Context: an optimization exercise on an open-source flow, tuned for small area, a short achievable clock period and few clock cycles per item. The choices shown serve that exercise and are no tape-out recipe. RTL that was checked went through simulation tests only; none was proved equivalent to the original. The series may have gaps, and a smaller design here may also do less where the tests do not look. Only the layout flow was run in run 2; the RTL was not checked for function there.

## flow/run.sh

```bash
#!/bin/bash
# synth_recipe.tcl (not shown) runs the flow's synth.tcl, then flattens the netlist and writes it again
# the make line also repeats each setting of config.mk as NAME=value (left out here)
make -C /OpenROAD-flow-scripts/flow DESIGN_CONFIG=/design/flow/config.mk WORK_HOME=/design/flow/orfs CLKGATE_MAP_FILE= SYNTH_SCRIPT=/design/flow/synth_recipe.tcl finish
```

## flow/config.mk

```make
export PLATFORM = sky130hd
export DESIGN_NAME = boothsalgo
export DESIGN_NICKNAME = boothsalgo
export VERILOG_FILES = /design/flow/design.v
export SDC_FILE = /design/flow/constraint.sdc
export NUM_CORES = 4
export LEC_CHECK = 0
export ABC_AREA = 1
export CAP_MARGIN = 20
export CORE_MARGIN = 2
export CORE_UTILIZATION = 40
export SETUP_SLACK_MARGIN = 2.0
export SLEW_MARGIN = 20
```

## flow/constraint.sdc

```tcl
create_clock -name core_clock -period 6.5 [get_ports {clock}]
set_input_delay 1.3000 -clock core_clock [delete_from_list [all_inputs] [get_ports {clock}]]
set_output_delay 1.3000 -clock core_clock [all_outputs]
set_load 0.01 [all_outputs]
```

## flow/design.v

```verilog
module boothsalgo(clock, reset, signal_in, mcand, mplier, product, done_signal, addOP, subOP);
    input clock, reset, signal_in;
    input signed [31:0] mcand;
    input signed [31:0] mplier;
    output reg signed [63:0] product;
    output reg done_signal;
    output reg [4:0] addOP;
    reg m31;              
    output reg [4:0] subOP;
    reg [31:0] X;         
    reg [31:0] L;         
    reg [31:0] H;         
    reg        busy;
    reg [1:0] nch;   
    reg [1:0] idx;   
    wire mcand_fit1 = (~|mcand[31:7]) | (&mcand[31:7]);
    wire mcand_fit2 = (~|mcand[31:15]) | (&mcand[31:15]);
    wire mcand_fit3 = (~|mcand[31:23]) | (&mcand[31:23]);
    wire [1:0] n_mcand = mcand_fit1 ? 2'd0 : (mcand_fit2 ? 2'd1 : (mcand_fit3 ? 2'd2 : (3)));
    wire mplier_fit1 = (~|mplier[31:7]) | (&mplier[31:7]);
    wire mplier_fit2 = (~|mplier[31:15]) | (&mplier[31:15]);
    wire mplier_fit3 = (~|mplier[31:23]) | (&mplier[31:23]);
    wire [1:0] n_mplier = mplier_fit1 ? 2'd0 : (mplier_fit2 ? 2'd1 : (mplier_fit3 ? 2'd2 : (3)));
    wire swap = n_mcand < n_mplier;
    wire [8:0] ys = {swap ? mcand[7:0] : mplier[7:0], 1'b0};
    wire [8:0] yn = L[15:7];
    wire [33:0] xe = {{2{X[31]}}, X};
    wire [33:0] x2 = {X[31], X, 1'b0};
    reg one0, two0, neg0;
    wire ones0 = ys[0] ^ ys[1];
    wire twos0 = (ys[2] & ~ys[1] & ~ys[0]) | (~ys[2] & ys[1] & ys[0]);
    wire onen0 = yn[0] ^ yn[1];
    wire twon0 = (yn[2] & ~yn[1] & ~yn[0]) | (~yn[2] & yn[1] & yn[0]);
    wire [33:0] pp0 = (({34{one0}} & xe) | ({34{two0}} & x2)) ^ {34{neg0}};
    reg one1, two1, neg1;
    wire ones1 = ys[2] ^ ys[3];
    wire twos1 = (ys[4] & ~ys[3] & ~ys[2]) | (~ys[4] & ys[3] & ys[2]);
    wire onen1 = yn[2] ^ yn[3];
    wire twon1 = (yn[4] & ~yn[3] & ~yn[2]) | (~yn[4] & yn[3] & yn[2]);
    wire [33:0] pp1 = (({34{one1}} & xe) | ({34{two1}} & x2)) ^ {34{neg1}};
    reg one2, two2, neg2;
    wire ones2 = ys[4] ^ ys[5];
    wire twos2 = (ys[6] & ~ys[5] & ~ys[4]) | (~ys[6] & ys[5] & ys[4]);
    wire onen2 = yn[4] ^ yn[5];
    wire twon2 = (yn[6] & ~yn[5] & ~yn[4]) | (~yn[6] & yn[5] & yn[4]);
    wire [33:0] pp2 = (({34{one2}} & xe) | ({34{two2}} & x2)) ^ {34{neg2}};
    reg one3, two3, neg3;
    wire ones3 = ys[6] ^ ys[7];
    wire twos3 = (ys[8] & ~ys[7] & ~ys[6]) | (~ys[8] & ys[7] & ys[6]);
    wire onen3 = yn[6] ^ yn[7];
    wire twon3 = (yn[8] & ~yn[7] & ~yn[6]) | (~yn[8] & yn[7] & yn[6]);
    wire [33:0] pp3 = (({34{one3}} & xe) | ({34{two3}} & x2)) ^ {34{neg3}};
    always @(posedge clock) begin
        one0 <= signal_in ? ones0 : onen0;
        two0 <= signal_in ? twos0 : twon0;
        neg0 <= signal_in ? ys[2] : yn[2];
        one1 <= signal_in ? ones1 : onen1;
        two1 <= signal_in ? twos1 : twon1;
        neg1 <= signal_in ? ys[4] : yn[4];
        one2 <= signal_in ? ones2 : onen2;
        two2 <= signal_in ? twos2 : twon2;
        neg2 <= signal_in ? ys[6] : yn[6];
        one3 <= signal_in ? ones3 : onen3;
        two3 <= signal_in ? twos3 : twon3;
        neg3 <= signal_in ? ys[8] : yn[8];
    end
    wire cs1;
    wire cs2;
    wire cs3;
    wire cs4;
    wire cs5;
    wire cs6;
    wire cs7;
    wire cs8;
    wire cs9;
    wire cs10;
    wire cs11;
    wire cs12;
    wire cs13;
    wire cs14;
    wire cs15;
    wire cs16;
    wire cs17;
    wire cs18;
    wire cs19;
    wire cs20;
    wire cs21;
    wire cs22;
    wire cs23;
    wire cs24;
    wire cs25;
    wire cs26;
    wire cs27;
    wire cs28;
    wire cs29;
    wire cs30;
    wire cs31;
    wire cs32;
    wire cs33;
    wire cs34;
    wire cs35;
    wire cs36;
    wire cs37;
    wire cs38;
    wire cs39;
    wire cs40;
    wire cs41;
    wire cs42;
    wire cs43;
    wire cs44;
    wire cs45;
    wire cs46;
    wire cs47;
    wire cs48;
    wire cs49;
    wire cs50;
    wire cs51;
    wire cs52;
    wire cs53;
    wire cs54;
    wire cs55;
    wire cs56;
    wire cs57;
    wire cs58;
    wire cs59;
    wire cs60;
    wire cs61;
    wire cs62;
    wire cs63;
    wire cs64;
    wire cs65;
    wire cs66;
    wire cs67;
    wire cs68;
    wire cs69;
    wire cs70;
    wire cs71;
    wire cs72;
    wire cs73;
    wire cs74;
    wire cs75;
    wire cs76;
    wire cs77;
    wire cs78;
    wire cs79;
    wire cs80;
    wire cs81;
    wire cs82;
    wire cs83;
    wire cs84;
    wire cs85;
    wire cs86;
    wire cs87;
    wire cs88;
    wire cs89;
    wire cs90;
    wire cs91;
    wire cs92;
    wire cs93;
    wire cs94;
    wire cs95;
    wire cs96;
    wire cs97;
    wire cs98;
    wire cs99;
    wire cs100;
    wire cs101;
    wire cs102;
    wire cs103;
    wire cs104;
    wire cs105;
    wire cs106;
    wire cs107;
    wire cs108;
    wire cs109;
    wire cs110;
    wire cs111;
    wire cs112;
    wire cs113;
    wire cs114;
    wire cs115;
    wire cs116;
    wire cs117;
    wire cs118;
    wire cs119;
    wire cs120;
    wire cs121;
    wire cs122;
    wire cs123;
    wire cs124;
    wire cs125;
    wire cs126;
    wire cs127;
    wire cs128;
    wire cs129;
    wire cs130;
    wire cs131;
    wire cs132;
    wire cs133;
    wire cs134;
    wire cs135;
    wire cs136;
    wire cs137;
    wire cs138;
    wire cs139;
    wire cs140;
    wire cs141;
    wire cs142;
    wire cs143;
    wire cs144;
    wire cs145;
    wire cs146;
    wire cs147;
    wire cs148;
    wire cs149;
    wire cs150;
    wire cs151;
    wire cs152;
    wire cs153;
    wire cs154;
    wire cs155;
    wire cs156;
    wire cs157;
    wire cs158;
    wire cs159;
    wire cs160;
    wire cs161;
    wire cs162;
    wire cs163;
    wire cs164;
    wire cs165;
    wire cs166;
    wire cs167;
    wire cs168;
    wire cs169;
    wire cs170;
    wire cs171;
    wire cs172;
    wire cs173;
    wire cs174;
    wire cs175;
    wire cs176;
    wire cs177;
    wire cs178;
    wire cs179;
    wire cs180;
    wire cs181;
    wire cs182;
    wire cs183;
    wire cs184;
    wire cs185;
    wire cs186;
    wire cs187;
    wire cs188;
    wire cs189;
    wire cs190;
    wire cs191;
    wire cs192;
    wire cs193;
    wire cs194;
    wire cs195;
    wire cs196;
    wire cs197;
    wire cs198;
    wire cs199;
    wire cs200;
    wire cs201;
    wire cs202;
    wire cs203;
    wire cs204;
    wire cs205;
    wire cs206;
    wire cs207;
    wire cs208;
    wire cs209;
    wire cs210;
    wire cs211;
    wire cs212;
    wire cs213;
    wire cs214;
    wire cs215;
    wire cs216;
    wire cs217;
    wire cs218;
    wire cs219;
    wire cs220;
    wire cs221;
    wire cs222;
    wire cs223;
    wire cs224;
    wire cs225;
    wire cs226;
    wire cs227;
    wire cs228;
    wire cs229;
    wire cs230;
    wire cs231;
    wire cs232;
    wire cs233;
    wire cs234;
    wire cs235;
    wire cs236;
    wire cs237;
    wire cs238;
    wire cs239;
    wire cs240;
    wire cs241;
    wire cs242;
    wire cs243;
    wire cs244;
    wire cs245;
    wire cs246;
    wire cs247;
    wire cs248;
    wire cs249;
    wire cs250;
    wire cs251;
    wire cs252;
    wire cs253;
    wire cs254;
    wire cs255;
    wire cs256;
    wire cs257;
    wire cs258;
    wire cs259;
    wire cs260;
    wire cs261;
    wire cs262;
    wire cs263;
    wire cs264;
    assign cs1 = H[4] ^ pp0[4];
    assign cs2 = H[4] & pp0[4];
    assign cs3 = H[5] ^ pp0[5];
    assign cs4 = H[5] & pp0[5];
    assign cs5 = H[6] ^ pp0[6] ^ pp1[4];
    assign cs6 = (H[6] & pp0[6]) | (H[6] & pp1[4]) | (pp0[6] & pp1[4]);
    assign cs7 = pp2[2] ^ pp3[0];
    assign cs8 = pp2[2] & pp3[0];
    assign cs9 = H[7] ^ pp0[7] ^ pp1[5];
    assign cs10 = (H[7] & pp0[7]) | (H[7] & pp1[5]) | (pp0[7] & pp1[5]);
    assign cs11 = pp2[3] ^ pp3[1];
    assign cs12 = pp2[3] & pp3[1];
    assign cs13 = H[8] ^ pp0[8] ^ pp1[6];
    assign cs14 = (H[8] & pp0[8]) | (H[8] & pp1[6]) | (pp0[8] & pp1[6]);
    assign cs15 = pp2[4] ^ pp3[2];
    assign cs16 = pp2[4] & pp3[2];
    assign cs17 = H[9] ^ pp0[9] ^ pp1[7];
    assign cs18 = (H[9] & pp0[9]) | (H[9] & pp1[7]) | (pp0[9] & pp1[7]);
    assign cs19 = pp2[5] ^ pp3[3];
    assign cs20 = pp2[5] & pp3[3];
    assign cs21 = H[10] ^ pp0[10] ^ pp1[8];
    assign cs22 = (H[10] & pp0[10]) | (H[10] & pp1[8]) | (pp0[10] & pp1[8]);
    assign cs23 = pp2[6] ^ pp3[4];
    assign cs24 = pp2[6] & pp3[4];
    assign cs25 = H[11] ^ pp0[11] ^ pp1[9];
    assign cs26 = (H[11] & pp0[11]) | (H[11] & pp1[9]) | (pp0[11] & pp1[9]);
    assign cs27 = pp2[7] ^ pp3[5];
    assign cs28 = pp2[7] & pp3[5];
    assign cs29 = H[12] ^ pp0[12] ^ pp1[10];
    assign cs30 = (H[12] & pp0[12]) | (H[12] & pp1[10]) | (pp0[12] & pp1[10]);
    assign cs31 = pp2[8] ^ pp3[6];
    assign cs32 = pp2[8] & pp3[6];
    assign cs33 = H[13] ^ pp0[13] ^ pp1[11];
    assign cs34 = (H[13] & pp0[13]) | (H[13] & pp1[11]) | (pp0[13] & pp1[11]);
    assign cs35 = pp2[9] ^ pp3[7];
    assign cs36 = pp2[9] & pp3[7];
    assign cs37 = H[14] ^ pp0[14] ^ pp1[12];
    assign cs38 = (H[14] & pp0[14]) | (H[14] & pp1[12]) | (pp0[14] & pp1[12]);
    assign cs39 = pp2[10] ^ pp3[8];
    assign cs40 = pp2[10] & pp3[8];
    assign cs41 = H[15] ^ pp0[15] ^ pp1[13];
    assign cs42 = (H[15] & pp0[15]) | (H[15] & pp1[13]) | (pp0[15] & pp1[13]);
    assign cs43 = pp2[11] ^ pp3[9];
    assign cs44 = pp2[11] & pp3[9];
    assign cs45 = H[16] ^ pp0[16] ^ pp1[14];
    assign cs46 = (H[16] & pp0[16]) | (H[16] & pp1[14]) | (pp0[16] & pp1[14]);
    assign cs47 = pp2[12] ^ pp3[10];
    assign cs48 = pp2[12] & pp3[10];
    assign cs49 = H[17] ^ pp0[17] ^ pp1[15];
    assign cs50 = (H[17] & pp0[17]) | (H[17] & pp1[15]) | (pp0[17] & pp1[15]);
    assign cs51 = pp2[13] ^ pp3[11];
    assign cs52 = pp2[13] & pp3[11];
    assign cs53 = H[18] ^ pp0[18] ^ pp1[16];
    assign cs54 = (H[18] & pp0[18]) | (H[18] & pp1[16]) | (pp0[18] & pp1[16]);
    assign cs55 = pp2[14] ^ pp3[12];
    assign cs56 = pp2[14] & pp3[12];
    assign cs57 = H[19] ^ pp0[19] ^ pp1[17];
    assign cs58 = (H[19] & pp0[19]) | (H[19] & pp1[17]) | (pp0[19] & pp1[17]);
    assign cs59 = pp2[15] ^ pp3[13];
    assign cs60 = pp2[15] & pp3[13];
    assign cs61 = H[20] ^ pp0[20] ^ pp1[18];
    assign cs62 = (H[20] & pp0[20]) | (H[20] & pp1[18]) | (pp0[20] & pp1[18]);
    assign cs63 = pp2[16] ^ pp3[14];
    assign cs64 = pp2[16] & pp3[14];
    assign cs65 = H[21] ^ pp0[21] ^ pp1[19];
    assign cs66 = (H[21] & pp0[21]) | (H[21] & pp1[19]) | (pp0[21] & pp1[19]);
    assign cs67 = pp2[17] ^ pp3[15];
    assign cs68 = pp2[17] & pp3[15];
    assign cs69 = H[22] ^ pp0[22] ^ pp1[20];
    assign cs70 = (H[22] & pp0[22]) | (H[22] & pp1[20]) | (pp0[22] & pp1[20]);
    assign cs71 = pp2[18] ^ pp3[16];
    assign cs72 = pp2[18] & pp3[16];
    assign cs73 = H[23] ^ pp0[23] ^ pp1[21];
    assign cs74 = (H[23] & pp0[23]) | (H[23] & pp1[21]) | (pp0[23] & pp1[21]);
    assign cs75 = pp2[19] ^ pp3[17];
    assign cs76 = pp2[19] & pp3[17];
    assign cs77 = H[24] ^ pp0[24] ^ pp1[22];
    assign cs78 = (H[24] & pp0[24]) | (H[24] & pp1[22]) | (pp0[24] & pp1[22]);
    assign cs79 = pp2[20] ^ pp3[18];
    assign cs80 = pp2[20] & pp3[18];
    assign cs81 = H[25] ^ pp0[25] ^ pp1[23];
    assign cs82 = (H[25] & pp0[25]) | (H[25] & pp1[23]) | (pp0[25] & pp1[23]);
    assign cs83 = pp2[21] ^ pp3[19];
    assign cs84 = pp2[21] & pp3[19];
    assign cs85 = H[26] ^ pp0[26] ^ pp1[24];
    assign cs86 = (H[26] & pp0[26]) | (H[26] & pp1[24]) | (pp0[26] & pp1[24]);
    assign cs87 = pp2[22] ^ pp3[20];
    assign cs88 = pp2[22] & pp3[20];
    assign cs89 = H[27] ^ pp0[27] ^ pp1[25];
    assign cs90 = (H[27] & pp0[27]) | (H[27] & pp1[25]) | (pp0[27] & pp1[25]);
    assign cs91 = pp2[23] ^ pp3[21];
    assign cs92 = pp2[23] & pp3[21];
    assign cs93 = H[28] ^ pp0[28] ^ pp1[26];
    assign cs94 = (H[28] & pp0[28]) | (H[28] & pp1[26]) | (pp0[28] & pp1[26]);
    assign cs95 = pp2[24] ^ pp3[22];
    assign cs96 = pp2[24] & pp3[22];
    assign cs97 = H[29] ^ pp0[29] ^ pp1[27];
    assign cs98 = (H[29] & pp0[29]) | (H[29] & pp1[27]) | (pp0[29] & pp1[27]);
    assign cs99 = pp2[25] ^ pp3[23];
    assign cs100 = pp2[25] & pp3[23];
    assign cs101 = H[30] ^ pp0[30] ^ pp1[28];
    assign cs102 = (H[30] & pp0[30]) | (H[30] & pp1[28]) | (pp0[30] & pp1[28]);
    assign cs103 = pp2[26] ^ pp3[24];
    assign cs104 = pp2[26] & pp3[24];
    assign cs105 = ~H[31] ^ pp0[31] ^ pp1[29];
    assign cs106 = (~H[31] & pp0[31]) | (~H[31] & pp1[29]) | (pp0[31] & pp1[29]);
    assign cs107 = pp2[27] ^ pp3[25] ^ 1'b1;
    assign cs108 = (pp2[27] & pp3[25]) | (pp2[27] & 1'b1) | (pp3[25] & 1'b1);
    assign cs109 = pp0[32] ^ pp1[30] ^ pp2[28];
    assign cs110 = (pp0[32] & pp1[30]) | (pp0[32] & pp2[28]) | (pp1[30] & pp2[28]);
    assign cs111 = pp3[26] ^ 1'b1;
    assign cs112 = pp3[26] & 1'b1;
    assign cs113 = ~pp0[33] ^ pp1[31] ^ pp2[29];
    assign cs114 = (~pp0[33] & pp1[31]) | (~pp0[33] & pp2[29]) | (pp1[31] & pp2[29]);
    assign cs115 = pp1[32] ^ pp2[30];
    assign cs116 = pp1[32] & pp2[30];
    assign cs117 = H[2] ^ pp0[2];
    assign cs118 = H[2] & pp0[2];
    assign cs119 = H[3] ^ pp0[3];
    assign cs120 = H[3] & pp0[3];
    assign cs121 = cs1 ^ pp1[2] ^ pp2[0];
    assign cs122 = (cs1 & pp1[2]) | (cs1 & pp2[0]) | (pp1[2] & pp2[0]);
    assign cs123 = cs2 ^ cs3 ^ pp1[3];
    assign cs124 = (cs2 & cs3) | (cs2 & pp1[3]) | (cs3 & pp1[3]);
    assign cs125 = cs4 ^ cs5 ^ cs7;
    assign cs126 = (cs4 & cs5) | (cs4 & cs7) | (cs5 & cs7);
    assign cs127 = cs6 ^ cs8 ^ cs9;
    assign cs128 = (cs6 & cs8) | (cs6 & cs9) | (cs8 & cs9);
    assign cs129 = cs10 ^ cs12 ^ cs13;
    assign cs130 = (cs10 & cs12) | (cs10 & cs13) | (cs12 & cs13);
    assign cs131 = cs14 ^ cs16 ^ cs17;
    assign cs132 = (cs14 & cs16) | (cs14 & cs17) | (cs16 & cs17);
    assign cs133 = cs18 ^ cs20 ^ cs21;
    assign cs134 = (cs18 & cs20) | (cs18 & cs21) | (cs20 & cs21);
    assign cs135 = cs22 ^ cs24 ^ cs25;
    assign cs136 = (cs22 & cs24) | (cs22 & cs25) | (cs24 & cs25);
    assign cs137 = cs26 ^ cs28 ^ cs29;
    assign cs138 = (cs26 & cs28) | (cs26 & cs29) | (cs28 & cs29);
    assign cs139 = cs30 ^ cs32 ^ cs33;
    assign cs140 = (cs30 & cs32) | (cs30 & cs33) | (cs32 & cs33);
    assign cs141 = cs34 ^ cs36 ^ cs37;
    assign cs142 = (cs34 & cs36) | (cs34 & cs37) | (cs36 & cs37);
    assign cs143 = cs38 ^ cs40 ^ cs41;
    assign cs144 = (cs38 & cs40) | (cs38 & cs41) | (cs40 & cs41);
    assign cs145 = cs42 ^ cs44 ^ cs45;
    assign cs146 = (cs42 & cs44) | (cs42 & cs45) | (cs44 & cs45);
    assign cs147 = cs46 ^ cs48 ^ cs49;
    assign cs148 = (cs46 & cs48) | (cs46 & cs49) | (cs48 & cs49);
    assign cs149 = cs50 ^ cs52 ^ cs53;
    assign cs150 = (cs50 & cs52) | (cs50 & cs53) | (cs52 & cs53);
    assign cs151 = cs54 ^ cs56 ^ cs57;
    assign cs152 = (cs54 & cs56) | (cs54 & cs57) | (cs56 & cs57);
    assign cs153 = cs58 ^ cs60 ^ cs61;
    assign cs154 = (cs58 & cs60) | (cs58 & cs61) | (cs60 & cs61);
    assign cs155 = cs62 ^ cs64 ^ cs65;
    assign cs156 = (cs62 & cs64) | (cs62 & cs65) | (cs64 & cs65);
    assign cs157 = cs66 ^ cs68 ^ cs69;
    assign cs158 = (cs66 & cs68) | (cs66 & cs69) | (cs68 & cs69);
    assign cs159 = cs70 ^ cs72 ^ cs73;
    assign cs160 = (cs70 & cs72) | (cs70 & cs73) | (cs72 & cs73);
    assign cs161 = cs74 ^ cs76 ^ cs77;
    assign cs162 = (cs74 & cs76) | (cs74 & cs77) | (cs76 & cs77);
    assign cs163 = cs78 ^ cs80 ^ cs81;
    assign cs164 = (cs78 & cs80) | (cs78 & cs81) | (cs80 & cs81);
    assign cs165 = cs82 ^ cs84 ^ cs85;
    assign cs166 = (cs82 & cs84) | (cs82 & cs85) | (cs84 & cs85);
    assign cs167 = cs86 ^ cs88 ^ cs89;
    assign cs168 = (cs86 & cs88) | (cs86 & cs89) | (cs88 & cs89);
    assign cs169 = cs90 ^ cs92 ^ cs93;
    assign cs170 = (cs90 & cs92) | (cs90 & cs93) | (cs92 & cs93);
    assign cs171 = cs94 ^ cs96 ^ cs97;
    assign cs172 = (cs94 & cs96) | (cs94 & cs97) | (cs96 & cs97);
    assign cs173 = cs98 ^ cs100 ^ cs101;
    assign cs174 = (cs98 & cs100) | (cs98 & cs101) | (cs100 & cs101);
    assign cs175 = cs102 ^ cs104 ^ cs105;
    assign cs176 = (cs102 & cs104) | (cs102 & cs105) | (cs104 & cs105);
    assign cs177 = cs106 ^ cs108 ^ cs109;
    assign cs178 = (cs106 & cs108) | (cs106 & cs109) | (cs108 & cs109);
    assign cs179 = cs110 ^ cs112 ^ cs113;
    assign cs180 = (cs110 & cs112) | (cs110 & cs113) | (cs112 & cs113);
    assign cs181 = cs114 ^ cs115 ^ pp3[28];
    assign cs182 = (cs114 & cs115) | (cs114 & pp3[28]) | (cs115 & pp3[28]);
    assign cs183 = cs116 ^ ~pp1[33] ^ pp2[31];
    assign cs184 = (cs116 & ~pp1[33]) | (cs116 & pp2[31]) | (~pp1[33] & pp2[31]);
    assign cs185 = pp2[32] ^ pp3[30];
    assign cs186 = pp2[32] & pp3[30];
    assign cs187 = H[0] ^ pp0[0];
    assign cs188 = H[0] & pp0[0];
    assign cs189 = H[1] ^ pp0[1];
    assign cs190 = H[1] & pp0[1];
    assign cs191 = cs117 ^ pp1[0] ^ neg1;
    assign cs192 = (cs117 & pp1[0]) | (cs117 & neg1) | (pp1[0] & neg1);
    assign cs193 = cs118 ^ cs119 ^ pp1[1];
    assign cs194 = (cs118 & cs119) | (cs118 & pp1[1]) | (cs119 & pp1[1]);
    assign cs195 = cs120 ^ cs121 ^ neg2;
    assign cs196 = (cs120 & cs121) | (cs120 & neg2) | (cs121 & neg2);
    assign cs197 = cs122 ^ cs123 ^ pp2[1];
    assign cs198 = (cs122 & cs123) | (cs122 & pp2[1]) | (cs123 & pp2[1]);
    assign cs199 = cs124 ^ cs125 ^ neg3;
    assign cs200 = (cs124 & cs125) | (cs124 & neg3) | (cs125 & neg3);
    assign cs201 = cs126 ^ cs127 ^ cs11;
    assign cs202 = (cs126 & cs127) | (cs126 & cs11) | (cs127 & cs11);
    assign cs203 = cs128 ^ cs129 ^ cs15;
    assign cs204 = (cs128 & cs129) | (cs128 & cs15) | (cs129 & cs15);
    assign cs205 = cs130 ^ cs131 ^ cs19;
    assign cs206 = (cs130 & cs131) | (cs130 & cs19) | (cs131 & cs19);
    assign cs207 = cs132 ^ cs133 ^ cs23;
    assign cs208 = (cs132 & cs133) | (cs132 & cs23) | (cs133 & cs23);
    assign cs209 = cs134 ^ cs135 ^ cs27;
    assign cs210 = (cs134 & cs135) | (cs134 & cs27) | (cs135 & cs27);
    assign cs211 = cs136 ^ cs137 ^ cs31;
    assign cs212 = (cs136 & cs137) | (cs136 & cs31) | (cs137 & cs31);
    assign cs213 = cs138 ^ cs139 ^ cs35;
    assign cs214 = (cs138 & cs139) | (cs138 & cs35) | (cs139 & cs35);
    assign cs215 = cs140 ^ cs141 ^ cs39;
    assign cs216 = (cs140 & cs141) | (cs140 & cs39) | (cs141 & cs39);
    assign cs217 = cs142 ^ cs143 ^ cs43;
    assign cs218 = (cs142 & cs143) | (cs142 & cs43) | (cs143 & cs43);
    assign cs219 = cs144 ^ cs145 ^ cs47;
    assign cs220 = (cs144 & cs145) | (cs144 & cs47) | (cs145 & cs47);
    assign cs221 = cs146 ^ cs147 ^ cs51;
    assign cs222 = (cs146 & cs147) | (cs146 & cs51) | (cs147 & cs51);
    assign cs223 = cs148 ^ cs149 ^ cs55;
    assign cs224 = (cs148 & cs149) | (cs148 & cs55) | (cs149 & cs55);
    assign cs225 = cs150 ^ cs151 ^ cs59;
    assign cs226 = (cs150 & cs151) | (cs150 & cs59) | (cs151 & cs59);
    assign cs227 = cs152 ^ cs153 ^ cs63;
    assign cs228 = (cs152 & cs153) | (cs152 & cs63) | (cs153 & cs63);
    assign cs229 = cs154 ^ cs155 ^ cs67;
    assign cs230 = (cs154 & cs155) | (cs154 & cs67) | (cs155 & cs67);
    assign cs231 = cs156 ^ cs157 ^ cs71;
    assign cs232 = (cs156 & cs157) | (cs156 & cs71) | (cs157 & cs71);
    assign cs233 = cs158 ^ cs159 ^ cs75;
    assign cs234 = (cs158 & cs159) | (cs158 & cs75) | (cs159 & cs75);
    assign cs235 = cs160 ^ cs161 ^ cs79;
    assign cs236 = (cs160 & cs161) | (cs160 & cs79) | (cs161 & cs79);
    assign cs237 = cs162 ^ cs163 ^ cs83;
    assign cs238 = (cs162 & cs163) | (cs162 & cs83) | (cs163 & cs83);
    assign cs239 = cs164 ^ cs165 ^ cs87;
    assign cs240 = (cs164 & cs165) | (cs164 & cs87) | (cs165 & cs87);
    assign cs241 = cs166 ^ cs167 ^ cs91;
    assign cs242 = (cs166 & cs167) | (cs166 & cs91) | (cs167 & cs91);
    assign cs243 = cs168 ^ cs169 ^ cs95;
    assign cs244 = (cs168 & cs169) | (cs168 & cs95) | (cs169 & cs95);
    assign cs245 = cs170 ^ cs171 ^ cs99;
    assign cs246 = (cs170 & cs171) | (cs170 & cs99) | (cs171 & cs99);
    assign cs247 = cs172 ^ cs173 ^ cs103;
    assign cs248 = (cs172 & cs173) | (cs172 & cs103) | (cs173 & cs103);
    assign cs249 = cs174 ^ cs175 ^ cs107;
    assign cs250 = (cs174 & cs175) | (cs174 & cs107) | (cs175 & cs107);
    assign cs251 = cs176 ^ cs177 ^ cs111;
    assign cs252 = (cs176 & cs177) | (cs176 & cs111) | (cs177 & cs111);
    assign cs253 = cs178 ^ cs179 ^ pp3[27];
    assign cs254 = (cs178 & cs179) | (cs178 & pp3[27]) | (cs179 & pp3[27]);
    assign cs255 = cs180 ^ cs181 ^ 1'b1;
    assign cs256 = (cs180 & cs181) | (cs180 & 1'b1) | (cs181 & 1'b1);
    assign cs257 = cs182 ^ cs183 ^ pp3[29];
    assign cs258 = (cs182 & cs183) | (cs182 & pp3[29]) | (cs183 & pp3[29]);
    assign cs259 = cs184 ^ cs185 ^ 1'b1;
    assign cs260 = (cs184 & cs185) | (cs184 & 1'b1) | (cs185 & 1'b1);
    assign cs261 = cs186 ^ ~pp2[33] ^ pp3[31];
    assign cs262 = (cs186 & ~pp2[33]) | (cs186 & pp3[31]) | (~pp2[33] & pp3[31]);
    assign cs263 = pp3[32] ^ 1'b1;
    assign cs264 = pp3[32] & 1'b1;
    wire [39:0] sum = {cs264, cs262, cs260, cs258, cs256, cs254, cs252, cs250, cs248, cs246, cs244, cs242, cs240, cs238, cs236, cs234, cs232, cs230, cs228, cs226, cs224, cs222, cs220, cs218, cs216, cs214, cs212, cs210, cs208, cs206, cs204, cs202, cs200, cs198, cs196, cs194, cs192, cs190, cs188, cs187} + {~pp3[33], cs263, cs261, cs259, cs257, cs255, cs253, cs251, cs249, cs247, cs245, cs243, cs241, cs239, cs237, cs235, cs233, cs231, cs229, cs227, cs225, cs223, cs221, cs219, cs217, cs215, cs213, cs211, cs209, cs207, cs205, cs203, cs201, cs199, cs197, cs195, cs193, cs191, cs189, neg0};
    wire [31:0] rises = mplier & ~{mplier[30:0], 1'b0};
    reg [11:0] gcnt;      
    wire [2:0] gn0;
    wire [2:0] gn1;
    wire [2:0] gn2;
    wire [2:0] gn3;
    wire gq1;
    wire gq2;
    wire gq3;
    wire gq4;
    wire gq5;
    wire gq6;
    wire gq7;
    wire gq8;
    wire gq9;
    wire gq10;
    wire gq11;
    wire gq12;
    wire gq13;
    wire gq14;
    wire gq15;
    wire gq16;
    assign gq1 = (rises[0] | rises[1]) ^ (rises[2] | rises[3]);
    assign gq2 = (rises[0] | rises[1]) & (rises[2] | rises[3]);
    assign gq3 = gq1 ^ (rises[4] | rises[5]);
    assign gq4 = gq1 & (rises[4] | rises[5]);
    assign gn0 = {1'b0, gq4, gq3} + {1'b0, gq2, (rises[6] | rises[7])};
    assign gq5 = (rises[8] | rises[9]) ^ (rises[10] | rises[11]);
    assign gq6 = (rises[8] | rises[9]) & (rises[10] | rises[11]);
    assign gq7 = gq5 ^ (rises[12] | rises[13]);
    assign gq8 = gq5 & (rises[12] | rises[13]);
    assign gn1 = {1'b0, gq8, gq7} + {1'b0, gq6, (rises[14] | rises[15])};
    assign gq9 = (rises[16] | rises[17]) ^ (rises[18] | rises[19]);
    assign gq10 = (rises[16] | rises[17]) & (rises[18] | rises[19]);
    assign gq11 = gq9 ^ (rises[20] | rises[21]);
    assign gq12 = gq9 & (rises[20] | rises[21]);
    assign gn2 = {1'b0, gq12, gq11} + {1'b0, gq10, (rises[22] | rises[23])};
    assign gq13 = (rises[24] | rises[25]) ^ (rises[26] | rises[27]);
    assign gq14 = (rises[24] | rises[25]) & (rises[26] | rises[27]);
    assign gq15 = gq13 ^ (rises[28] | rises[29]);
    assign gq16 = gq13 & (rises[28] | rises[29]);
    assign gn3 = {1'b0, gq16, gq15} + {1'b0, gq14, (rises[30] | rises[31])};
    always @(posedge clock) gcnt <= {gn3, gn2, gn1, gn0};
    wire pc1;
    wire pc2;
    wire pc3;
    wire pc4;
    wire pc5;
    wire pc6;
    wire pc7;
    wire pc8;
    wire pc9;
    wire pc10;
    wire pc11;
    wire pc12;
    assign pc1 = gcnt[0] ^ gcnt[3];
    assign pc2 = gcnt[0] & gcnt[3];
    assign pc3 = gcnt[1] ^ gcnt[4] ^ gcnt[7];
    assign pc4 = (gcnt[1] & gcnt[4]) | (gcnt[1] & gcnt[7]) | (gcnt[4] & gcnt[7]);
    assign pc5 = gcnt[2] ^ gcnt[5] ^ gcnt[8];
    assign pc6 = (gcnt[2] & gcnt[5]) | (gcnt[2] & gcnt[8]) | (gcnt[5] & gcnt[8]);
    assign pc7 = pc1 ^ gcnt[6];
    assign pc8 = pc1 & gcnt[6];
    assign pc9 = pc2 ^ pc3 ^ gcnt[10];
    assign pc10 = (pc2 & pc3) | (pc2 & gcnt[10]) | (pc3 & gcnt[10]);
    assign pc11 = pc4 ^ pc5 ^ gcnt[11];
    assign pc12 = (pc4 & pc5) | (pc4 & gcnt[11]) | (pc5 & gcnt[11]);
    wire [4:0] nsub = {1'b0, pc12, pc10, pc8, pc7} + {1'b0, pc6, pc11, pc9, gcnt[9]};
    always @(posedge clock) begin
        if (reset) begin
            busy <= 1'b0;
            done_signal <= 1'b0;
        end else if (signal_in) begin
            X <= swap ? mplier : mcand;
            L <= swap ? mcand : mplier;
            nch <= swap ? n_mcand : n_mplier;
            H <= 32'd0;
            idx <= 2'd0;
            busy <= 1'b1;
            done_signal <= 1'b0;
            m31 <= mplier[31];
        end else if (busy) begin
            if (idx == 2'd0) subOP <= nsub;
            H <= sum[39:8];
            L <= {sum[7:0], L[31:8]};
            idx <= idx + 1'b1;
            if (idx == nch) begin
                busy <= 1'b0;
                done_signal <= 1'b1;
            end
        end
    end
    always @(*) begin
        addOP = subOP - {4'd0, m31};
        case (nch)
            2'd0: product = $signed({H, L}) >>> 24;
            2'd1: product = $signed({H, L}) >>> 16;
            2'd2: product = $signed({H, L}) >>> 8;
            2'd3: product = $signed({H, L}) >>> 0;
            default: product = 64'sd0;
        endcase
    end
endmodule
```

==> run_1/clk_routes.png <==
Bar = 50 um.
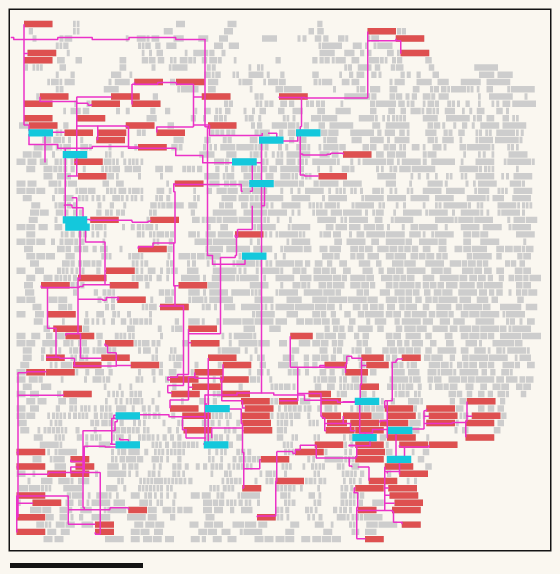
[flip-flops] red | count: 132
[clock drivers] cyan | count: 17
[clock wires] magenta | length: 2510 um
routed clock nets	18
flops lie	widely spread

==> run_1/power_grid.png <==
Bar = 50 um. Pins as bars on the die edge.
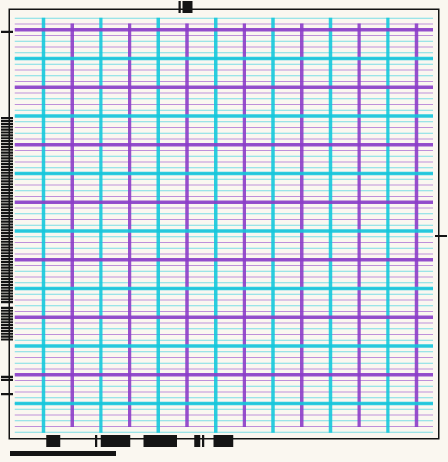
net	color
VDD	purple
VSS	cyan
rows	72
met1 rails	73

==> results.sh, run 1 <==
export IMPL_die_w_um=202.4
export IMPL_dieHeight_um=202.4
export IMPL_hold_path_class="reg -> reg"
export IMPL_htree_levels=4
export IMPL_hold_ws_ns=0.5428
export IMPL_grt_start_max_net_pins=72
export IMPL_tns_ns=0
export IMPL_place_inst=2712
export IMPL_dr_total_vias=16483
export IMPL_drv_slew=0
export IMPL_yosysUniqueCellTypes=47
export IMPL_cts_tree="yes"
export IMPL_ant_nets=0
export IMPL_clk_latency_ns=0.45
export IMPL_clk_path_buf_depth=2
export IMPL_rows=72
export IMPL_worst_path_max_fanout=5
export IMPL_critPathLaunch="two1$_DFF_P_"
export IMPL_relSlewSlack_pct=30.30
export IMPL_end_kind="flop"
export IMPL_final_nets=2583
export IMPL_final_cell_mix="365 x inv_1, 325 x nand2_1, 140 x clkdlybuf4s50_1"
export IMPL_firstDrtPassIters=8
export IMPL_cp_required_ns=6.78
export IMPL_synth_area_sq_um=15750
export IMPL_gp_congestion=0.9881
export IMPL_final_cells=2842
export IMPL_fillCellCount=3663
export IMPL_vias_per_cell=5.800
export IMPL_seq_area_frac_synth_pct=23.51
export IMPL_endpoint="H[26]$_SDFFCE_PP0P_"
export IMPL_cp_start_kind="flop"
export IMPL_worst_setup_path_type="reg -> reg"
export IMPL_fmax_mhz=217.5
export IMPL_yosys_warnings=1
export IMPL_wl_per_cell_um=24.24
export IMPL_cts_buffers=17
export IMPL_worst_pin_slew_ns=1.043
export IMPL_coreArea_sq_um=38740
export IMPL_hold_viol=0
export IMPL_finalSetupViolCount=0
export IMPL_syn_avg_cell_area_sq_um=7.452
export IMPL_r2r_end="H[26]$_SDFFCE_PP0P_"
export IMPL_grt_pass1_vias=15688
export IMPL_cp_depth=19
export IMPL_slowest_stage="fa_1"
export IMPL_drive_gt1_share_pct=21.04
export IMPL_synth_fp_nets=2386
export IMPL_fin_worst_skew_ns=0.01656
export IMPL_rsz0062_at_grt="yes"
export IMPL_ff2ff_setup_slack_ns=1.90
export IMPL_path_delay_family="adder cells"
export IMPL_path_buf_inv=6
export IMPL_postLayoutCellArea_sq_um=21000
export IMPL_drtIter0Drc=1965
export IMPL_fp_dieArea_sq_um=40980
export IMPL_hpwl_um=52560
export IMPL_initial_utilization_pct=40.67
export IMPL_synth_seq_cells=132
export IMPL_ios=142
export IMPL_clock_sinks=132
export IMPL_final_common_cell="inv_1"
export IMPL_antenna_diode_count=0
export IMPL_reg2regPathDepth=19
export IMPL_slowest_delay_ns=0.53
export IMPL_syn2layout_area_growth_pct=33.28
export IMPL_r2r_start="two1$_DFF_P_"
export IMPL_status="no timing/DRC/antenna violations"
export IMPL_period_share_pct=70.73
export IMPL_maxCapViolations=0
export IMPL_place_area_sq_um=17640
export IMPL_crit_arrival_ns=4.88
Testbench counts for the RTL of run 1, summed over its fixed seeds: cycles 8,914, mults 3,200.
==> run_1/placement_by_type.png <==
Bar = 50 um.
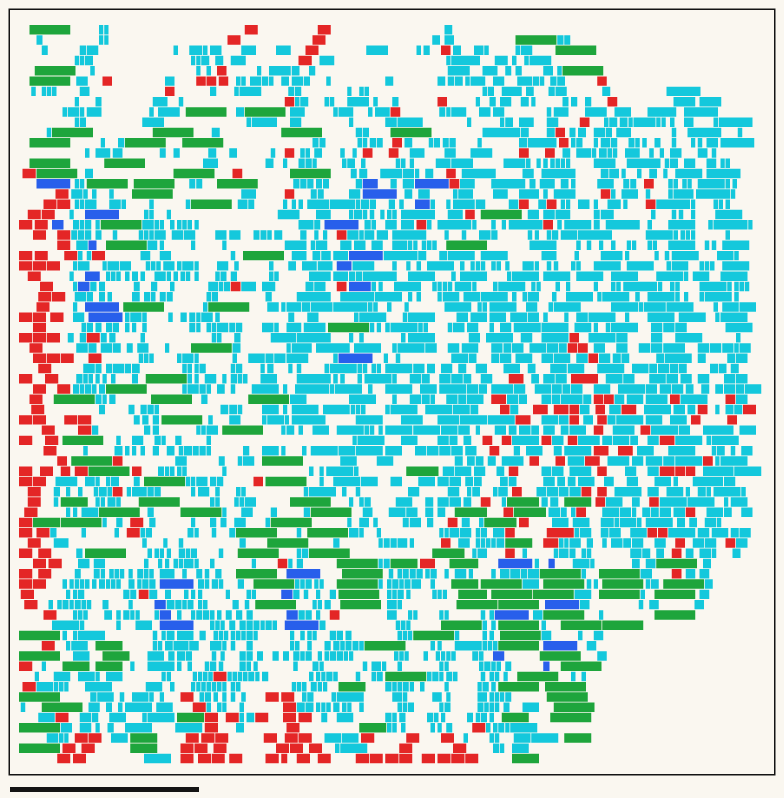
class	color	cells
combinational and other logic	cyan	1909
other buffers and delay cells	red	251
clock drivers and dummy loads	blue	32
flops	green	132

==> run_1/routing.png <==
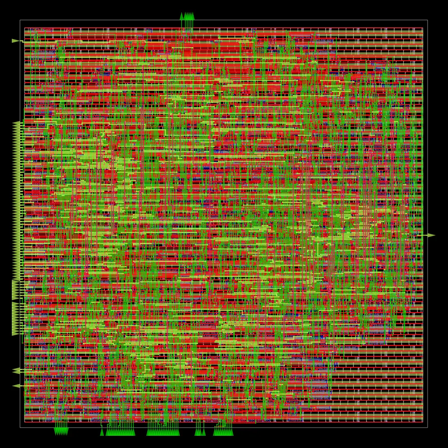
GRT Total Usage: 33.33%
met2 wire len: 28930 um
Routed WL: 68880 um
Met1 Wirelength: 30530 um
met3 WL: 6931 um

==> run 1: through the flow <==
step                util, %  setup WS (ns)
finish                54.20          1.903
global route          54.20          1.772
CTS                   51.52          1.940
detailed placement    45.53         0.7260
global placement      45.53         0.6239
floorplan                 -          2.067
==> run 1: flip-flops by register name, summed over array words and instances, names as in the netlist, 2 cells and up <==
register  cells
idx           2
H            32
X            32
subOP         5
L            32
gcnt         12
nch           2
==> run 1: worst min-delay path by stage <==
stage | slack [ns] | endpoint | cells after the start | start
after floorplan | 0.50 | two0$_DFF_P_ | 2 | L[7]$_DFFE_PP_
after global placement | 0.50 | done_signal$_SDFFE_PN0P_ | 2 | done_signal$_SDFFE_PN0P_
after detailed placement | 0.52 | done_signal$_SDFFE_PN0P_ | 2 | done_signal$_SDFFE_PN0P_
after CTS | 0.55 | done_signal$_SDFFE_PN0P_ | 2 | done_signal$_SDFFE_PN0P_
after global routing | 0.57 | done_signal$_SDFFE_PN0P_ | 2 | done_signal$_SDFFE_PN0P_
final | 0.54 | done_signal$_SDFFE_PN0P_ | 2 | done_signal$_SDFFE_PN0P_
==> run 1: worst min-delay path: stages (launching register included) <==
cell     delay (ns)
dfxtp_1        0.33
o21ai_0        0.09
nor2_1         0.09
==> run 1: cell type report <==
class	instances	area [sq um]	area share, %
Inverter	422	1685	8.027
Clock buffer	17	425.4	2.026
Clock inverter	15	138.9	0.6615
Multi-Input combinational cell	1476	11990	57.10
Timing Repair inverter	11	75.07	0.3576
Timing Repair Buffer	251	2306	10.98
Tap cell	518	648.1	3.087
Sequential cell	132	3729	17.76
==> run 1: timing repair <==
| action | 4_1_cts | 5_1_grt |
|---|---|---|
| gates resized for setup | 310 | 182 |
| setup endpoints to repair | 62 | 42 |
| buffers inserted | 52 | 35 |
| pin swaps | 68 | 66 |
| gates cloned | 9 | 2 |
==> run 1: Yosys cell counts, drive strengths merged <==
cell type  number  share of area, %
nand3b          6              0.29
xnor2           2              0.11
or2             1             0.040
o211ai          3              0.14
and2            3              0.12
a221oi          8              0.44
o22ai         132               5.2
and3            1             0.040
xor2          140               7.8
nor2          164               4.0
a21boi          3              0.14
o221ai          6              0.33
inv           418                10
a31oi           8              0.32
dfxtp          26               3.3
clkbuf         61               1.5
edfxtp        106                20
ha            100               7.9
o32ai           1             0.056
fa            105                13
maj3            1             0.064
o21ai         189               6.0
nand4          10              0.40
nand2         364               8.8
o21bai          7              0.33
nand3          39               1.2
o31ai           1             0.048
buf            23              0.87
a21oi         117               3.8
a211o           1             0.056
o2111ai        27               1.5
clkinv          4             0.095
a21o            6              0.29
a22oi           2             0.095
o21a           13              0.62
nor4            2             0.079
nor3           14              0.44
==> run 1: metal layers <==
layer | vias up | track usage (%) | routed length, um
met1 | 7990 | 49.62 | 30530
met4 | 0 | 11.31 | 2486
li1 | 7339 | - | -
met2 | 1002 | 48.35 | 28930
met5 | - | 0 | 0
met3 | 152 | 5.950 | 6931
==> run 1: logic make-up (layout without fill, tap and decap cells) <==
logic type | count (synthesis) | after routing | share of synthesized area, %
and+or+nand+nor | 604 | 604 | 15.45
xor gates and xnor gates | 142 | 142 | 7.895
DFF | 132 | 132 | 23.51
adders and majority gates | 206 | 206 | 21.35
buffers and inverters | 506 | 716 | 12.38
AOI/OAI and AO/OA | 524 | 524 | 19.41
==> run_1/congestion.png <==
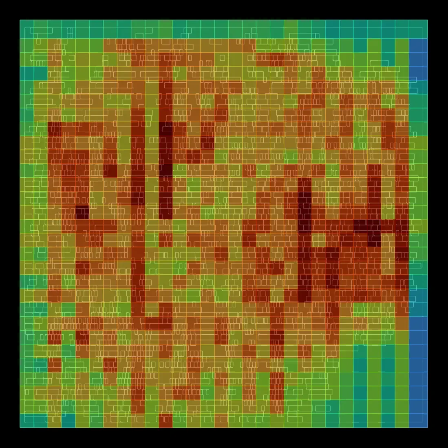

==> inputs of run 2 (changes only) <==
--- a/flow/design.v
+++ b/flow/design.v
@@ -28,40 +28,60 @@
     wire [33:0] x2 = {X[31], X, 1'b0};
     reg one0, two0, neg0;
+    reg one0_n, two0_n, neg0_n;    
     wire ones0 = ys[0] ^ ys[1];
     wire twos0 = (ys[2] & ~ys[1] & ~ys[0]) | (~ys[2] & ys[1] & ys[0]);
     wire onen0 = yn[0] ^ yn[1];
     wire twon0 = (yn[2] & ~yn[1] & ~yn[0]) | (~yn[2] & yn[1] & yn[0]);
-    wire [33:0] pp0 = (({34{one0}} & xe) | ({34{two0}} & x2)) ^ {34{neg0}};
+    wire [33:0] pp0 = {(({17{~one0_n}} & xe[33:17]) | ({17{~two0_n}} & x2[33:17])) ^ {17{~neg0_n}},
+                         (({17{one0}} & xe[16:0]) | ({17{two0}} & x2[16:0])) ^ {17{neg0}}};
     reg one1, two1, neg1;
+    reg one1_n, two1_n, neg1_n;    
     wire ones1 = ys[2] ^ ys[3];
     wire twos1 = (ys[4] & ~ys[3] & ~ys[2]) | (~ys[4] & ys[3] & ys[2]);
     wire onen1 = yn[2] ^ yn[3];
     wire twon1 = (yn[4] & ~yn[3] & ~yn[2]) | (~yn[4] & yn[3] & yn[2]);
-    wire [33:0] pp1 = (({34{one1}} & xe) | ({34{two1}} & x2)) ^ {34{neg1}};
+    wire [33:0] pp1 = {(({17{~one1_n}} & xe[33:17]) | ({17{~two1_n}} & x2[33:17])) ^ {17{~neg1_n}},
+                         (({17{one1}} & xe[16:0]) | ({17{two1}} & x2[16:0])) ^ {17{neg1}}};
     reg one2, two2, neg2;
+    reg one2_n, two2_n, neg2_n;    
     wire ones2 = ys[4] ^ ys[5];
     wire twos2 = (ys[6] & ~ys[5] & ~ys[4]) | (~ys[6] & ys[5] & ys[4]);
     wire onen2 = yn[4] ^ yn[5];
     wire twon2 = (yn[6] & ~yn[5] & ~yn[4]) | (~yn[6] & yn[5] & yn[4]);
-    wire [33:0] pp2 = (({34{one2}} & xe) | ({34{two2}} & x2)) ^ {34{neg2}};
+    wire [33:0] pp2 = {(({17{~one2_n}} & xe[33:17]) | ({17{~two2_n}} & x2[33:17])) ^ {17{~neg2_n}},
+                         (({17{one2}} & xe[16:0]) | ({17{two2}} & x2[16:0])) ^ {17{neg2}}};
     reg one3, two3, neg3;
+    reg one3_n, two3_n, neg3_n;    
     wire ones3 = ys[6] ^ ys[7];
     wire twos3 = (ys[8] & ~ys[7] & ~ys[6]) | (~ys[8] & ys[7] & ys[6]);
     wire onen3 = yn[6] ^ yn[7];
     wire twon3 = (yn[8] & ~yn[7] & ~yn[6]) | (~yn[8] & yn[7] & yn[6]);
-    wire [33:0] pp3 = (({34{one3}} & xe) | ({34{two3}} & x2)) ^ {34{neg3}};
+    wire [33:0] pp3 = {(({17{~one3_n}} & xe[33:17]) | ({17{~two3_n}} & x2[33:17])) ^ {17{~neg3_n}},
+                         (({17{one3}} & xe[16:0]) | ({17{two3}} & x2[16:0])) ^ {17{neg3}}};
     always @(posedge clock) begin
         one0 <= signal_in ? ones0 : onen0;
         two0 <= signal_in ? twos0 : twon0;
         neg0 <= signal_in ? ys[2] : yn[2];
+        one0_n <= ~(signal_in ? ones0 : onen0);
+        two0_n <= ~(signal_in ? twos0 : twon0);
+        neg0_n <= ~(signal_in ? ys[2] : yn[2]);
         one1 <= signal_in ? ones1 : onen1;
         two1 <= signal_in ? twos1 : twon1;
         neg1 <= signal_in ? ys[4] : yn[4];
+        one1_n <= ~(signal_in ? ones1 : onen1);
+        two1_n <= ~(signal_in ? twos1 : twon1);
+        neg1_n <= ~(signal_in ? ys[4] : yn[4]);
         one2 <= signal_in ? ones2 : onen2;
         two2 <= signal_in ? twos2 : twon2;
         neg2 <= signal_in ? ys[6] : yn[6];
+        one2_n <= ~(signal_in ? ones2 : onen2);
+        two2_n <= ~(signal_in ? twos2 : twon2);
+        neg2_n <= ~(signal_in ? ys[6] : yn[6]);
         one3 <= signal_in ? ones3 : onen3;
         two3 <= signal_in ? twos3 : twon3;
         neg3 <= signal_in ? ys[8] : yn[8];
+        one3_n <= ~(signal_in ? ones3 : onen3);
+        two3_n <= ~(signal_in ? twos3 : twon3);
+        neg3_n <= ~(signal_in ? ys[8] : yn[8]);
     end
     wire cs1;
==> run_2/congestion.png <==
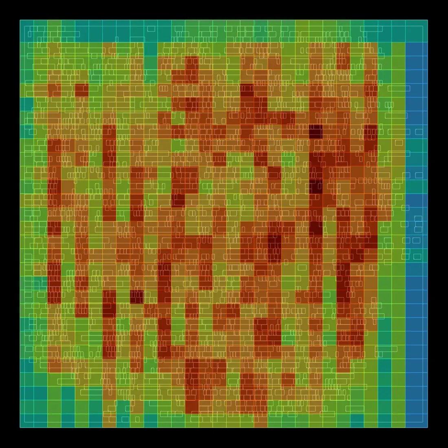
mean routed wirelength per cell: 22.56 um
GR met1 Demand/Resource: 41.13%

==> run_2/wires.png <==
Bar = 50 um. Two of the layers only.
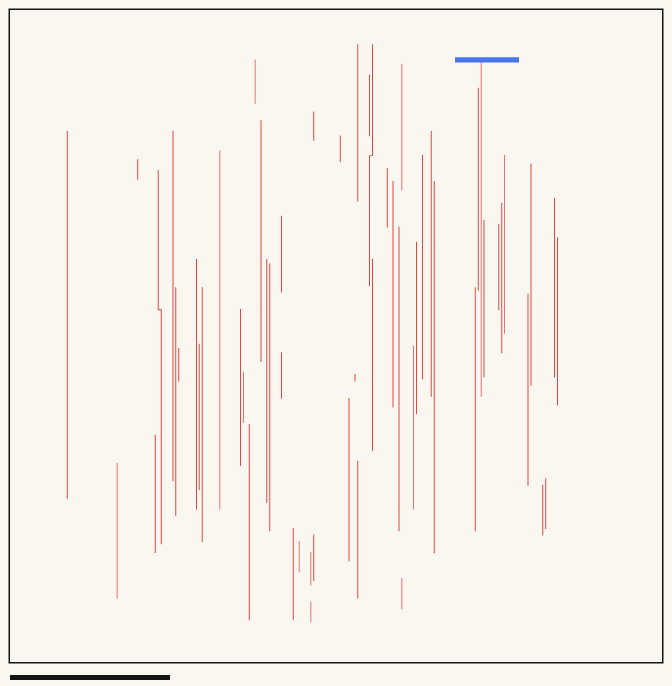
layer	color	wire length
metal 5	blue	18.4 um
metal 4	red	2920 um

==> results.sh, run 2 <==
export IMPL_dr_total_vias=15504
export IMPL_relSlewSlack_pct=26.25
export IMPL_reg_top3="H (32), L (32), X (32)"
export IMPL_synthTopCellsByCount="446 x inv_1, 327 x nand2_1, 155 x nor2_1"
export IMPL_synth_top_area_cell="edfxtp_1"
export IMPL_postLayoutCellArea_sq_um=20010
export IMPL_synth_seq_cells=144
export IMPL_fmax_mhz=222.1
export IMPL_reg2regPathDepth=21
export IMPL_rows=73
export IMPL_hp_start="gcnt[9]$_DFF_P_"
export IMPL_synth_compound_area_share_pct=19.05
export IMPL_cp_required_ns=5.20
export IMPL_maxCapViolations=0
export IMPL_synth_fp_nets=2408
export IMPL_synth_fa_ha_area_share_pct=21.01
export IMPL_synthFlopType="edfxtp_1"
export IMPL_tns_ns=0
export IMPL_grt_use_total_pct=30.25
export IMPL_clk_latency_ns=0.45
export IMPL_status="no timing/DRC/antenna violations"
export IMPL_grt_start_max_net_pins=110
export IMPL_synth_most_common_cell="inv_1"
export IMPL_final_common_cell="inv_1"
export IMPL_synth_top_cells_by_area="edfxtp_1 20%, fa_1 13%, inv_1 10%"
export IMPL_grt_pass1_vias=15089
export IMPL_htree_levels=4
export IMPL_cts_buffers=17
export IMPL_initial_utilization_pct=40.50
export IMPL_r2r_start="one0$_DFF_P_"
export IMPL_place_inst=2731
export IMPL_drive_gt1_share_pct=14.88
export IMPL_ff2ff_setup_slack_ns=2.01
export IMPL_finalSetupViolCount=0
export IMPL_firstDrtPassIters=6
export IMPL_cts_tree="yes"
export IMPL_syn2layout_area_growth_pct=24.65
export IMPL_worst_path_max_fanout=29
export IMPL_period_share_pct=69.26
export IMPL_wirelength_um=63060
export IMPL_hpwl_um=49320
export IMPL_end_kind="output port"
export IMPL_whs_endpoint="subOP[0]$_DFFE_PP_"
export IMPL_die_w_um=204.3
export IMPL_synth_top_cell_area_share_pct=19.83
export IMPL_final_cells=2796
export IMPL_gp_congestion=1.014
export IMPL_final_cell_mix="402 x inv_1, 306 x nand2_1, 140 x clkdlybuf4s50_1"
export IMPL_drv_slew=0
export IMPL_fin_crit_ns=4.502
export IMPL_vias_per_cell=5.545
export IMPL_crit_arrival_ns=3.20
export IMPL_final_nets=2531
export IMPL_synth_edf_count=106
export IMPL_synth_simple_area_share_pct=14.88
export IMPL_worst_setup_path_type="reg -> out"
export IMPL_holdPathStages=1
export IMPL_clock_sinks=144
export IMPL_synth_area_sq_um=16060
export IMPL_rsz0062_at_grt="yes"
export IMPL_fillCellCount=3907
export IMPL_place_area_sq_um=17880
export IMPL_dieHeight_um=204.3
export IMPL_syn_avg_cell_area_sq_um=7.517
export IMPL_worst_pin_slew_ns=1.105
export IMPL_synth_xor_area_share_pct=7.583
export IMPL_drtIter0Drc=1689
export IMPL_async_reset_ff_share_pct=0
export IMPL_post_route_util_pct=50.49
export IMPL_cp_start_kind="flop"
export IMPL_synth_mux_area_fraction_pct=0
export IMPL_antenna_diode_count=0
export IMPL_ios=142
export IMPL_ant_nets=0
export IMPL_hold_path_class="reg -> reg"
export IMPL_coreArea_sq_um=39640
export IMPL_clk_path_buf_depth=2
export IMPL_yosys_warnings=1
export IMPL_hold_viol=0
export IMPL_synth_top_family_by_area="adder cells"
export IMPL_r2r_end="H[20]$_SDFFCE_PP0P_"
export IMPL_seq_area_frac_synth_pct=24.56
==> run_2/placement_by_type.png <==
Bar = 50 um.
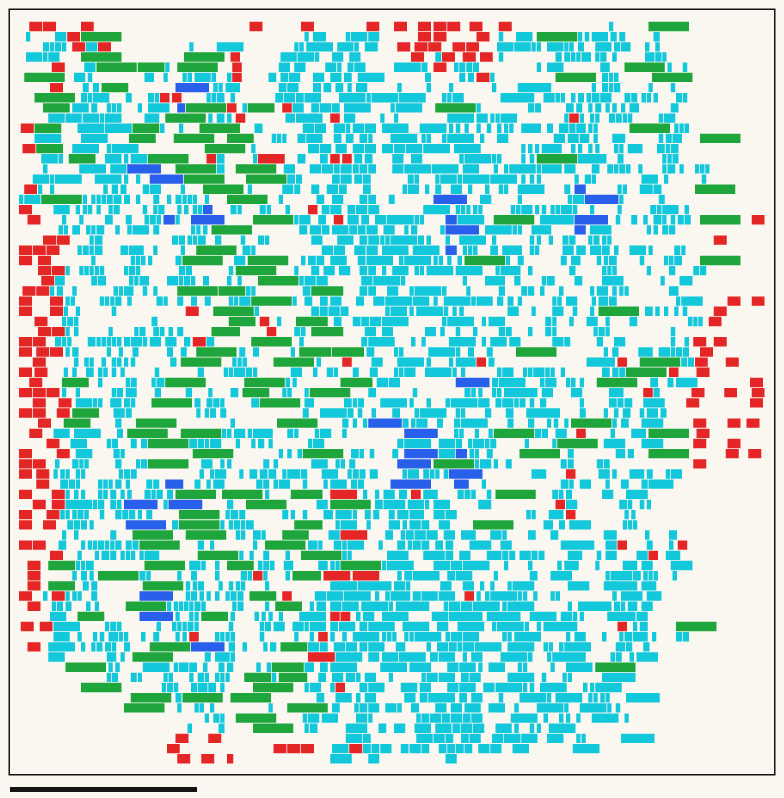
class	color	cells
combinational and other logic	cyan	1910
clock drivers and dummy loads	blue	31
other buffers and delay cells	red	186
flops	green	144

==> run_2/power_grid.png <==
Bar = 50 um. Pins as bars on the die edge.
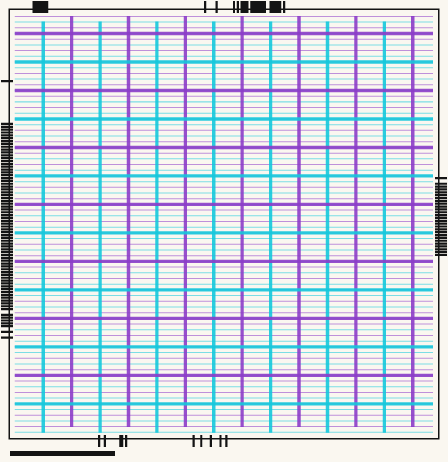
net	color
VDD	purple
VSS	cyan
signal pins	142
rows	73
met1 rails	74

## run 2: cell types whose count changed in the layout (fill, tap and decap cells not counted), moves of 11 or more
cell        before  now
ha_4            30   17
buf_4           95   39
a21oi_2         24   35
buf_6           13    0
nand2_1        325  306
o21ai_0        126  113
nor2_4          28   13
inv_1          365  402
o22ai_2         29   18
clkinvlp_4      31   10
a21oi_1         74   87
o22ai_1         91  113
nor2_1         111  130
## run 2: timing repair
action                                  CTS  global route
pin swaps                                 5            44
gates resized for setup                  96           235
gates cloned                              2             0
buffers inserted                         14            17
endpoints found under the setup margin   58            58
## run 2: stage by stage
stage / worst slack (ns) / hold WS (ns)
2_1_floorplan: 2.025 / 0.4881
3_3_place_gp: 1.286 / 0.5268
3_5_place_dp: 1.346 / 0.5270
4_1_cts: 1.866 / 0.5446
5_1_grt: 1.819 / 0.5676
6_report: 1.998 / 0.5381
## run 2: critical path: stages, from the launching register on
cell and delay, ns:
edfxtp_1 0.42, buf_4 0.19, nor2_1 0.08, buf_4 0.25, inv_1 0.51, o21ai_0 0.64, clkdlybuf4s50_1 0.64
## run 2: how the worst max path moves through the flow
| stage | start | endpoint | slack (ns) | cells past startpoint |
|---|---|---|---|---|
| floorplan | neg1$_DFF_P_ | H[19]$_SDFFCE_PP0P_ | 2.03 | 20 |
| global placement | neg0$_DFF_P_ | H[23]$_SDFFCE_PP0P_ | 1.29 | 17 |
| detailed placement | neg0$_DFF_P_ | H[23]$_SDFFCE_PP0P_ | 1.35 | 17 |
| CTS | one0$_DFF_P_ | H[23]$_SDFFCE_PP0P_ | 1.87 | 18 |
| global route | one0$_DFF_P_ | H[20]$_SDFFCE_PP0P_ | 1.82 | 21 |
| finish | nch[1]$_DFFE_PP_ | product[32] | 2.00 | 6 |
## run 2: logic make-up after synthesis
kind of cell	after synthesis
AND/OR/NAND/NOR	583
adder cells (fa/ha/maj)	207
flip-flops	144
XOR/XNOR	139
buffers and inverters	539
AO/OA/AOI/OAI	524
## run 2: final cells by class
| cell class | count | area [sq um] | share of cell area [%] |
|---|---|---|---|
| clock buffer | 20 | 489.2 | 2.445 |
| clock inverter | 11 | 137.6 | 0.6877 |
| inverter | 455 | 1759 | 8.790 |
| multi-input combinational | 1454 | 11160 | 55.79 |
| sequential | 144 | 3979 | 19.88 |
| tap | 525 | 656.9 | 3.282 |
| timing repair buffer | 186 | 1819 | 9.090 |
| timing repair inverter | 1 | 7.507 | 0.03751 |
## run 2: per-layer routing
metal  share of wire, %  track usage [%]  wire (um)
met3                7.6            4.783       4791
met4                4.6            13.10       2921
met2                 45            47.60      28310
met1                 43            41.13      27020
met5              0.029                0         18
==> run_2/clk_routes.png <==
Bar = 50 um.
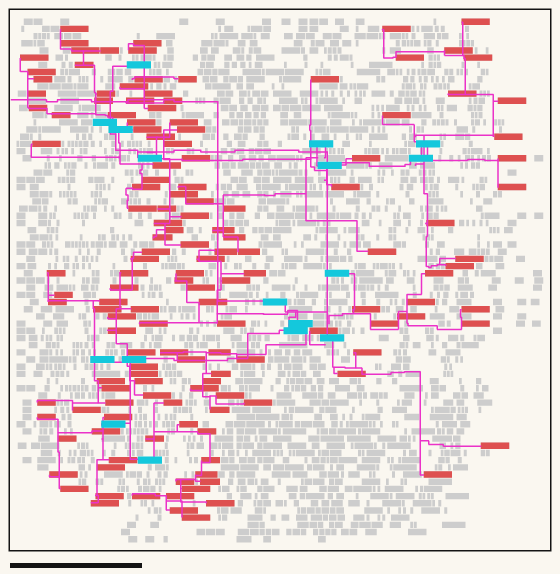

==> inputs of run 3 (changes only) <==
--- a/flow/design.v
+++ b/flow/design.v
@@ -12,5 +12,6 @@
     reg [31:0] H;         
     reg        busy;
-    reg [1:0] nch;   
+    reg [3:0] sel;    
+    reg [3:0] sel_n;  
     reg [1:0] idx;   
     wire mcand_fit1 = (~|mcand[31:7]) | (&mcand[31:7]);
@@ -682,4 +683,8 @@
     assign pc12 = (pc4 & pc5) | (pc4 & gcnt[11]) | (pc5 & gcnt[11]);
     wire [4:0] nsub = {1'b0, pc12, pc10, pc8, pc7} + {1'b0, pc6, pc11, pc9, gcnt[9]};
+    wire [63:0] al0 = $signed({H, L}) >>> 24;
+    wire [63:0] al1 = $signed({H, L}) >>> 16;
+    wire [63:0] al2 = $signed({H, L}) >>> 8;
+    wire [63:0] al3 = $signed({H, L}) >>> 0;
     always @(posedge clock) begin
         if (reset) begin
@@ -689,5 +694,6 @@
             X <= swap ? mplier : mcand;
             L <= swap ? mcand : mplier;
-            nch <= swap ? n_mcand : n_mplier;
+            sel <= 4'd1 << (swap ? n_mcand : n_mplier);
+            sel_n <= ~(4'd1 << (swap ? n_mcand : n_mplier));
             H <= 32'd0;
             idx <= 2'd0;
@@ -700,5 +706,5 @@
             L <= {sum[7:0], L[31:8]};
             idx <= idx + 1'b1;
-            if (idx == nch) begin
+            if (sel[idx]) begin
                 busy <= 1'b0;
                 done_signal <= 1'b1;
@@ -708,11 +714,13 @@
     always @(*) begin
         addOP = subOP - {4'd0, m31};
-        case (nch)
-            2'd0: product = $signed({H, L}) >>> 24;
-            2'd1: product = $signed({H, L}) >>> 16;
-            2'd2: product = $signed({H, L}) >>> 8;
-            2'd3: product = $signed({H, L}) >>> 0;
-            default: product = 64'sd0;
-        endcase
+        product = 64'd0;
+        product[31:0] = product[31:0] | ({32{sel[0]}} & al0[31:0]);
+        product[63:32] = product[63:32] | ({32{~sel_n[0]}} & al0[63:32]);
+        product[31:0] = product[31:0] | ({32{sel[1]}} & al1[31:0]);
+        product[63:32] = product[63:32] | ({32{~sel_n[1]}} & al1[63:32]);
+        product[31:0] = product[31:0] | ({32{sel[2]}} & al2[31:0]);
+        product[63:32] = product[63:32] | ({32{~sel_n[2]}} & al2[63:32]);
+        product[31:0] = product[31:0] | ({32{sel[3]}} & al3[31:0]);
+        product[63:32] = product[63:32] | ({32{~sel_n[3]}} & al3[63:32]);
     end
 endmodule
--- a/flow/config.mk
+++ b/flow/config.mk
@@ -10,4 +10,5 @@
 export CORE_MARGIN = 2
 export CORE_UTILIZATION = 40
+export PLACE_DENSITY = 0.75
 export SETUP_SLACK_MARGIN = 2.0
 export SLEW_MARGIN = 20
==> run_3/clk_routes.png <==
Bar = 50 um.
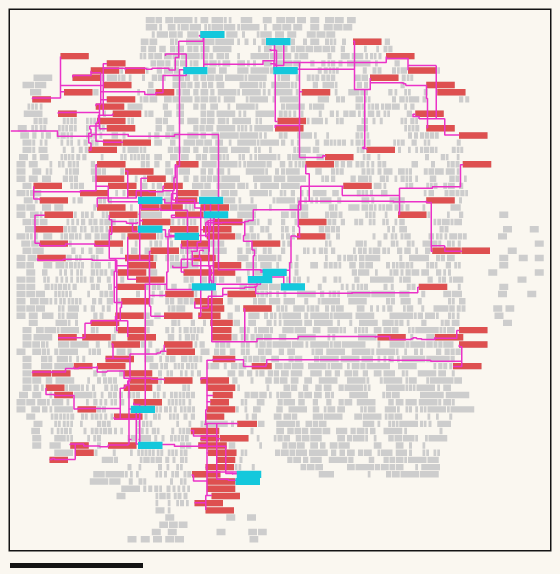
[flip-flops] red | count: 150
[clock wires] magenta | length: 3010 um
[clock drivers] cyan | count: 17
routed clock nets	18
flops lie	widely spread

==> run_3/congestion.png <==
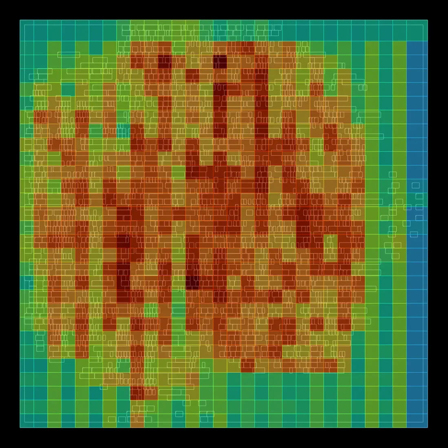
GRT Total Usage: 28.61%
GR peak layer: met2
routing usage on met3: 5.050%
GR met1 Demand/Resource: 38.53%
mean routed wirelength per cell: 21.93 um

==> run_3/wires.png <==
Bar = 50 um. Two of the layers only.
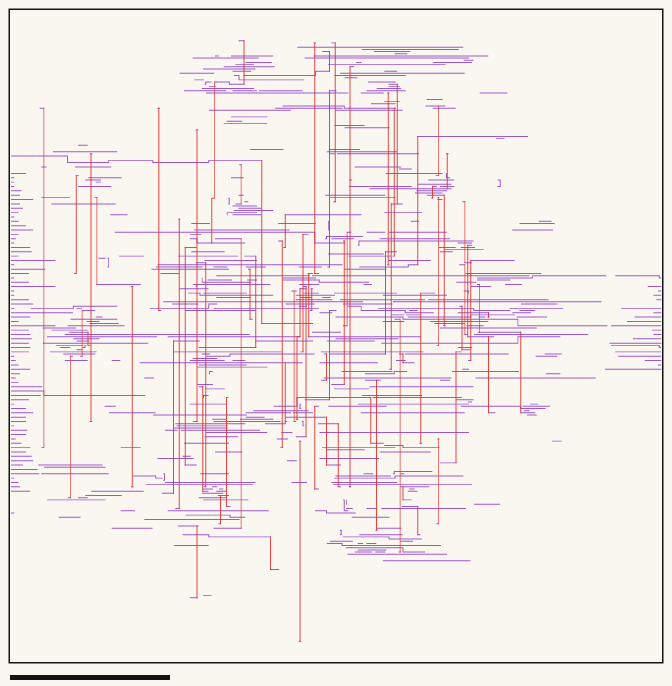
layer	color	wire length
metal 4	red	2830 um
metal 3	purple	6230 um

==> run_3/power_grid.png <==
Bar = 50 um. Pins as bars on the die edge.
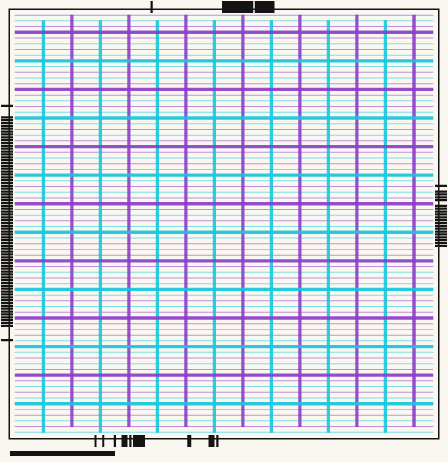
net	color
VSS	cyan
VDD	purple
rows	73
met5 straps	14
met4 straps	14
signal pins	142

==> results.sh, run 3 <==
export IMPL_maxCapViolations=0
export IMPL_firstDrtPassIters=6
export IMPL_cp_required_ns=6.70
export IMPL_antenna_diode_count=0
export IMPL_finalSetupViolCount=0
export IMPL_synthTopCellsByCount="428 x inv_1, 264 x nand2_1, 167 x o22ai_1"
export IMPL_gp_congestion=1.008
export IMPL_ff2ff_setup_slack_ns=2.00
export IMPL_hold_viol=0
export IMPL_hpwl_um=46500
export IMPL_final_nets=2467
export IMPL_initial_utilization_pct=40.35
export IMPL_dr_total_vias=15767
export IMPL_post_route_util_pct=48.73
export IMPL_io_buffers=141
export IMPL_synth_area_sq_um=15960
export IMPL_hp_start="done_signal$_SDFFE_PN0P_"
export IMPL_grt_pass1_vias=15253
export IMPL_status="no timing/DRC/antenna violations"
export IMPL_cts_tree="yes"
export IMPL_grt_ovfl_total=0
export IMPL_root_buffer="clkbuf_16"
export IMPL_die_w_um=203.7
export IMPL_fin_crit_ns=4.496
export IMPL_worst_path_max_fanout=7
export IMPL_drive_gt1_share_pct=10.42
export IMPL_clk_path_buf_depth=2
export IMPL_fmax_mhz=222.4
export IMPL_yosys_warnings=1
export IMPL_worst_setup_path_type="reg -> reg"
export IMPL_synthFlopType="edfxtp_1"
export IMPL_reg_top3="H (32), L (32), X (32)"
export IMPL_synth_top_cells_by_area="edfxtp_1 21%, fa_1 13%, inv_1 10%"
export IMPL_synth_fp_nets=2358
export IMPL_worst_pin_slew_ns=1.056
export IMPL_vias_per_cell=5.769
export IMPL_drtIter0Drc=1799
export IMPL_rows=73
export IMPL_dieHeight_um=203.7
export IMPL_seq_area_frac_synth_pct=25.84
export IMPL_rsz0062_at_grt="yes"
export IMPL_final_common_cell="inv_1"
export IMPL_fp_dieArea_sq_um=41510
export IMPL_synth_edf_count=112
export IMPL_relSlewSlack_pct=29.59
export IMPL_clock_sinks=150
export IMPL_ant_nets=0
export IMPL_met2_usage_pct=45.36
export IMPL_coreArea_sq_um=39550
export IMPL_syn_avg_cell_area_sq_um=7.649
export IMPL_synth_top_area_cell="edfxtp_1"
export IMPL_grt_pass1_wl_um=89930
export IMPL_syn_inst=2086
export IMPL_htree_levels=4
export IMPL_holdPathStages=2
export IMPL_reg2regPathDepth=20
export IMPL_crit_arrival_ns=4.70
export IMPL_critPathLaunch="one0$_DFF_P_"
export IMPL_synth_seq_cells=150
export IMPL_fin_worst_skew_ns=0.02188
export IMPL_hold_path_class="reg -> reg"
export IMPL_drv_slew=0
export IMPL_cp_start_kind="flop"
export IMPL_r2r_start="one0$_DFF_P_"
export IMPL_yosysUniqueCellTypes=41
export IMPL_wirelength_um=59930
export IMPL_grt_start_max_net_pins=66
export IMPL_clk_pin_slew_ns=0.09
export IMPL_synth_most_common_cell="inv_1"
export IMPL_tns_ns=0
export IMPL_ios=142
export IMPL_antenna_found_initial=1
export IMPL_syn2layout_area_growth_pct=20.79
export IMPL_clk_latency_ns=0.46
export IMPL_drc_errors=0
export IMPL_synth_top_cell_area_share_pct=21.08
export IMPL_period_share_pct=69.18
export IMPL_cts_buffers=17
export IMPL_end_kind="flop"
export IMPL_final_cell_mix="398 x inv_1, 250 x nand2_1, 157 x o22ai_1"
export IMPL_async_reset_ff_share_pct=0
Testbench counts for the RTL of run 3, summed over its fixed seeds: cycles 8,914, mults 3,200.
run 3: critical path: stages, from the launching register on:
cell	delay [ns]
dfxtp_2	0.37
clkinvlp_4	0.17
buf_6	0.17
o22ai_2	0.20
xor2_2	0.12
fa_1	0.49
inv_1	0.06
fa_1	0.53
inv_1	0.05
fa_1	0.49
inv_1	0.07
ha_4	0.25
a21o_1	0.23
a21oi_4	0.21
nor2_1	0.06
nor2_1	0.12
nand2_2	0.10
a21oi_4	0.19
o21bai_1	0.13
o21ai_1	0.16
a21oi_2	0.06
run 3: final timing paths:
check | endpoint
max | H[23]$_SDFFCE_PP0P_
min | done_signal$_SDFFE_PN0P_
max reg2reg | H[23]$_SDFFCE_PP0P_
min reg2reg | done_signal$_SDFFE_PN0P_
run 3: timing repair:
action	4_1_cts	5_1_grt
pin swaps	4	14
hold buffers	0	0
gates resized for setup	87	116
endpoints found under the setup margin	32	54
endpoints found under the hold margin	0	0
gates cloned	2	0
setup buffers	16	8
run 3: kinds of logic (layout without fill, tap and decap cells):
kind of cell / Yosys count / in the layout / synth area share [%]
AOI/OAI and AO/OA: 577 / 577 / 20.38
buffers and inverters: 519 / 641 / 12.41
and+or+nand+nor: 492 / 492 / 12.48
adders and majority gates: 207 / 207 / 21.14
DFF: 150 / 150 / 25.84
xor gates and xnor gates: 141 / 141 / 7.739
run 3: metal layers:
| layer | up-vias | part of all wire [%] |
|---|---|---|
| li1 | 7102 | - |
| met2 | 1036 | 45 |
| met4 | 0 | 4.7 |
| met5 | - | 0 |
| met1 | 7469 | 40 |
| met3 | 160 | 10 |
run 3: layout make-up:
class	instances	area, sq um
tap	525	656.9
inverter	434	1664
multi-input combinational	1417	10490
sequential	150	4169
timing repair buffer	173	1655
clock buffer	21	493.0
fill	3741	20280
clock inverter	11	133.9
timing repair inverter	2	12.51
run 3: metrics by stage:
step	instances	setup WS, ns	instance area (sq um)	hold slack [ns]
after floorplan	2086	2.037	15960	0.4911
after global placement	2675	1.172	17760	0.5279
after detailed placement	2675	1.168	17760	0.5461
after CTS	2725	2.002	18790	0.5679
after global routing	2733	1.848	19270	0.6057
final	2733	2.004	19270	0.5452
==> run_3/placement_by_type.png <==
Bar = 50 um.
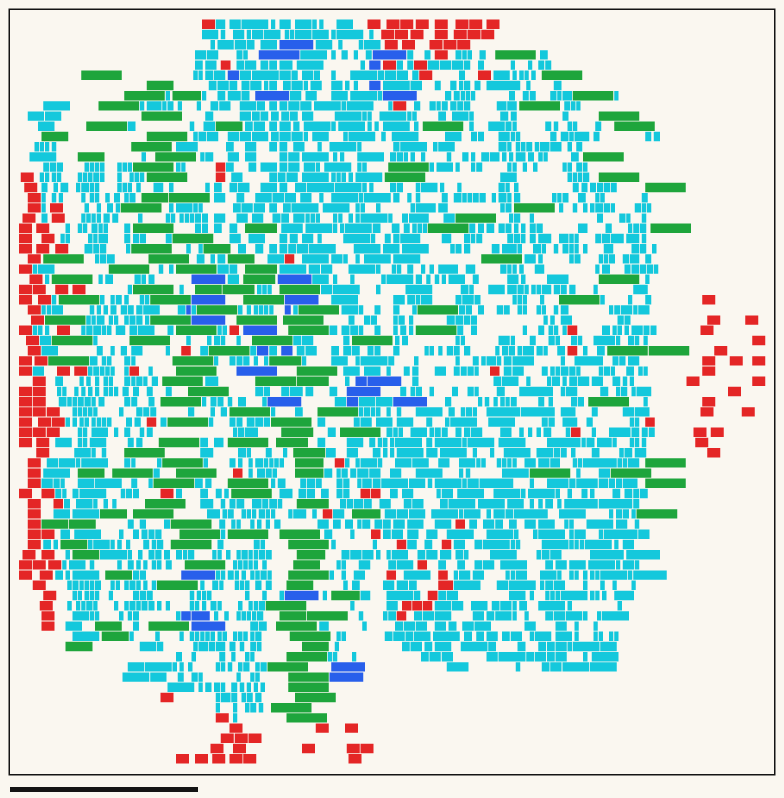

==> inputs of run 4 (changes only) <==
--- a/flow/config.mk
+++ b/flow/config.mk
@@ -10,5 +10,4 @@
 export CORE_MARGIN = 2
 export CORE_UTILIZATION = 40
-export PLACE_DENSITY = 0.75
 export SETUP_SLACK_MARGIN = 2.0
 export SLEW_MARGIN = 20
==> run_4/placement_by_type.png <==
Bar = 50 um.
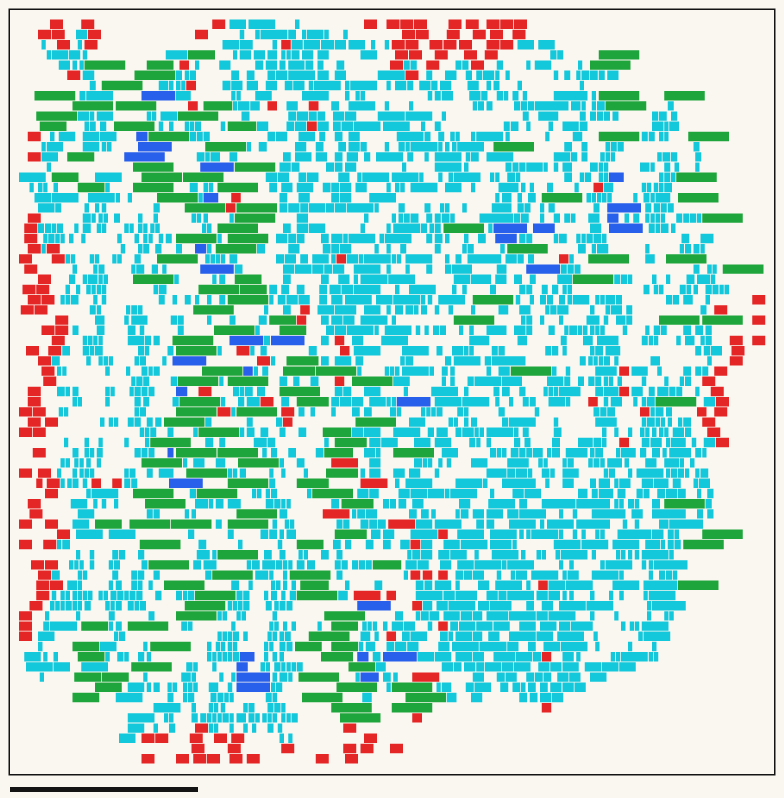
class	color	cells
other buffers and delay cells	red	186
flops	green	150
combinational and other logic	cyan	1857
clock drivers and dummy loads	blue	32

==> run_4/clk_routes.png <==
Bar = 50 um.
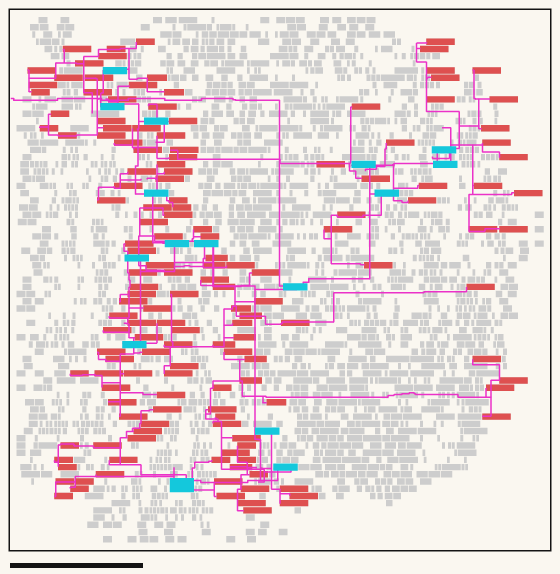
[clock drivers] cyan | count: 17
[flip-flops] red | count: 150
[clock wires] magenta | length: 2540 um
flops lie	widely spread
routed clock nets	18

==> run_4/wires.png <==
Bar = 50 um. Two of the layers only.
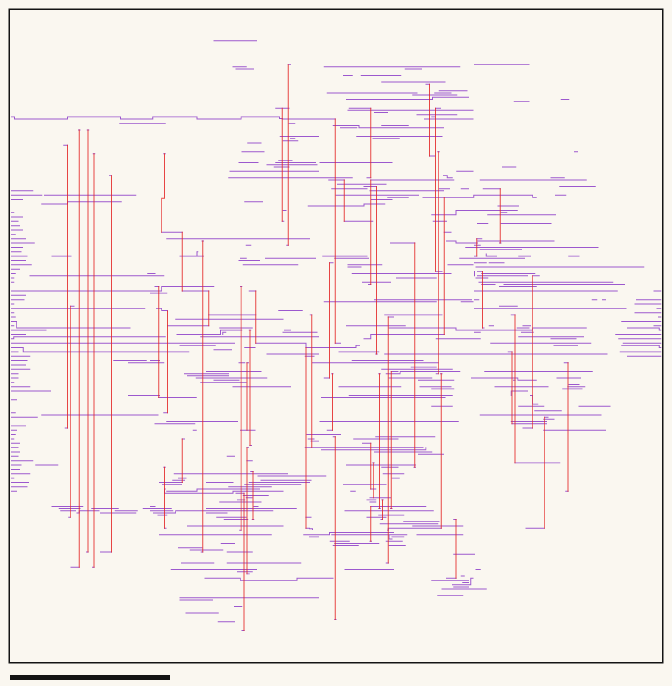
layer	color	wire length
metal 3	purple	5050 um
metal 4	red	2420 um

==> run_4/power_grid.png <==
Bar = 50 um. Pins as bars on the die edge.
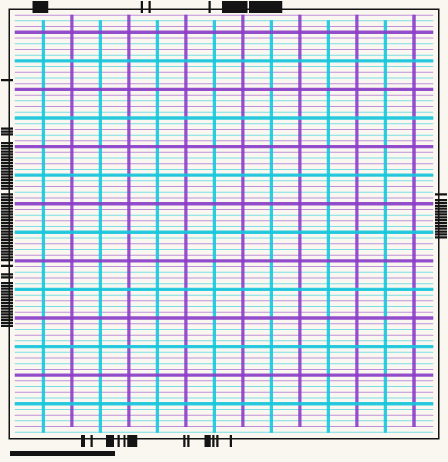
net	color
VSS	cyan
VDD	purple
met4 straps	14
met5 straps	14
signal pins	142
met1 rails	74

==> results.sh, run 4 <==
export IMPL_fin_crit_ns=4.383
export IMPL_fp_dieArea_sq_um=41510
export IMPL_vias_per_cell=5.660
export IMPL_gp_congestion=0.9934
export IMPL_htree_levels=4
export IMPL_clock_sinks=150
export IMPL_grt_use_total_pct=28.96
export IMPL_synth_top_area_cell="edfxtp_1"
export IMPL_reg_top3="H (32), L (32), X (32)"
export IMPL_post_route_util_pct=49.95
export IMPL_worst_pin_slew_ns=1.086
export IMPL_ctsHoldBuffers=0
export IMPL_worst_path_max_fanout=8
export IMPL_fin_worst_skew_ns=0.03633
export IMPL_cp_required_ns=6.70
export IMPL_final_nets=2484
export IMPL_fmax_mhz=228.2
export IMPL_coreArea_sq_um=39550
export IMPL_grt_pass1_vias=14731
export IMPL_fillCellCount=3807
export IMPL_synthTopCellsByCount="428 x inv_1, 264 x nand2_1, 167 x o22ai_1"
export IMPL_synth_seq_cells=150
export IMPL_drive_gt1_share_pct=13.44
export IMPL_synth_most_common_cell="inv_1"
export IMPL_seq_area_frac_synth_pct=25.84
export IMPL_maxCapViolations=0
export IMPL_wl_per_cell_um=22.30
export IMPL_hold_viol=0
export IMPL_dr_total_vias=15576
export IMPL_ios=142
export IMPL_rsz0062_at_grt="yes"
export IMPL_async_reset_ff_share_pct=0
export IMPL_die_w_um=203.7
export IMPL_status="no timing/DRC/antenna violations"
export IMPL_crit_arrival_ns=4.58
export IMPL_period_share_pct=67.43
export IMPL_wirelength_um=61380
export IMPL_drtIter0Drc=1602
export IMPL_syn_inst=2086
export IMPL_end_kind="flop"
export IMPL_io_buffers=141
export IMPL_finalSetupViolCount=0
export IMPL_rows=73
export IMPL_grt_pass1_wl_um=89580
export IMPL_yosys_warnings=1
export IMPL_synth_area_sq_um=15960
export IMPL_root_buffer="clkbuf_16"
## run 4: final cells by class
type / instances / area (sq um) / share of cell area, %
multi-input combinational: 1418 / 10750 / 54.43
sequential: 150 / 4165 / 21.08
timing repair buffer: 186 / 1819 / 9.209
inverter: 434 / 1720 / 8.709
tap: 525 / 656.9 / 3.325
clock buffer: 18 / 439.2 / 2.223
clock inverter: 14 / 161.4 / 0.8170
timing repair inverter: 5 / 35.03 / 0.1773
antenna: 2 / 5.005 / 0.02533
## run 4: kinds of logic (layout without fill, tap and decap cells)
logic type,count (synthesis),in the layout,share of synthesized area (%)
simple gates,492,493,12.48
flops,150,150,25.84
compound gates,577,577,20.38
xor+xnor,141,141,7.739
fa+ha+maj,207,207,21.14
other cells,0,2,0
buf+inv,519,657,12.41
## run 4: metal layers
layer  wire length [um]  share of wire, %  track usage, %
met5                  0                 0               0
met4               2415               3.9           11.08
met3               5051               8.2           3.547
met2              27790                45           45.86
met1              26120                43           40.42
## run 4: path summary, 6_finish.rpt
| check | from | endpoint | depth (start not counted) |
|---|---|---|---|
| setup reg to reg | two0$_DFF_P_ | H[23]$_SDFFCE_PP0P_ | 19 |
| setup / recovery | two0$_DFF_P_ | H[23]$_SDFFCE_PP0P_ | 19 |
| hold / removal | done_signal$_SDFFE_PN0P_ | done_signal$_SDFFE_PN0P_ | 2 |
| hold reg to reg | done_signal$_SDFFE_PN0P_ | done_signal$_SDFFE_PN0P_ | 2 |
## run 4: through the flow
step	cells	cell area (sq um)	worst slack [ns]
6_report	2752	19760	2.117
5_1_grt	2750	19750	1.946
4_1_cts	2717	18660	1.994
3_5_place_dp	2676	17760	1.188
3_3_place_gp	2676	17760	1.204
2_1_floorplan	2086	15960	2.037
## run 4: timing repair
action / CTS / global route
gates cloned: 4 / 2
resized for setup: 94 / 195
buffers inserted: 5 / 31
pin swaps: 4 / 39
setup endpoints to repair: 46 / 33
## run 4: worst max-delay path: stages, from the launching register on
cell and delay, ns:
dfxtp_4 0.40, clkinvlp_4 0.24, o22ai_2 0.24, xor2_1 0.11
fa_1 0.50, inv_1 0.06, fa_1 0.53, inv_1 0.05
fa_1 0.49, inv_1 0.06, ha_4 0.24, a21o_1 0.20
a21oi_2 0.18, nor2_1 0.06, nor2_1 0.11, nand2_2 0.11
a21oi_4 0.19, o21bai_1 0.11, o21ai_1 0.13, a21oi_1 0.06
==> run_4/routing.png <==
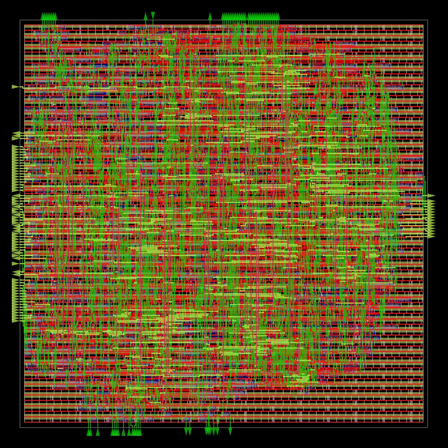

==> inputs of run 5 (changes only) <==
--- a/flow/config.mk
+++ b/flow/config.mk
@@ -10,4 +10,4 @@
 export CORE_MARGIN = 2
 export CORE_UTILIZATION = 40
-export SETUP_SLACK_MARGIN = 2.0
+export SETUP_SLACK_MARGIN = 2.4
 export SLEW_MARGIN = 20
==> run_5/routing.png <==
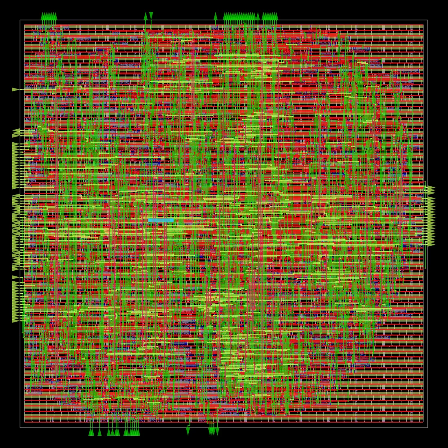
met3 WL: 6028 um
met2 wire len: 30370 um
max layer used: met5

==> run_5/congestion.png <==
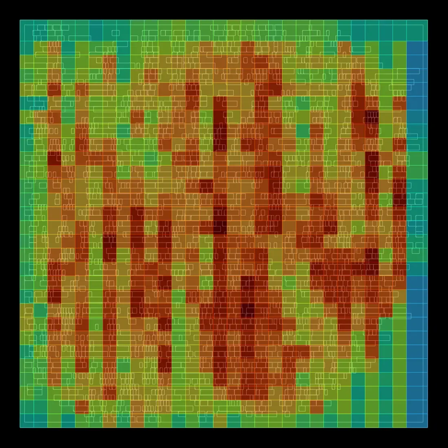
Core Util, Final: 53.03%
routing usage on met3: 5.513%

==> run_5/power_grid.png <==
Bar = 50 um. Pins as bars on the die edge.
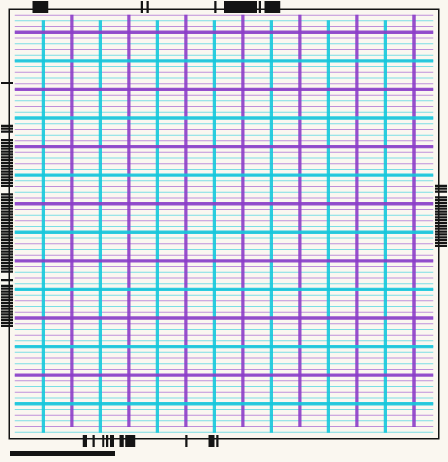
net	color
VSS	cyan
VDD	purple
rows	73
met4 straps	14
met5 straps	14

==> run_5/wires.png <==
Bar = 50 um. Two of the layers only.
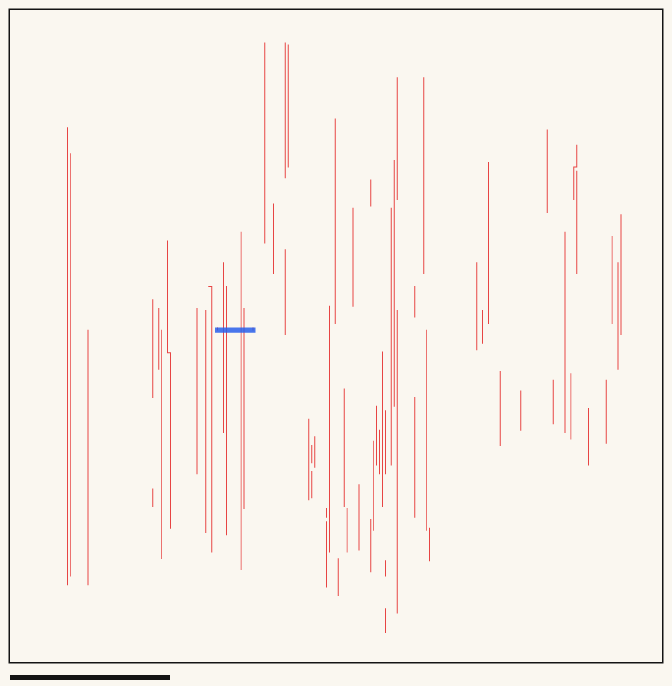
layer	color	wire length
metal 4	red	2660 um
metal 5	blue	11.0 um

==> results.sh, run 5 <==
export IMPL_synthTopCellsByCount="428 x inv_1, 264 x nand2_1, 167 x o22ai_1"
export IMPL_cp_start_kind="flop"
export IMPL_regArea_sq_um=4170
export IMPL_cts_buffers=17
export IMPL_die_w_um=203.7
export IMPL_fmax_mhz=226.2
export IMPL_syn_inst=2086
export IMPL_io_buffers=141
export IMPL_hold_path_class="reg -> reg"
export IMPL_slowest_delay_ns=0.53
export IMPL_ant_nets=0
export IMPL_yosys_warnings=1
export IMPL_root_buffer="clkbuf_16"
export IMPL_clk_path_buf_depth=2
export IMPL_synth_edf_count=112
export IMPL_end_kind="flop"
export IMPL_reg_top3="H (32), L (32), X (32)"
export IMPL_fin_worst_skew_ns=0.01367
export IMPL_endpoint="H[27]$_SDFFCE_PP0P_"
export IMPL_drv_slew=0
export IMPL_cp_depth=21
export IMPL_ctsHoldBuffers=0
export IMPL_syn_avg_cell_area_sq_um=7.649
export IMPL_synth_most_common_cell="inv_1"
export IMPL_grt_use_total_pct=31.31
export IMPL_fin_ws_ns=2.080
export IMPL_grt_pass1_vias=15696
export IMPL_vias_per_cell=5.681
export IMPL_reg2regPathDepth=21
export IMPL_htree_levels=4
export IMPL_tns_ns=0
export IMPL_relSlewSlack_pct=30.16
export IMPL_fillCellCount=3810
export IMPL_wirelength_um=66470
export IMPL_firstDrtPassIters=6
export IMPL_status="no timing/DRC/antenna violations"
export IMPL_drc_errors=0
export IMPL_wl_per_cell_um=23.51
export IMPL_crit_arrival_ns=4.61
export IMPL_async_reset_ff_share_pct=0
export IMPL_finalSetupViolCount=0
export IMPL_slowest_stage="fa_1"
export IMPL_holdPathStages=2
export IMPL_dr_total_vias=16060
export IMPL_grt_start_max_net_pins=68
export IMPL_period_share_pct=68.01
export IMPL_fp_dieArea_sq_um=41510
export IMPL_ios=142
export IMPL_drive_gt1_share_pct=21.03
export IMPL_coreArea_sq_um=39550
export IMPL_initial_utilization_pct=40.35
export IMPL_synth_fp_nets=2358
export IMPL_clk_pin_slew_ns=0.08
export IMPL_ff2ff_setup_slack_ns=2.08
export IMPL_path_delay_family="adder cells"
export IMPL_yosysUniqueCellTypes=41
export IMPL_hpwl_um=50230
export IMPL_hold_viol=0
export IMPL_dieHeight_um=203.7
export IMPL_critPathLaunch="one0$_DFF_P_"
export IMPL_grt_ovfl_total=0
export IMPL_fin_crit_ns=4.420
export IMPL_syn2layout_area_growth_pct=31.44
export IMPL_dp_slack_ns=1.044
export IMPL_r2r_start="one0$_DFF_P_"
export IMPL_cp_cell_sequence="clkinvlp_4, buf_6, o22ai_4, xor2_1, fa_1, inv_1, fa_1, inv_1, fa_1, inv_1, ha_4, nand2_4, nor2_4, buf_4, a21oi_2, nand2_1, nand2_1, nand3_2, buf_4, o21ai_0, a21oi_1"
export IMPL_gp_congestion=0.9793
export IMPL_worst_setup_path_type="reg -> reg"
export IMPL_rows=73
export IMPL_clk_latency_ns=0.45
export IMPL_final_cell_mix="349 x inv_1, 225 x nand2_1, 146 x o22ai_1"
-- run 5: cell families (layout without fill, tap and decap cells) --
| family | Yosys count | count (layout) | share of synthesized area, % |
|---|---|---|---|
| adder cells (fa/ha/maj) | 207 | 207 | 21.14 |
| AND/OR/NAND/NOR | 492 | 493 | 12.48 |
| AO/OA/AOI/OAI | 577 | 577 | 20.38 |
| flip-flops | 150 | 150 | 25.84 |
| buffers and inverters | 519 | 734 | 12.41 |
| XOR/XNOR | 141 | 141 | 7.739 |
-- run 5: worst register-to-register path, cell delays in order, from the launching register on --
cell and delay, ns:
dfxtp_4 0.39, clkinvlp_4 0.18, buf_6 0.19, o22ai_4 0.10, xor2_1 0.12, fa_1 0.53
inv_1 0.07, fa_1 0.53, inv_1 0.05, fa_1 0.50, inv_1 0.06, ha_4 0.28
nand2_4 0.11, nor2_4 0.04, buf_4 0.13, a21oi_2 0.18, nand2_1 0.12, nand2_1 0.09
nand3_2 0.09, buf_4 0.15, o21ai_0 0.16, a21oi_1 0.06
-- run 5: per-layer routing --
layer  global-route usage, %  share of wire, %
met1                   41.84                41
met2                   50.77                46
met3                   5.513               9.1
met4                   11.47               4.0
met5                       0             0.017
-- run 5: metrics by stage --
| step | utilization [%] | cells | hold WS [ns] | instance area, sq um |
|---|---|---|---|---|
| final | 53.03 | 2827 | 0.5181 | 20970 |
| after global routing | 53.03 | 2827 | 0.5819 | 20970 |
| after CTS | 50.83 | 2791 | 0.5248 | 20100 |
| after detailed placement | 44.90 | 2675 | 0.5058 | 17760 |
| after global placement | 44.90 | 2675 | 0.5024 | 17760 |
| after floorplan | - | 2086 | 0.4911 | 16010 |
-- run 5: what timing repair did --
action / in CTS / in global routing
endpoints found under the setup margin: 143 / 69
setup buffers: 75 / 35
pin swaps: 91 / 94
gates resized for setup: 319 / 145
cloned: 9 / 0
-- run 5: cell type report --
type	count	share of cell area (%)
Multi-Input combinational cell	1418	54.09
Sequential cell	150	19.88
Timing Repair Buffer	260	11.44
Inverter	434	8.292
Tap cell	525	3.132
Clock buffer	18	2.148
Clock inverter	14	0.7457
Timing Repair inverter	8	0.2744
-- run 5: worst min-delay path by stage --
stage	from	endpoint	slack, ns
CTS	done_signal$_SDFFE_PN0P_	done_signal$_SDFFE_PN0P_	0.52
finish	done_signal$_SDFFE_PN0P_	done_signal$_SDFFE_PN0P_	0.52
global placement	done_signal$_SDFFE_PN0P_	done_signal$_SDFFE_PN0P_	0.50
global route	done_signal$_SDFFE_PN0P_	done_signal$_SDFFE_PN0P_	0.58
floorplan	L[15]$_DFFE_PP_	neg3_n$_DFF_P_	0.49
detailed placement	done_signal$_SDFFE_PN0P_	done_signal$_SDFFE_PN0P_	0.51
==> run_5/placement_by_type.png <==
Bar = 50 um.
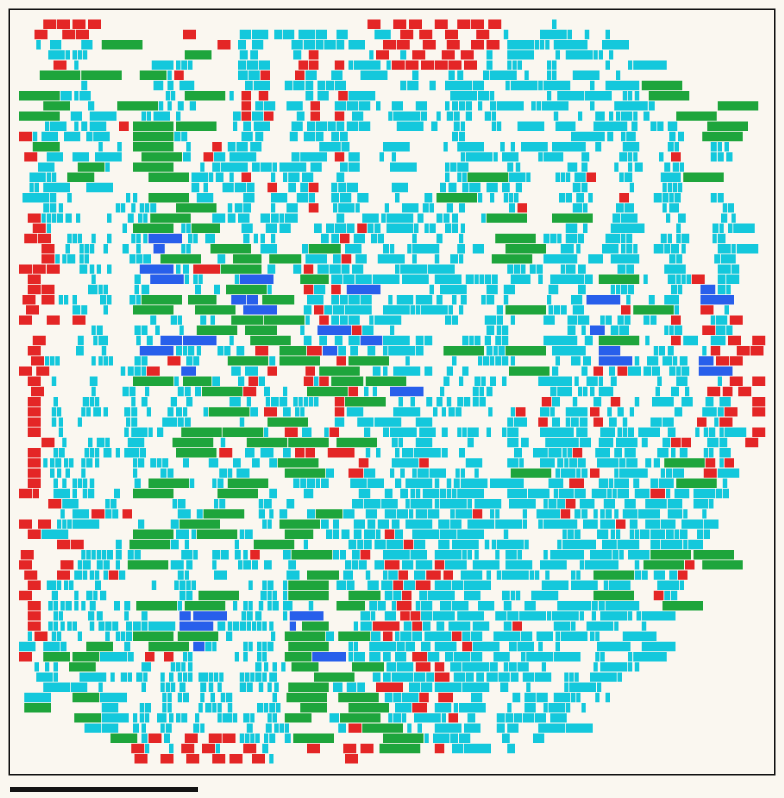

==> inputs of run 6 (changes only) <==
--- a/flow/config.mk
+++ b/flow/config.mk
@@ -10,4 +10,4 @@
 export CORE_MARGIN = 2
 export CORE_UTILIZATION = 40
-export SETUP_SLACK_MARGIN = 2.4
+export SETUP_SLACK_MARGIN = 2.8
 export SLEW_MARGIN = 20
==> run_6/placement_by_type.png <==
Bar = 50 um.
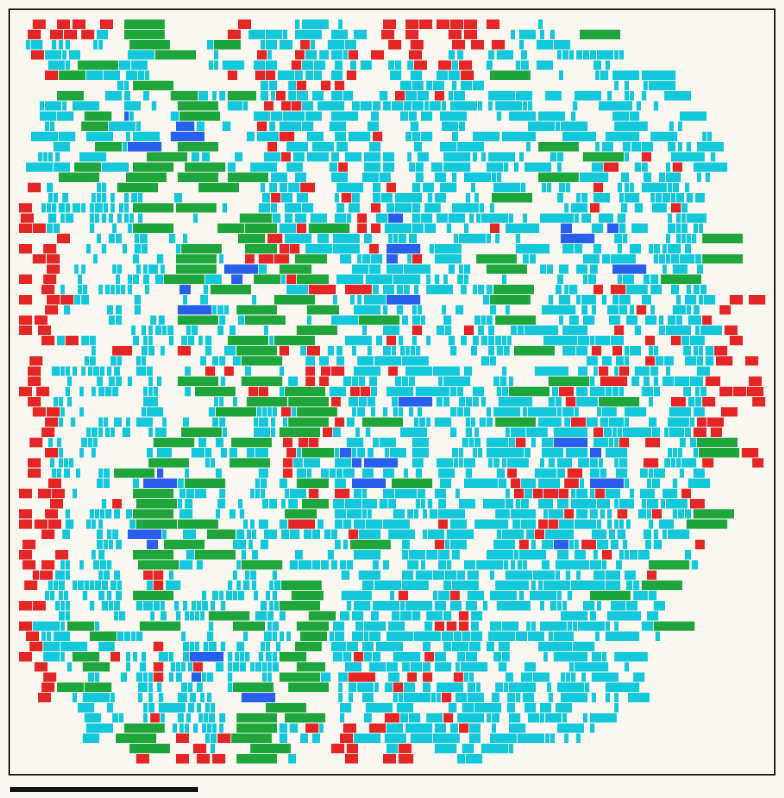
class	color	cells
flops	green	150
combinational and other logic	cyan	1858
other buffers and delay cells	red	298
clock drivers and dummy loads	blue	32

==> run_6/congestion.png <==
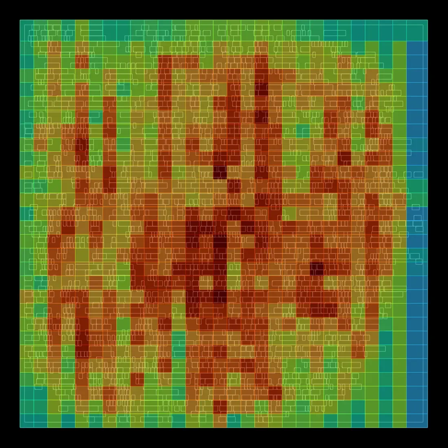
routing usage on met3: 6.440%
mean routed wirelength per cell: 23.09 um
GRT Total Usage: 31.37%
GR met1 Demand/Resource: 41.72%
Core Util, Final: 55.15%

==> run_6/wires.png <==
Bar = 50 um. Two of the layers only.
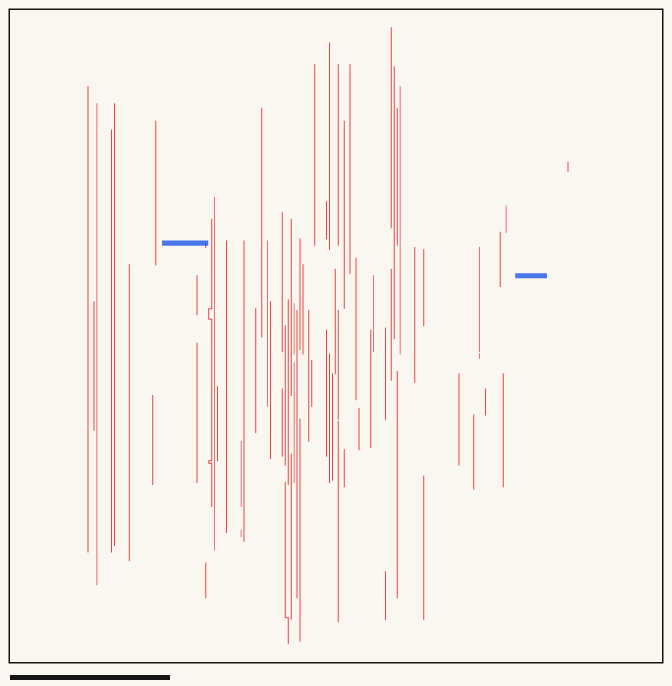
layer	color	wire length
metal 4	red	3510 um
metal 5	blue	21.2 um

==> run_6/clk_routes.png <==
Bar = 50 um.
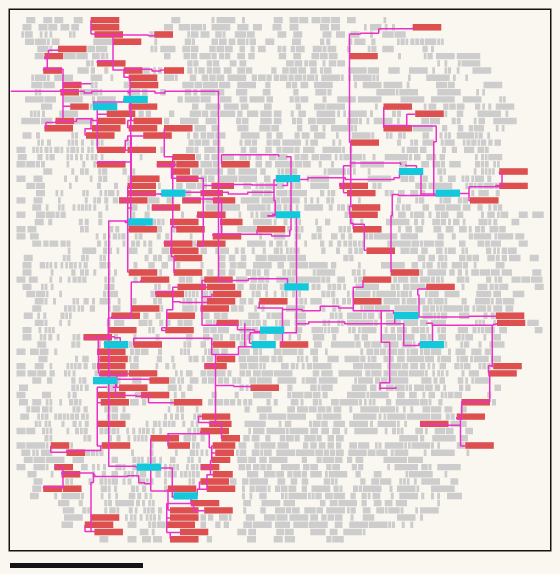
[clock drivers] cyan | count: 17
[flip-flops] red | count: 150
[clock wires] magenta | length: 2540 um
routed clock nets	18

==> results.sh, run 6 <==
export IMPL_status="no timing/DRC/antenna violations"
export IMPL_holdPathStages=2
export IMPL_whs_endpoint="done_signal$_SDFFE_PN0P_"
export IMPL_synth_compound_area_share_pct=20.38
export IMPL_dieHeight_um=203.7
export IMPL_worst_setup_path_type="reg -> reg"
export IMPL_seq_area_frac_synth_pct=25.84
export IMPL_final_common_cell="inv_1"
export IMPL_die_w_um=203.7
export IMPL_rsz0062_at_grt="yes"
export IMPL_clk_path_buf_depth=2
export IMPL_synth_top_cell_area_share_pct=21.08
export IMPL_initial_utilization_pct=40.35
export IMPL_cts_buffers=17
export IMPL_final_nets=2597
export IMPL_grt_pass1_wl_um=96110
export IMPL_synth_area_sq_um=15960
export IMPL_grt_start_max_net_pins=68
export IMPL_reg2regPathDepth=17
export IMPL_wirelength_um=66110
export IMPL_cp_start_kind="flop"
export IMPL_drive_gt1_share_pct=25.71
export IMPL_fillCellCount=3687
export IMPL_syn_inst=2086
export IMPL_root_buffer="clkbuf_16"
export IMPL_fmax_mhz=233.6
export IMPL_synth_mux_area_fraction_pct=0
export IMPL_synthTopCellsByCount="428 x inv_1, 264 x nand2_1, 167 x o22ai_1"
export IMPL_finalSetupViolCount=0
export IMPL_fp_dieArea_sq_um=41510
export IMPL_reg_top3="H (32), L (32), X (32)"
export IMPL_synth_fp_nets=2358
export IMPL_relSlewSlack_pct=28.33
export IMPL_hp_start="done_signal$_SDFFE_PN0P_"
export IMPL_htree_levels=4
export IMPL_synth_most_common_cell="inv_1"
export IMPL_clk_latency_ns=0.47
export IMPL_r2r_end="H[26]$_SDFFCE_PP0P_"
export IMPL_firstDrtPassIters=6
export IMPL_rows=73
export IMPL_tns_ns=0
export IMPL_fin_crit_ns=4.281
export IMPL_fin_worst_skew_ns=0.01478
export IMPL_final_cells=2863
export IMPL_synth_fa_ha_area_share_pct=21.14
export IMPL_clock_sinks=150
export IMPL_drv_slew=0
export IMPL_multi_input_area_sq_um=11860
export IMPL_place_inst=2674
export IMPL_grt_ovfl_total=0
export IMPL_hold_viol=0
[run 6: cell count changes in the layout (fill, tap and decap cells not counted), moves of 8 or more]
cell,change
a21oi_1,-11
a21oi_2,+11
buf_4,+28
buf_6,+8
clkdlybuf4s50_1,-12
inv_1,-11
o21ai_0,-31
o21ai_1,+19
o21ai_2,+9
o22ai_1,-23
o22ai_2,+22
[run 6: worst max path at each step]
| stage | from | end | slack, ns |
|---|---|---|---|
| after global routing | X[27]$_DFFE_PP_ | H[29]$_SDFFCE_PP0P_ | 2.03 |
| final | X[6]$_DFFE_PP_ | H[26]$_SDFFCE_PP0P_ | 2.22 |
| after floorplan | signal_in | H[0]$_SDFFCE_PP0P_ | 2.50 |
| after detailed placement | neg1_n$_DFF_P_ | H[29]$_SDFFCE_PP0P_ | 1.55 |
| after CTS | X[27]$_DFFE_PP_ | H[29]$_SDFFCE_PP0P_ | 2.27 |
| after global placement | neg1_n$_DFF_P_ | H[29]$_SDFFCE_PP0P_ | 1.61 |
[run 6: cell families (layout without fill, tap and decap cells)]
kind of cell / after synthesis / count (layout)
and+or+nand+nor: 492 / 494
DFF: 150 / 150
AOI/OAI and AO/OA: 577 / 577
buffers and inverters: 519 / 769
xor gates and xnor gates: 141 / 141
adders and majority gates: 207 / 207
[run 6: per-stage QoR]
| stage | setup WS (ns) | hold WS [ns] | cell area [sq um] |
|---|---|---|---|
| 2_1_floorplan | 2.504 | 0.4911 | 17140 |
| 3_3_place_gp | 1.607 | 0.5005 | 18630 |
| 3_5_place_dp | 1.550 | 0.5117 | 18630 |
| 4_1_cts | 2.270 | 0.5274 | 20910 |
| 5_1_grt | 2.031 | 0.5733 | 21810 |
| 6_report | 2.219 | 0.5184 | 21810 |
[run 6: layer usage]
layer  track usage (%)  up-vias  part of all wire, %  wire length (um)
li1                  -     7380                    -                 -
met1             41.72     7770                   41             27090
met2             48.79      844                   45             29660
met3             6.440      165                  8.8              5819
met4             15.02        4                  5.3              3512
met5                 0        -                0.032                21
[run 6: area by class of cell]
| class | instances | share of cell area, % |
|---|---|---|
| clock inverters | 14 | 0.5335 |
| repair buffers | 298 | 12.59 |
| well taps | 525 | 3.012 |
| flip-flops and latches | 150 | 19.15 |
| clock buffers | 18 | 2.013 |
| multi-input cells | 1419 | 54.36 |
| repair inverters | 5 | 0.1721 |
| inverters | 434 | 8.180 |
[run 6: what timing repair did]
item | in CTS | in global routing
endpoints found under the setup margin | 183 | 111
endpoints found under the hold margin | 0 | 0
gates resized for setup | 273 | 123
hold buffers | 0 | 0
pin swaps | 99 | 56
setup buffers | 100 | 50
gates cloned | 5 | 2
[run 6: worst max-delay path: stages, from the launching register on]
cell and delay [ns]:
edfxtp_1 0.45, inv_4 0.12, buf_6 0.11, o22ai_2 0.07, xor2_1 0.18, fa_1 0.48
inv_1 0.05, fa_1 0.48, inv_1 0.05, fa_1 0.52, inv_2 0.05, ha_4 0.32
nand2_4 0.09, nor4_1 0.59, nand4_1 0.21, nand3_2 0.13, o21ai_1 0.06, a21oi_1 0.17
==> run_6/routing.png <==
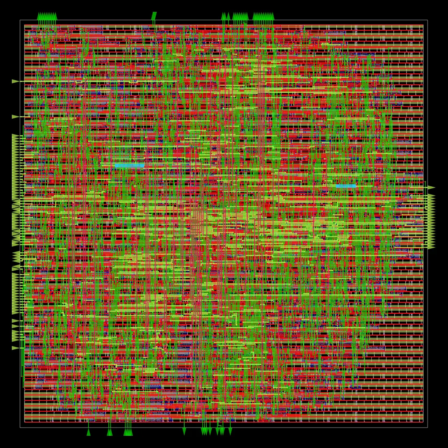

==> inputs of run 7 (changes only) <==
--- a/flow/config.mk
+++ b/flow/config.mk
@@ -9,5 +9,5 @@
 export CAP_MARGIN = 20
 export CORE_MARGIN = 2
-export CORE_UTILIZATION = 40
-export SETUP_SLACK_MARGIN = 2.8
+export CORE_UTILIZATION = 60
+export SETUP_SLACK_MARGIN = 2.0
 export SLEW_MARGIN = 20
==> run_7/routing.png <==
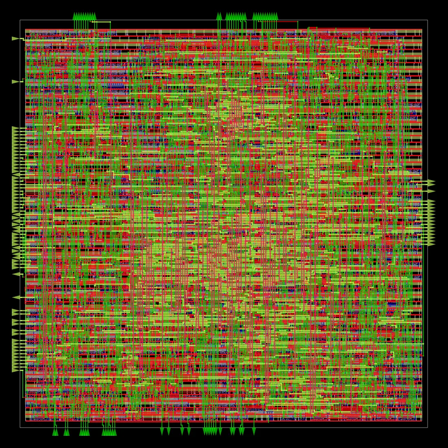
via count: 16437
GRT Total Usage: 41.83%
met3 WL: 7374 um
Routed WL: 60340 um

==> run_7/wires.png <==
Bar = 50 um. Two of the layers only.
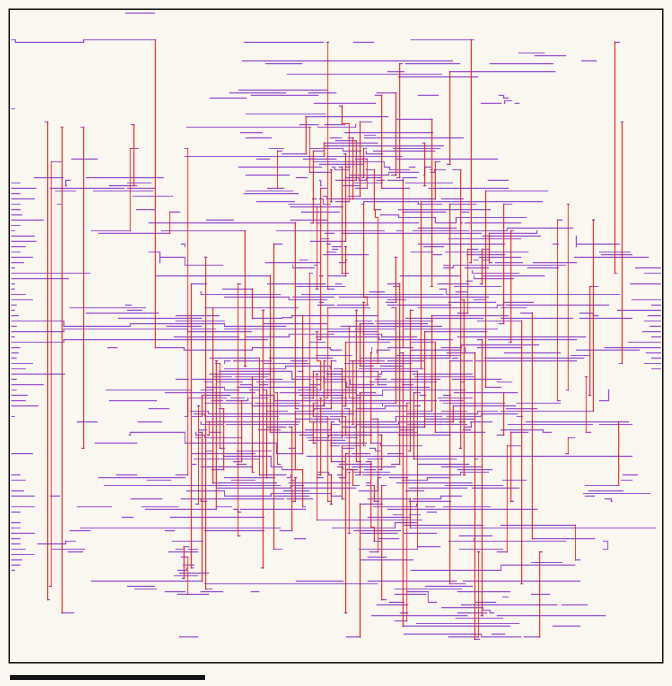
layer	color	wire length
metal 3	purple	7370 um
metal 4	red	4360 um

==> results.sh, run 7 <==
export IMPL_status="no timing/DRC/antenna violations"
export IMPL_clk_pin_slew_ns=0.08
export IMPL_place_inst=2488
export IMPL_synth_area_sq_um=15960
export IMPL_syn_avg_cell_area_sq_um=7.649
export IMPL_fp_dieArea_sq_um=27910
export IMPL_finalSetupViolCount=0
export IMPL_synth_fp_nets=2358
export IMPL_tns_ns=0
export IMPL_synth_edf_count=112
export IMPL_htree_levels=4
export IMPL_ant_nets=0
export IMPL_ios=142
export IMPL_hold_ws_ns=0.5389
export IMPL_synth_most_common_cell="inv_1"
export IMPL_cp_start_kind="flop"
export IMPL_die_w_um=167.1
export IMPL_slowest_stage="fa_1"
export IMPL_worst_setup_path_type="reg -> reg"
export IMPL_syn_inst=2086
export IMPL_cp_cell_sequence="clkinvlp_4, buf_4, o22ai_2, xor2_1, fa_1, inv_1, fa_1, inv_1, fa_1, inv_1, ha_4, a21oi_2, inv_1, a21oi_2, inv_1, a21oi_1, o21ai_0, nand2_1, nand3_1, o21ai_2, a21oi_1"
export IMPL_drc_errors=0
export IMPL_worst_path_max_fanout=5
export IMPL_fin_ws_ns=1.915
export IMPL_io_buffers=141
export IMPL_fin_crit_ns=4.585
export IMPL_worst_pin_slew_ns=1.092
export IMPL_cp_required_ns=6.68
export IMPL_drtIter0Drc=2765
export IMPL_path_delay_family="adder cells"
export IMPL_rsz0062_at_grt="yes"
export IMPL_path_buf_inv=7
export IMPL_fmax_mhz=218.1
export IMPL_clk_path_buf_depth=2
export IMPL_hold_viol=0
export IMPL_clock_sinks=150
export IMPL_grt_pass1_wl_um=89020
export IMPL_place_area_sq_um=17580
export IMPL_synth_top_cells_by_area="edfxtp_1 21%, fa_1 13%, inv_1 10%"
export IMPL_initial_utilization_pct=61.23
export IMPL_post_route_util_pct=74.55
export IMPL_crit_arrival_ns=4.76
export IMPL_root_buffer="clkbuf_16"
==> run_7/power_grid.png <==
Bar = 50 um. Pins as bars on the die edge.
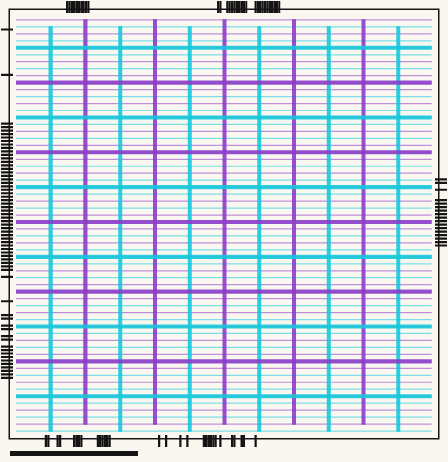
net	color
VDD	purple
VSS	cyan
met1 rails	60
met5 straps	11
signal pins	142
met4 straps	11
rows	59

==> run_7/placement_by_type.png <==
Bar = 50 um.
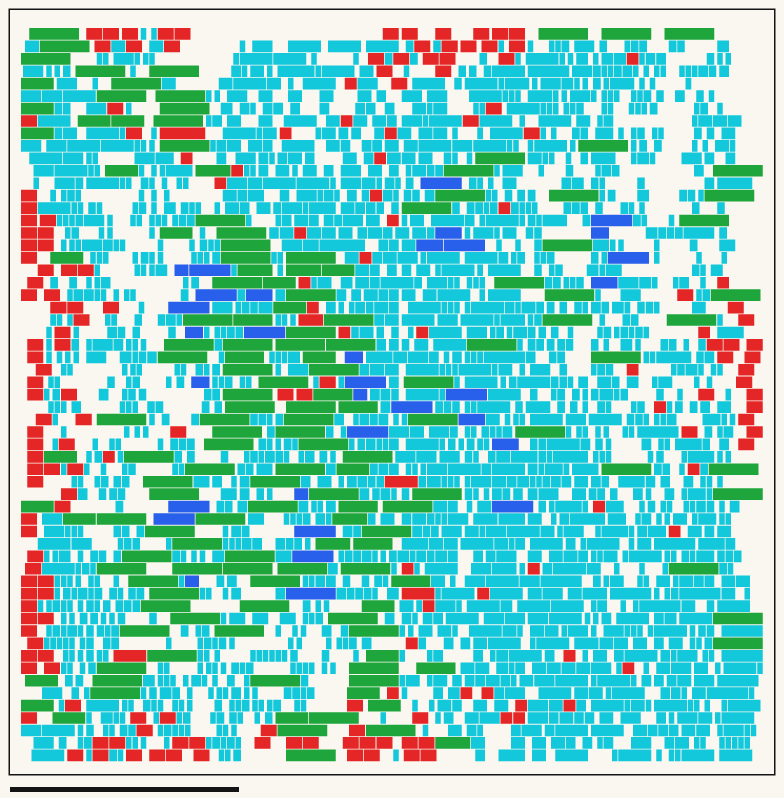
class	color	cells
other buffers and delay cells	red	186
flops	green	150
combinational and other logic	cyan	1854
clock drivers and dummy loads	blue	32

==> run 7: cell counts after synthesis <==
Identical to the previous run, type by type.
==> run 7: layout make-up <==
cell class              instances  area, sq um  share of cell area (%)
multi-input cells            1417        10690                   55.01
well taps                     335        419.2                   2.158
clock inverters                15        207.7                   1.069
clock buffers                  17        425.4                   2.190
repair buffers                186         1814                   9.339
repair inverters                3        22.52                  0.1159
inverters                     434         1690                   8.701
flip-flops and latches        150         4161                   21.42
==> run 7: path summary, 6_finish.rpt <==
kind / from / end / slack, ns / cells past startpoint
worst max-delay path: two0$_DFF_P_ / H[30]$_SDFFCE_PP0P_ / 1.91 / 21
worst min-delay path: gcnt[9]$_DFF_P_ / subOP[0]$_DFFE_PP_ / 0.54 / 1
worst max register to register: two0$_DFF_P_ / H[30]$_SDFFCE_PP0P_ / 1.91 / 21
worst min register to register: gcnt[9]$_DFF_P_ / subOP[0]$_DFFE_PP_ / 0.54 / 1
==> run 7: metal layers <==
layer	vias to the layer above	track usage, %
li1	7138	-
met1	7654	54.02
met2	1335	65.70
met3	310	9.078
met4	0	23.01
met5	-	0
==> run 7: cell families (layout without fill, tap and decap cells) <==
family,after synthesis,in the layout,share of synthesized area [%]
AO/OA/AOI/OAI,577,577,20.38
XOR/XNOR,141,141,7.739
adder cells (fa/ha/maj),207,207,21.14
buffers and inverters,519,655,12.41
flip-flops,150,150,25.84
AND/OR/NAND/NOR,492,492,12.48
==> run 7: timing repair <==
action | in CTS | in global routing
cloned | 3 | 0
pin swaps | 5 | 22
setup buffers | 19 | 15
gates resized for setup | 108 | 165
hold buffers | 0 | 0
setup endpoints to repair | 54 | 48
==> run 7: worst reg2reg max path: stages, from the launching register on <==
cell and delay [ns]:
dfxtp_4 0.39, clkinvlp_4 0.17, buf_4 0.17, o22ai_2 0.15
xor2_1 0.11, fa_1 0.51, inv_1 0.06, fa_1 0.53
inv_1 0.05, fa_1 0.50, inv_1 0.07, ha_4 0.25
a21oi_2 0.20, inv_1 0.08, a21oi_2 0.18, inv_1 0.09
a21oi_1 0.13, o21ai_0 0.09, nand2_1 0.08, nand3_1 0.20
o21ai_2 0.24, a21oi_1 0.08

==> port drivers added, routing unchanged <==
The results above use ideal ports. As a check the final layouts listed here were re-extracted and re-timed, cells and wires unchanged.
Step 1, drivers: a clkbuf_16 drives clock and a buf_2 each remaining input, both assumed.
Step 2 adds t to the input delays and takes it off the output delays; t is the mean of the earliest and latest rising clock arrival at the registers after step 1. Input paths then give back, and output paths get back, about the clock's delay inside the block.
Three values: ideal, step 1, step 2; two values: the first two.
| run | t, ns | setup WS [ns] | cell pins on the clock port's net |
|---|---|---|---|
| run 1 | 0.500 | 1.903 / 1.903 / 1.648 | 1 |
| run 2 | 0.497 | 1.998 / 1.945 / 1.812 | 1 |
| run 3 | 0.499 | 2.004 / 1.958 / 1.778 | 1 |
| run 4 | 0.519 | 2.117 / 2.089 / 1.695 | 1 |
| run 5 | 0.500 | 2.080 / 2.080 / 2.058 | 1 |
| run 6 | 0.516 | 2.219 / 2.219 / 2.219 | 1 |
| run 7 | 0.498 | 1.915 / 1.915 / 1.766 | 1 |
After both steps setup and hold are still met in every run listed. For run 4, which loses most, drivers alone change the setup slack by -0.028 ns; drivers and shift together by -0.422 ns.
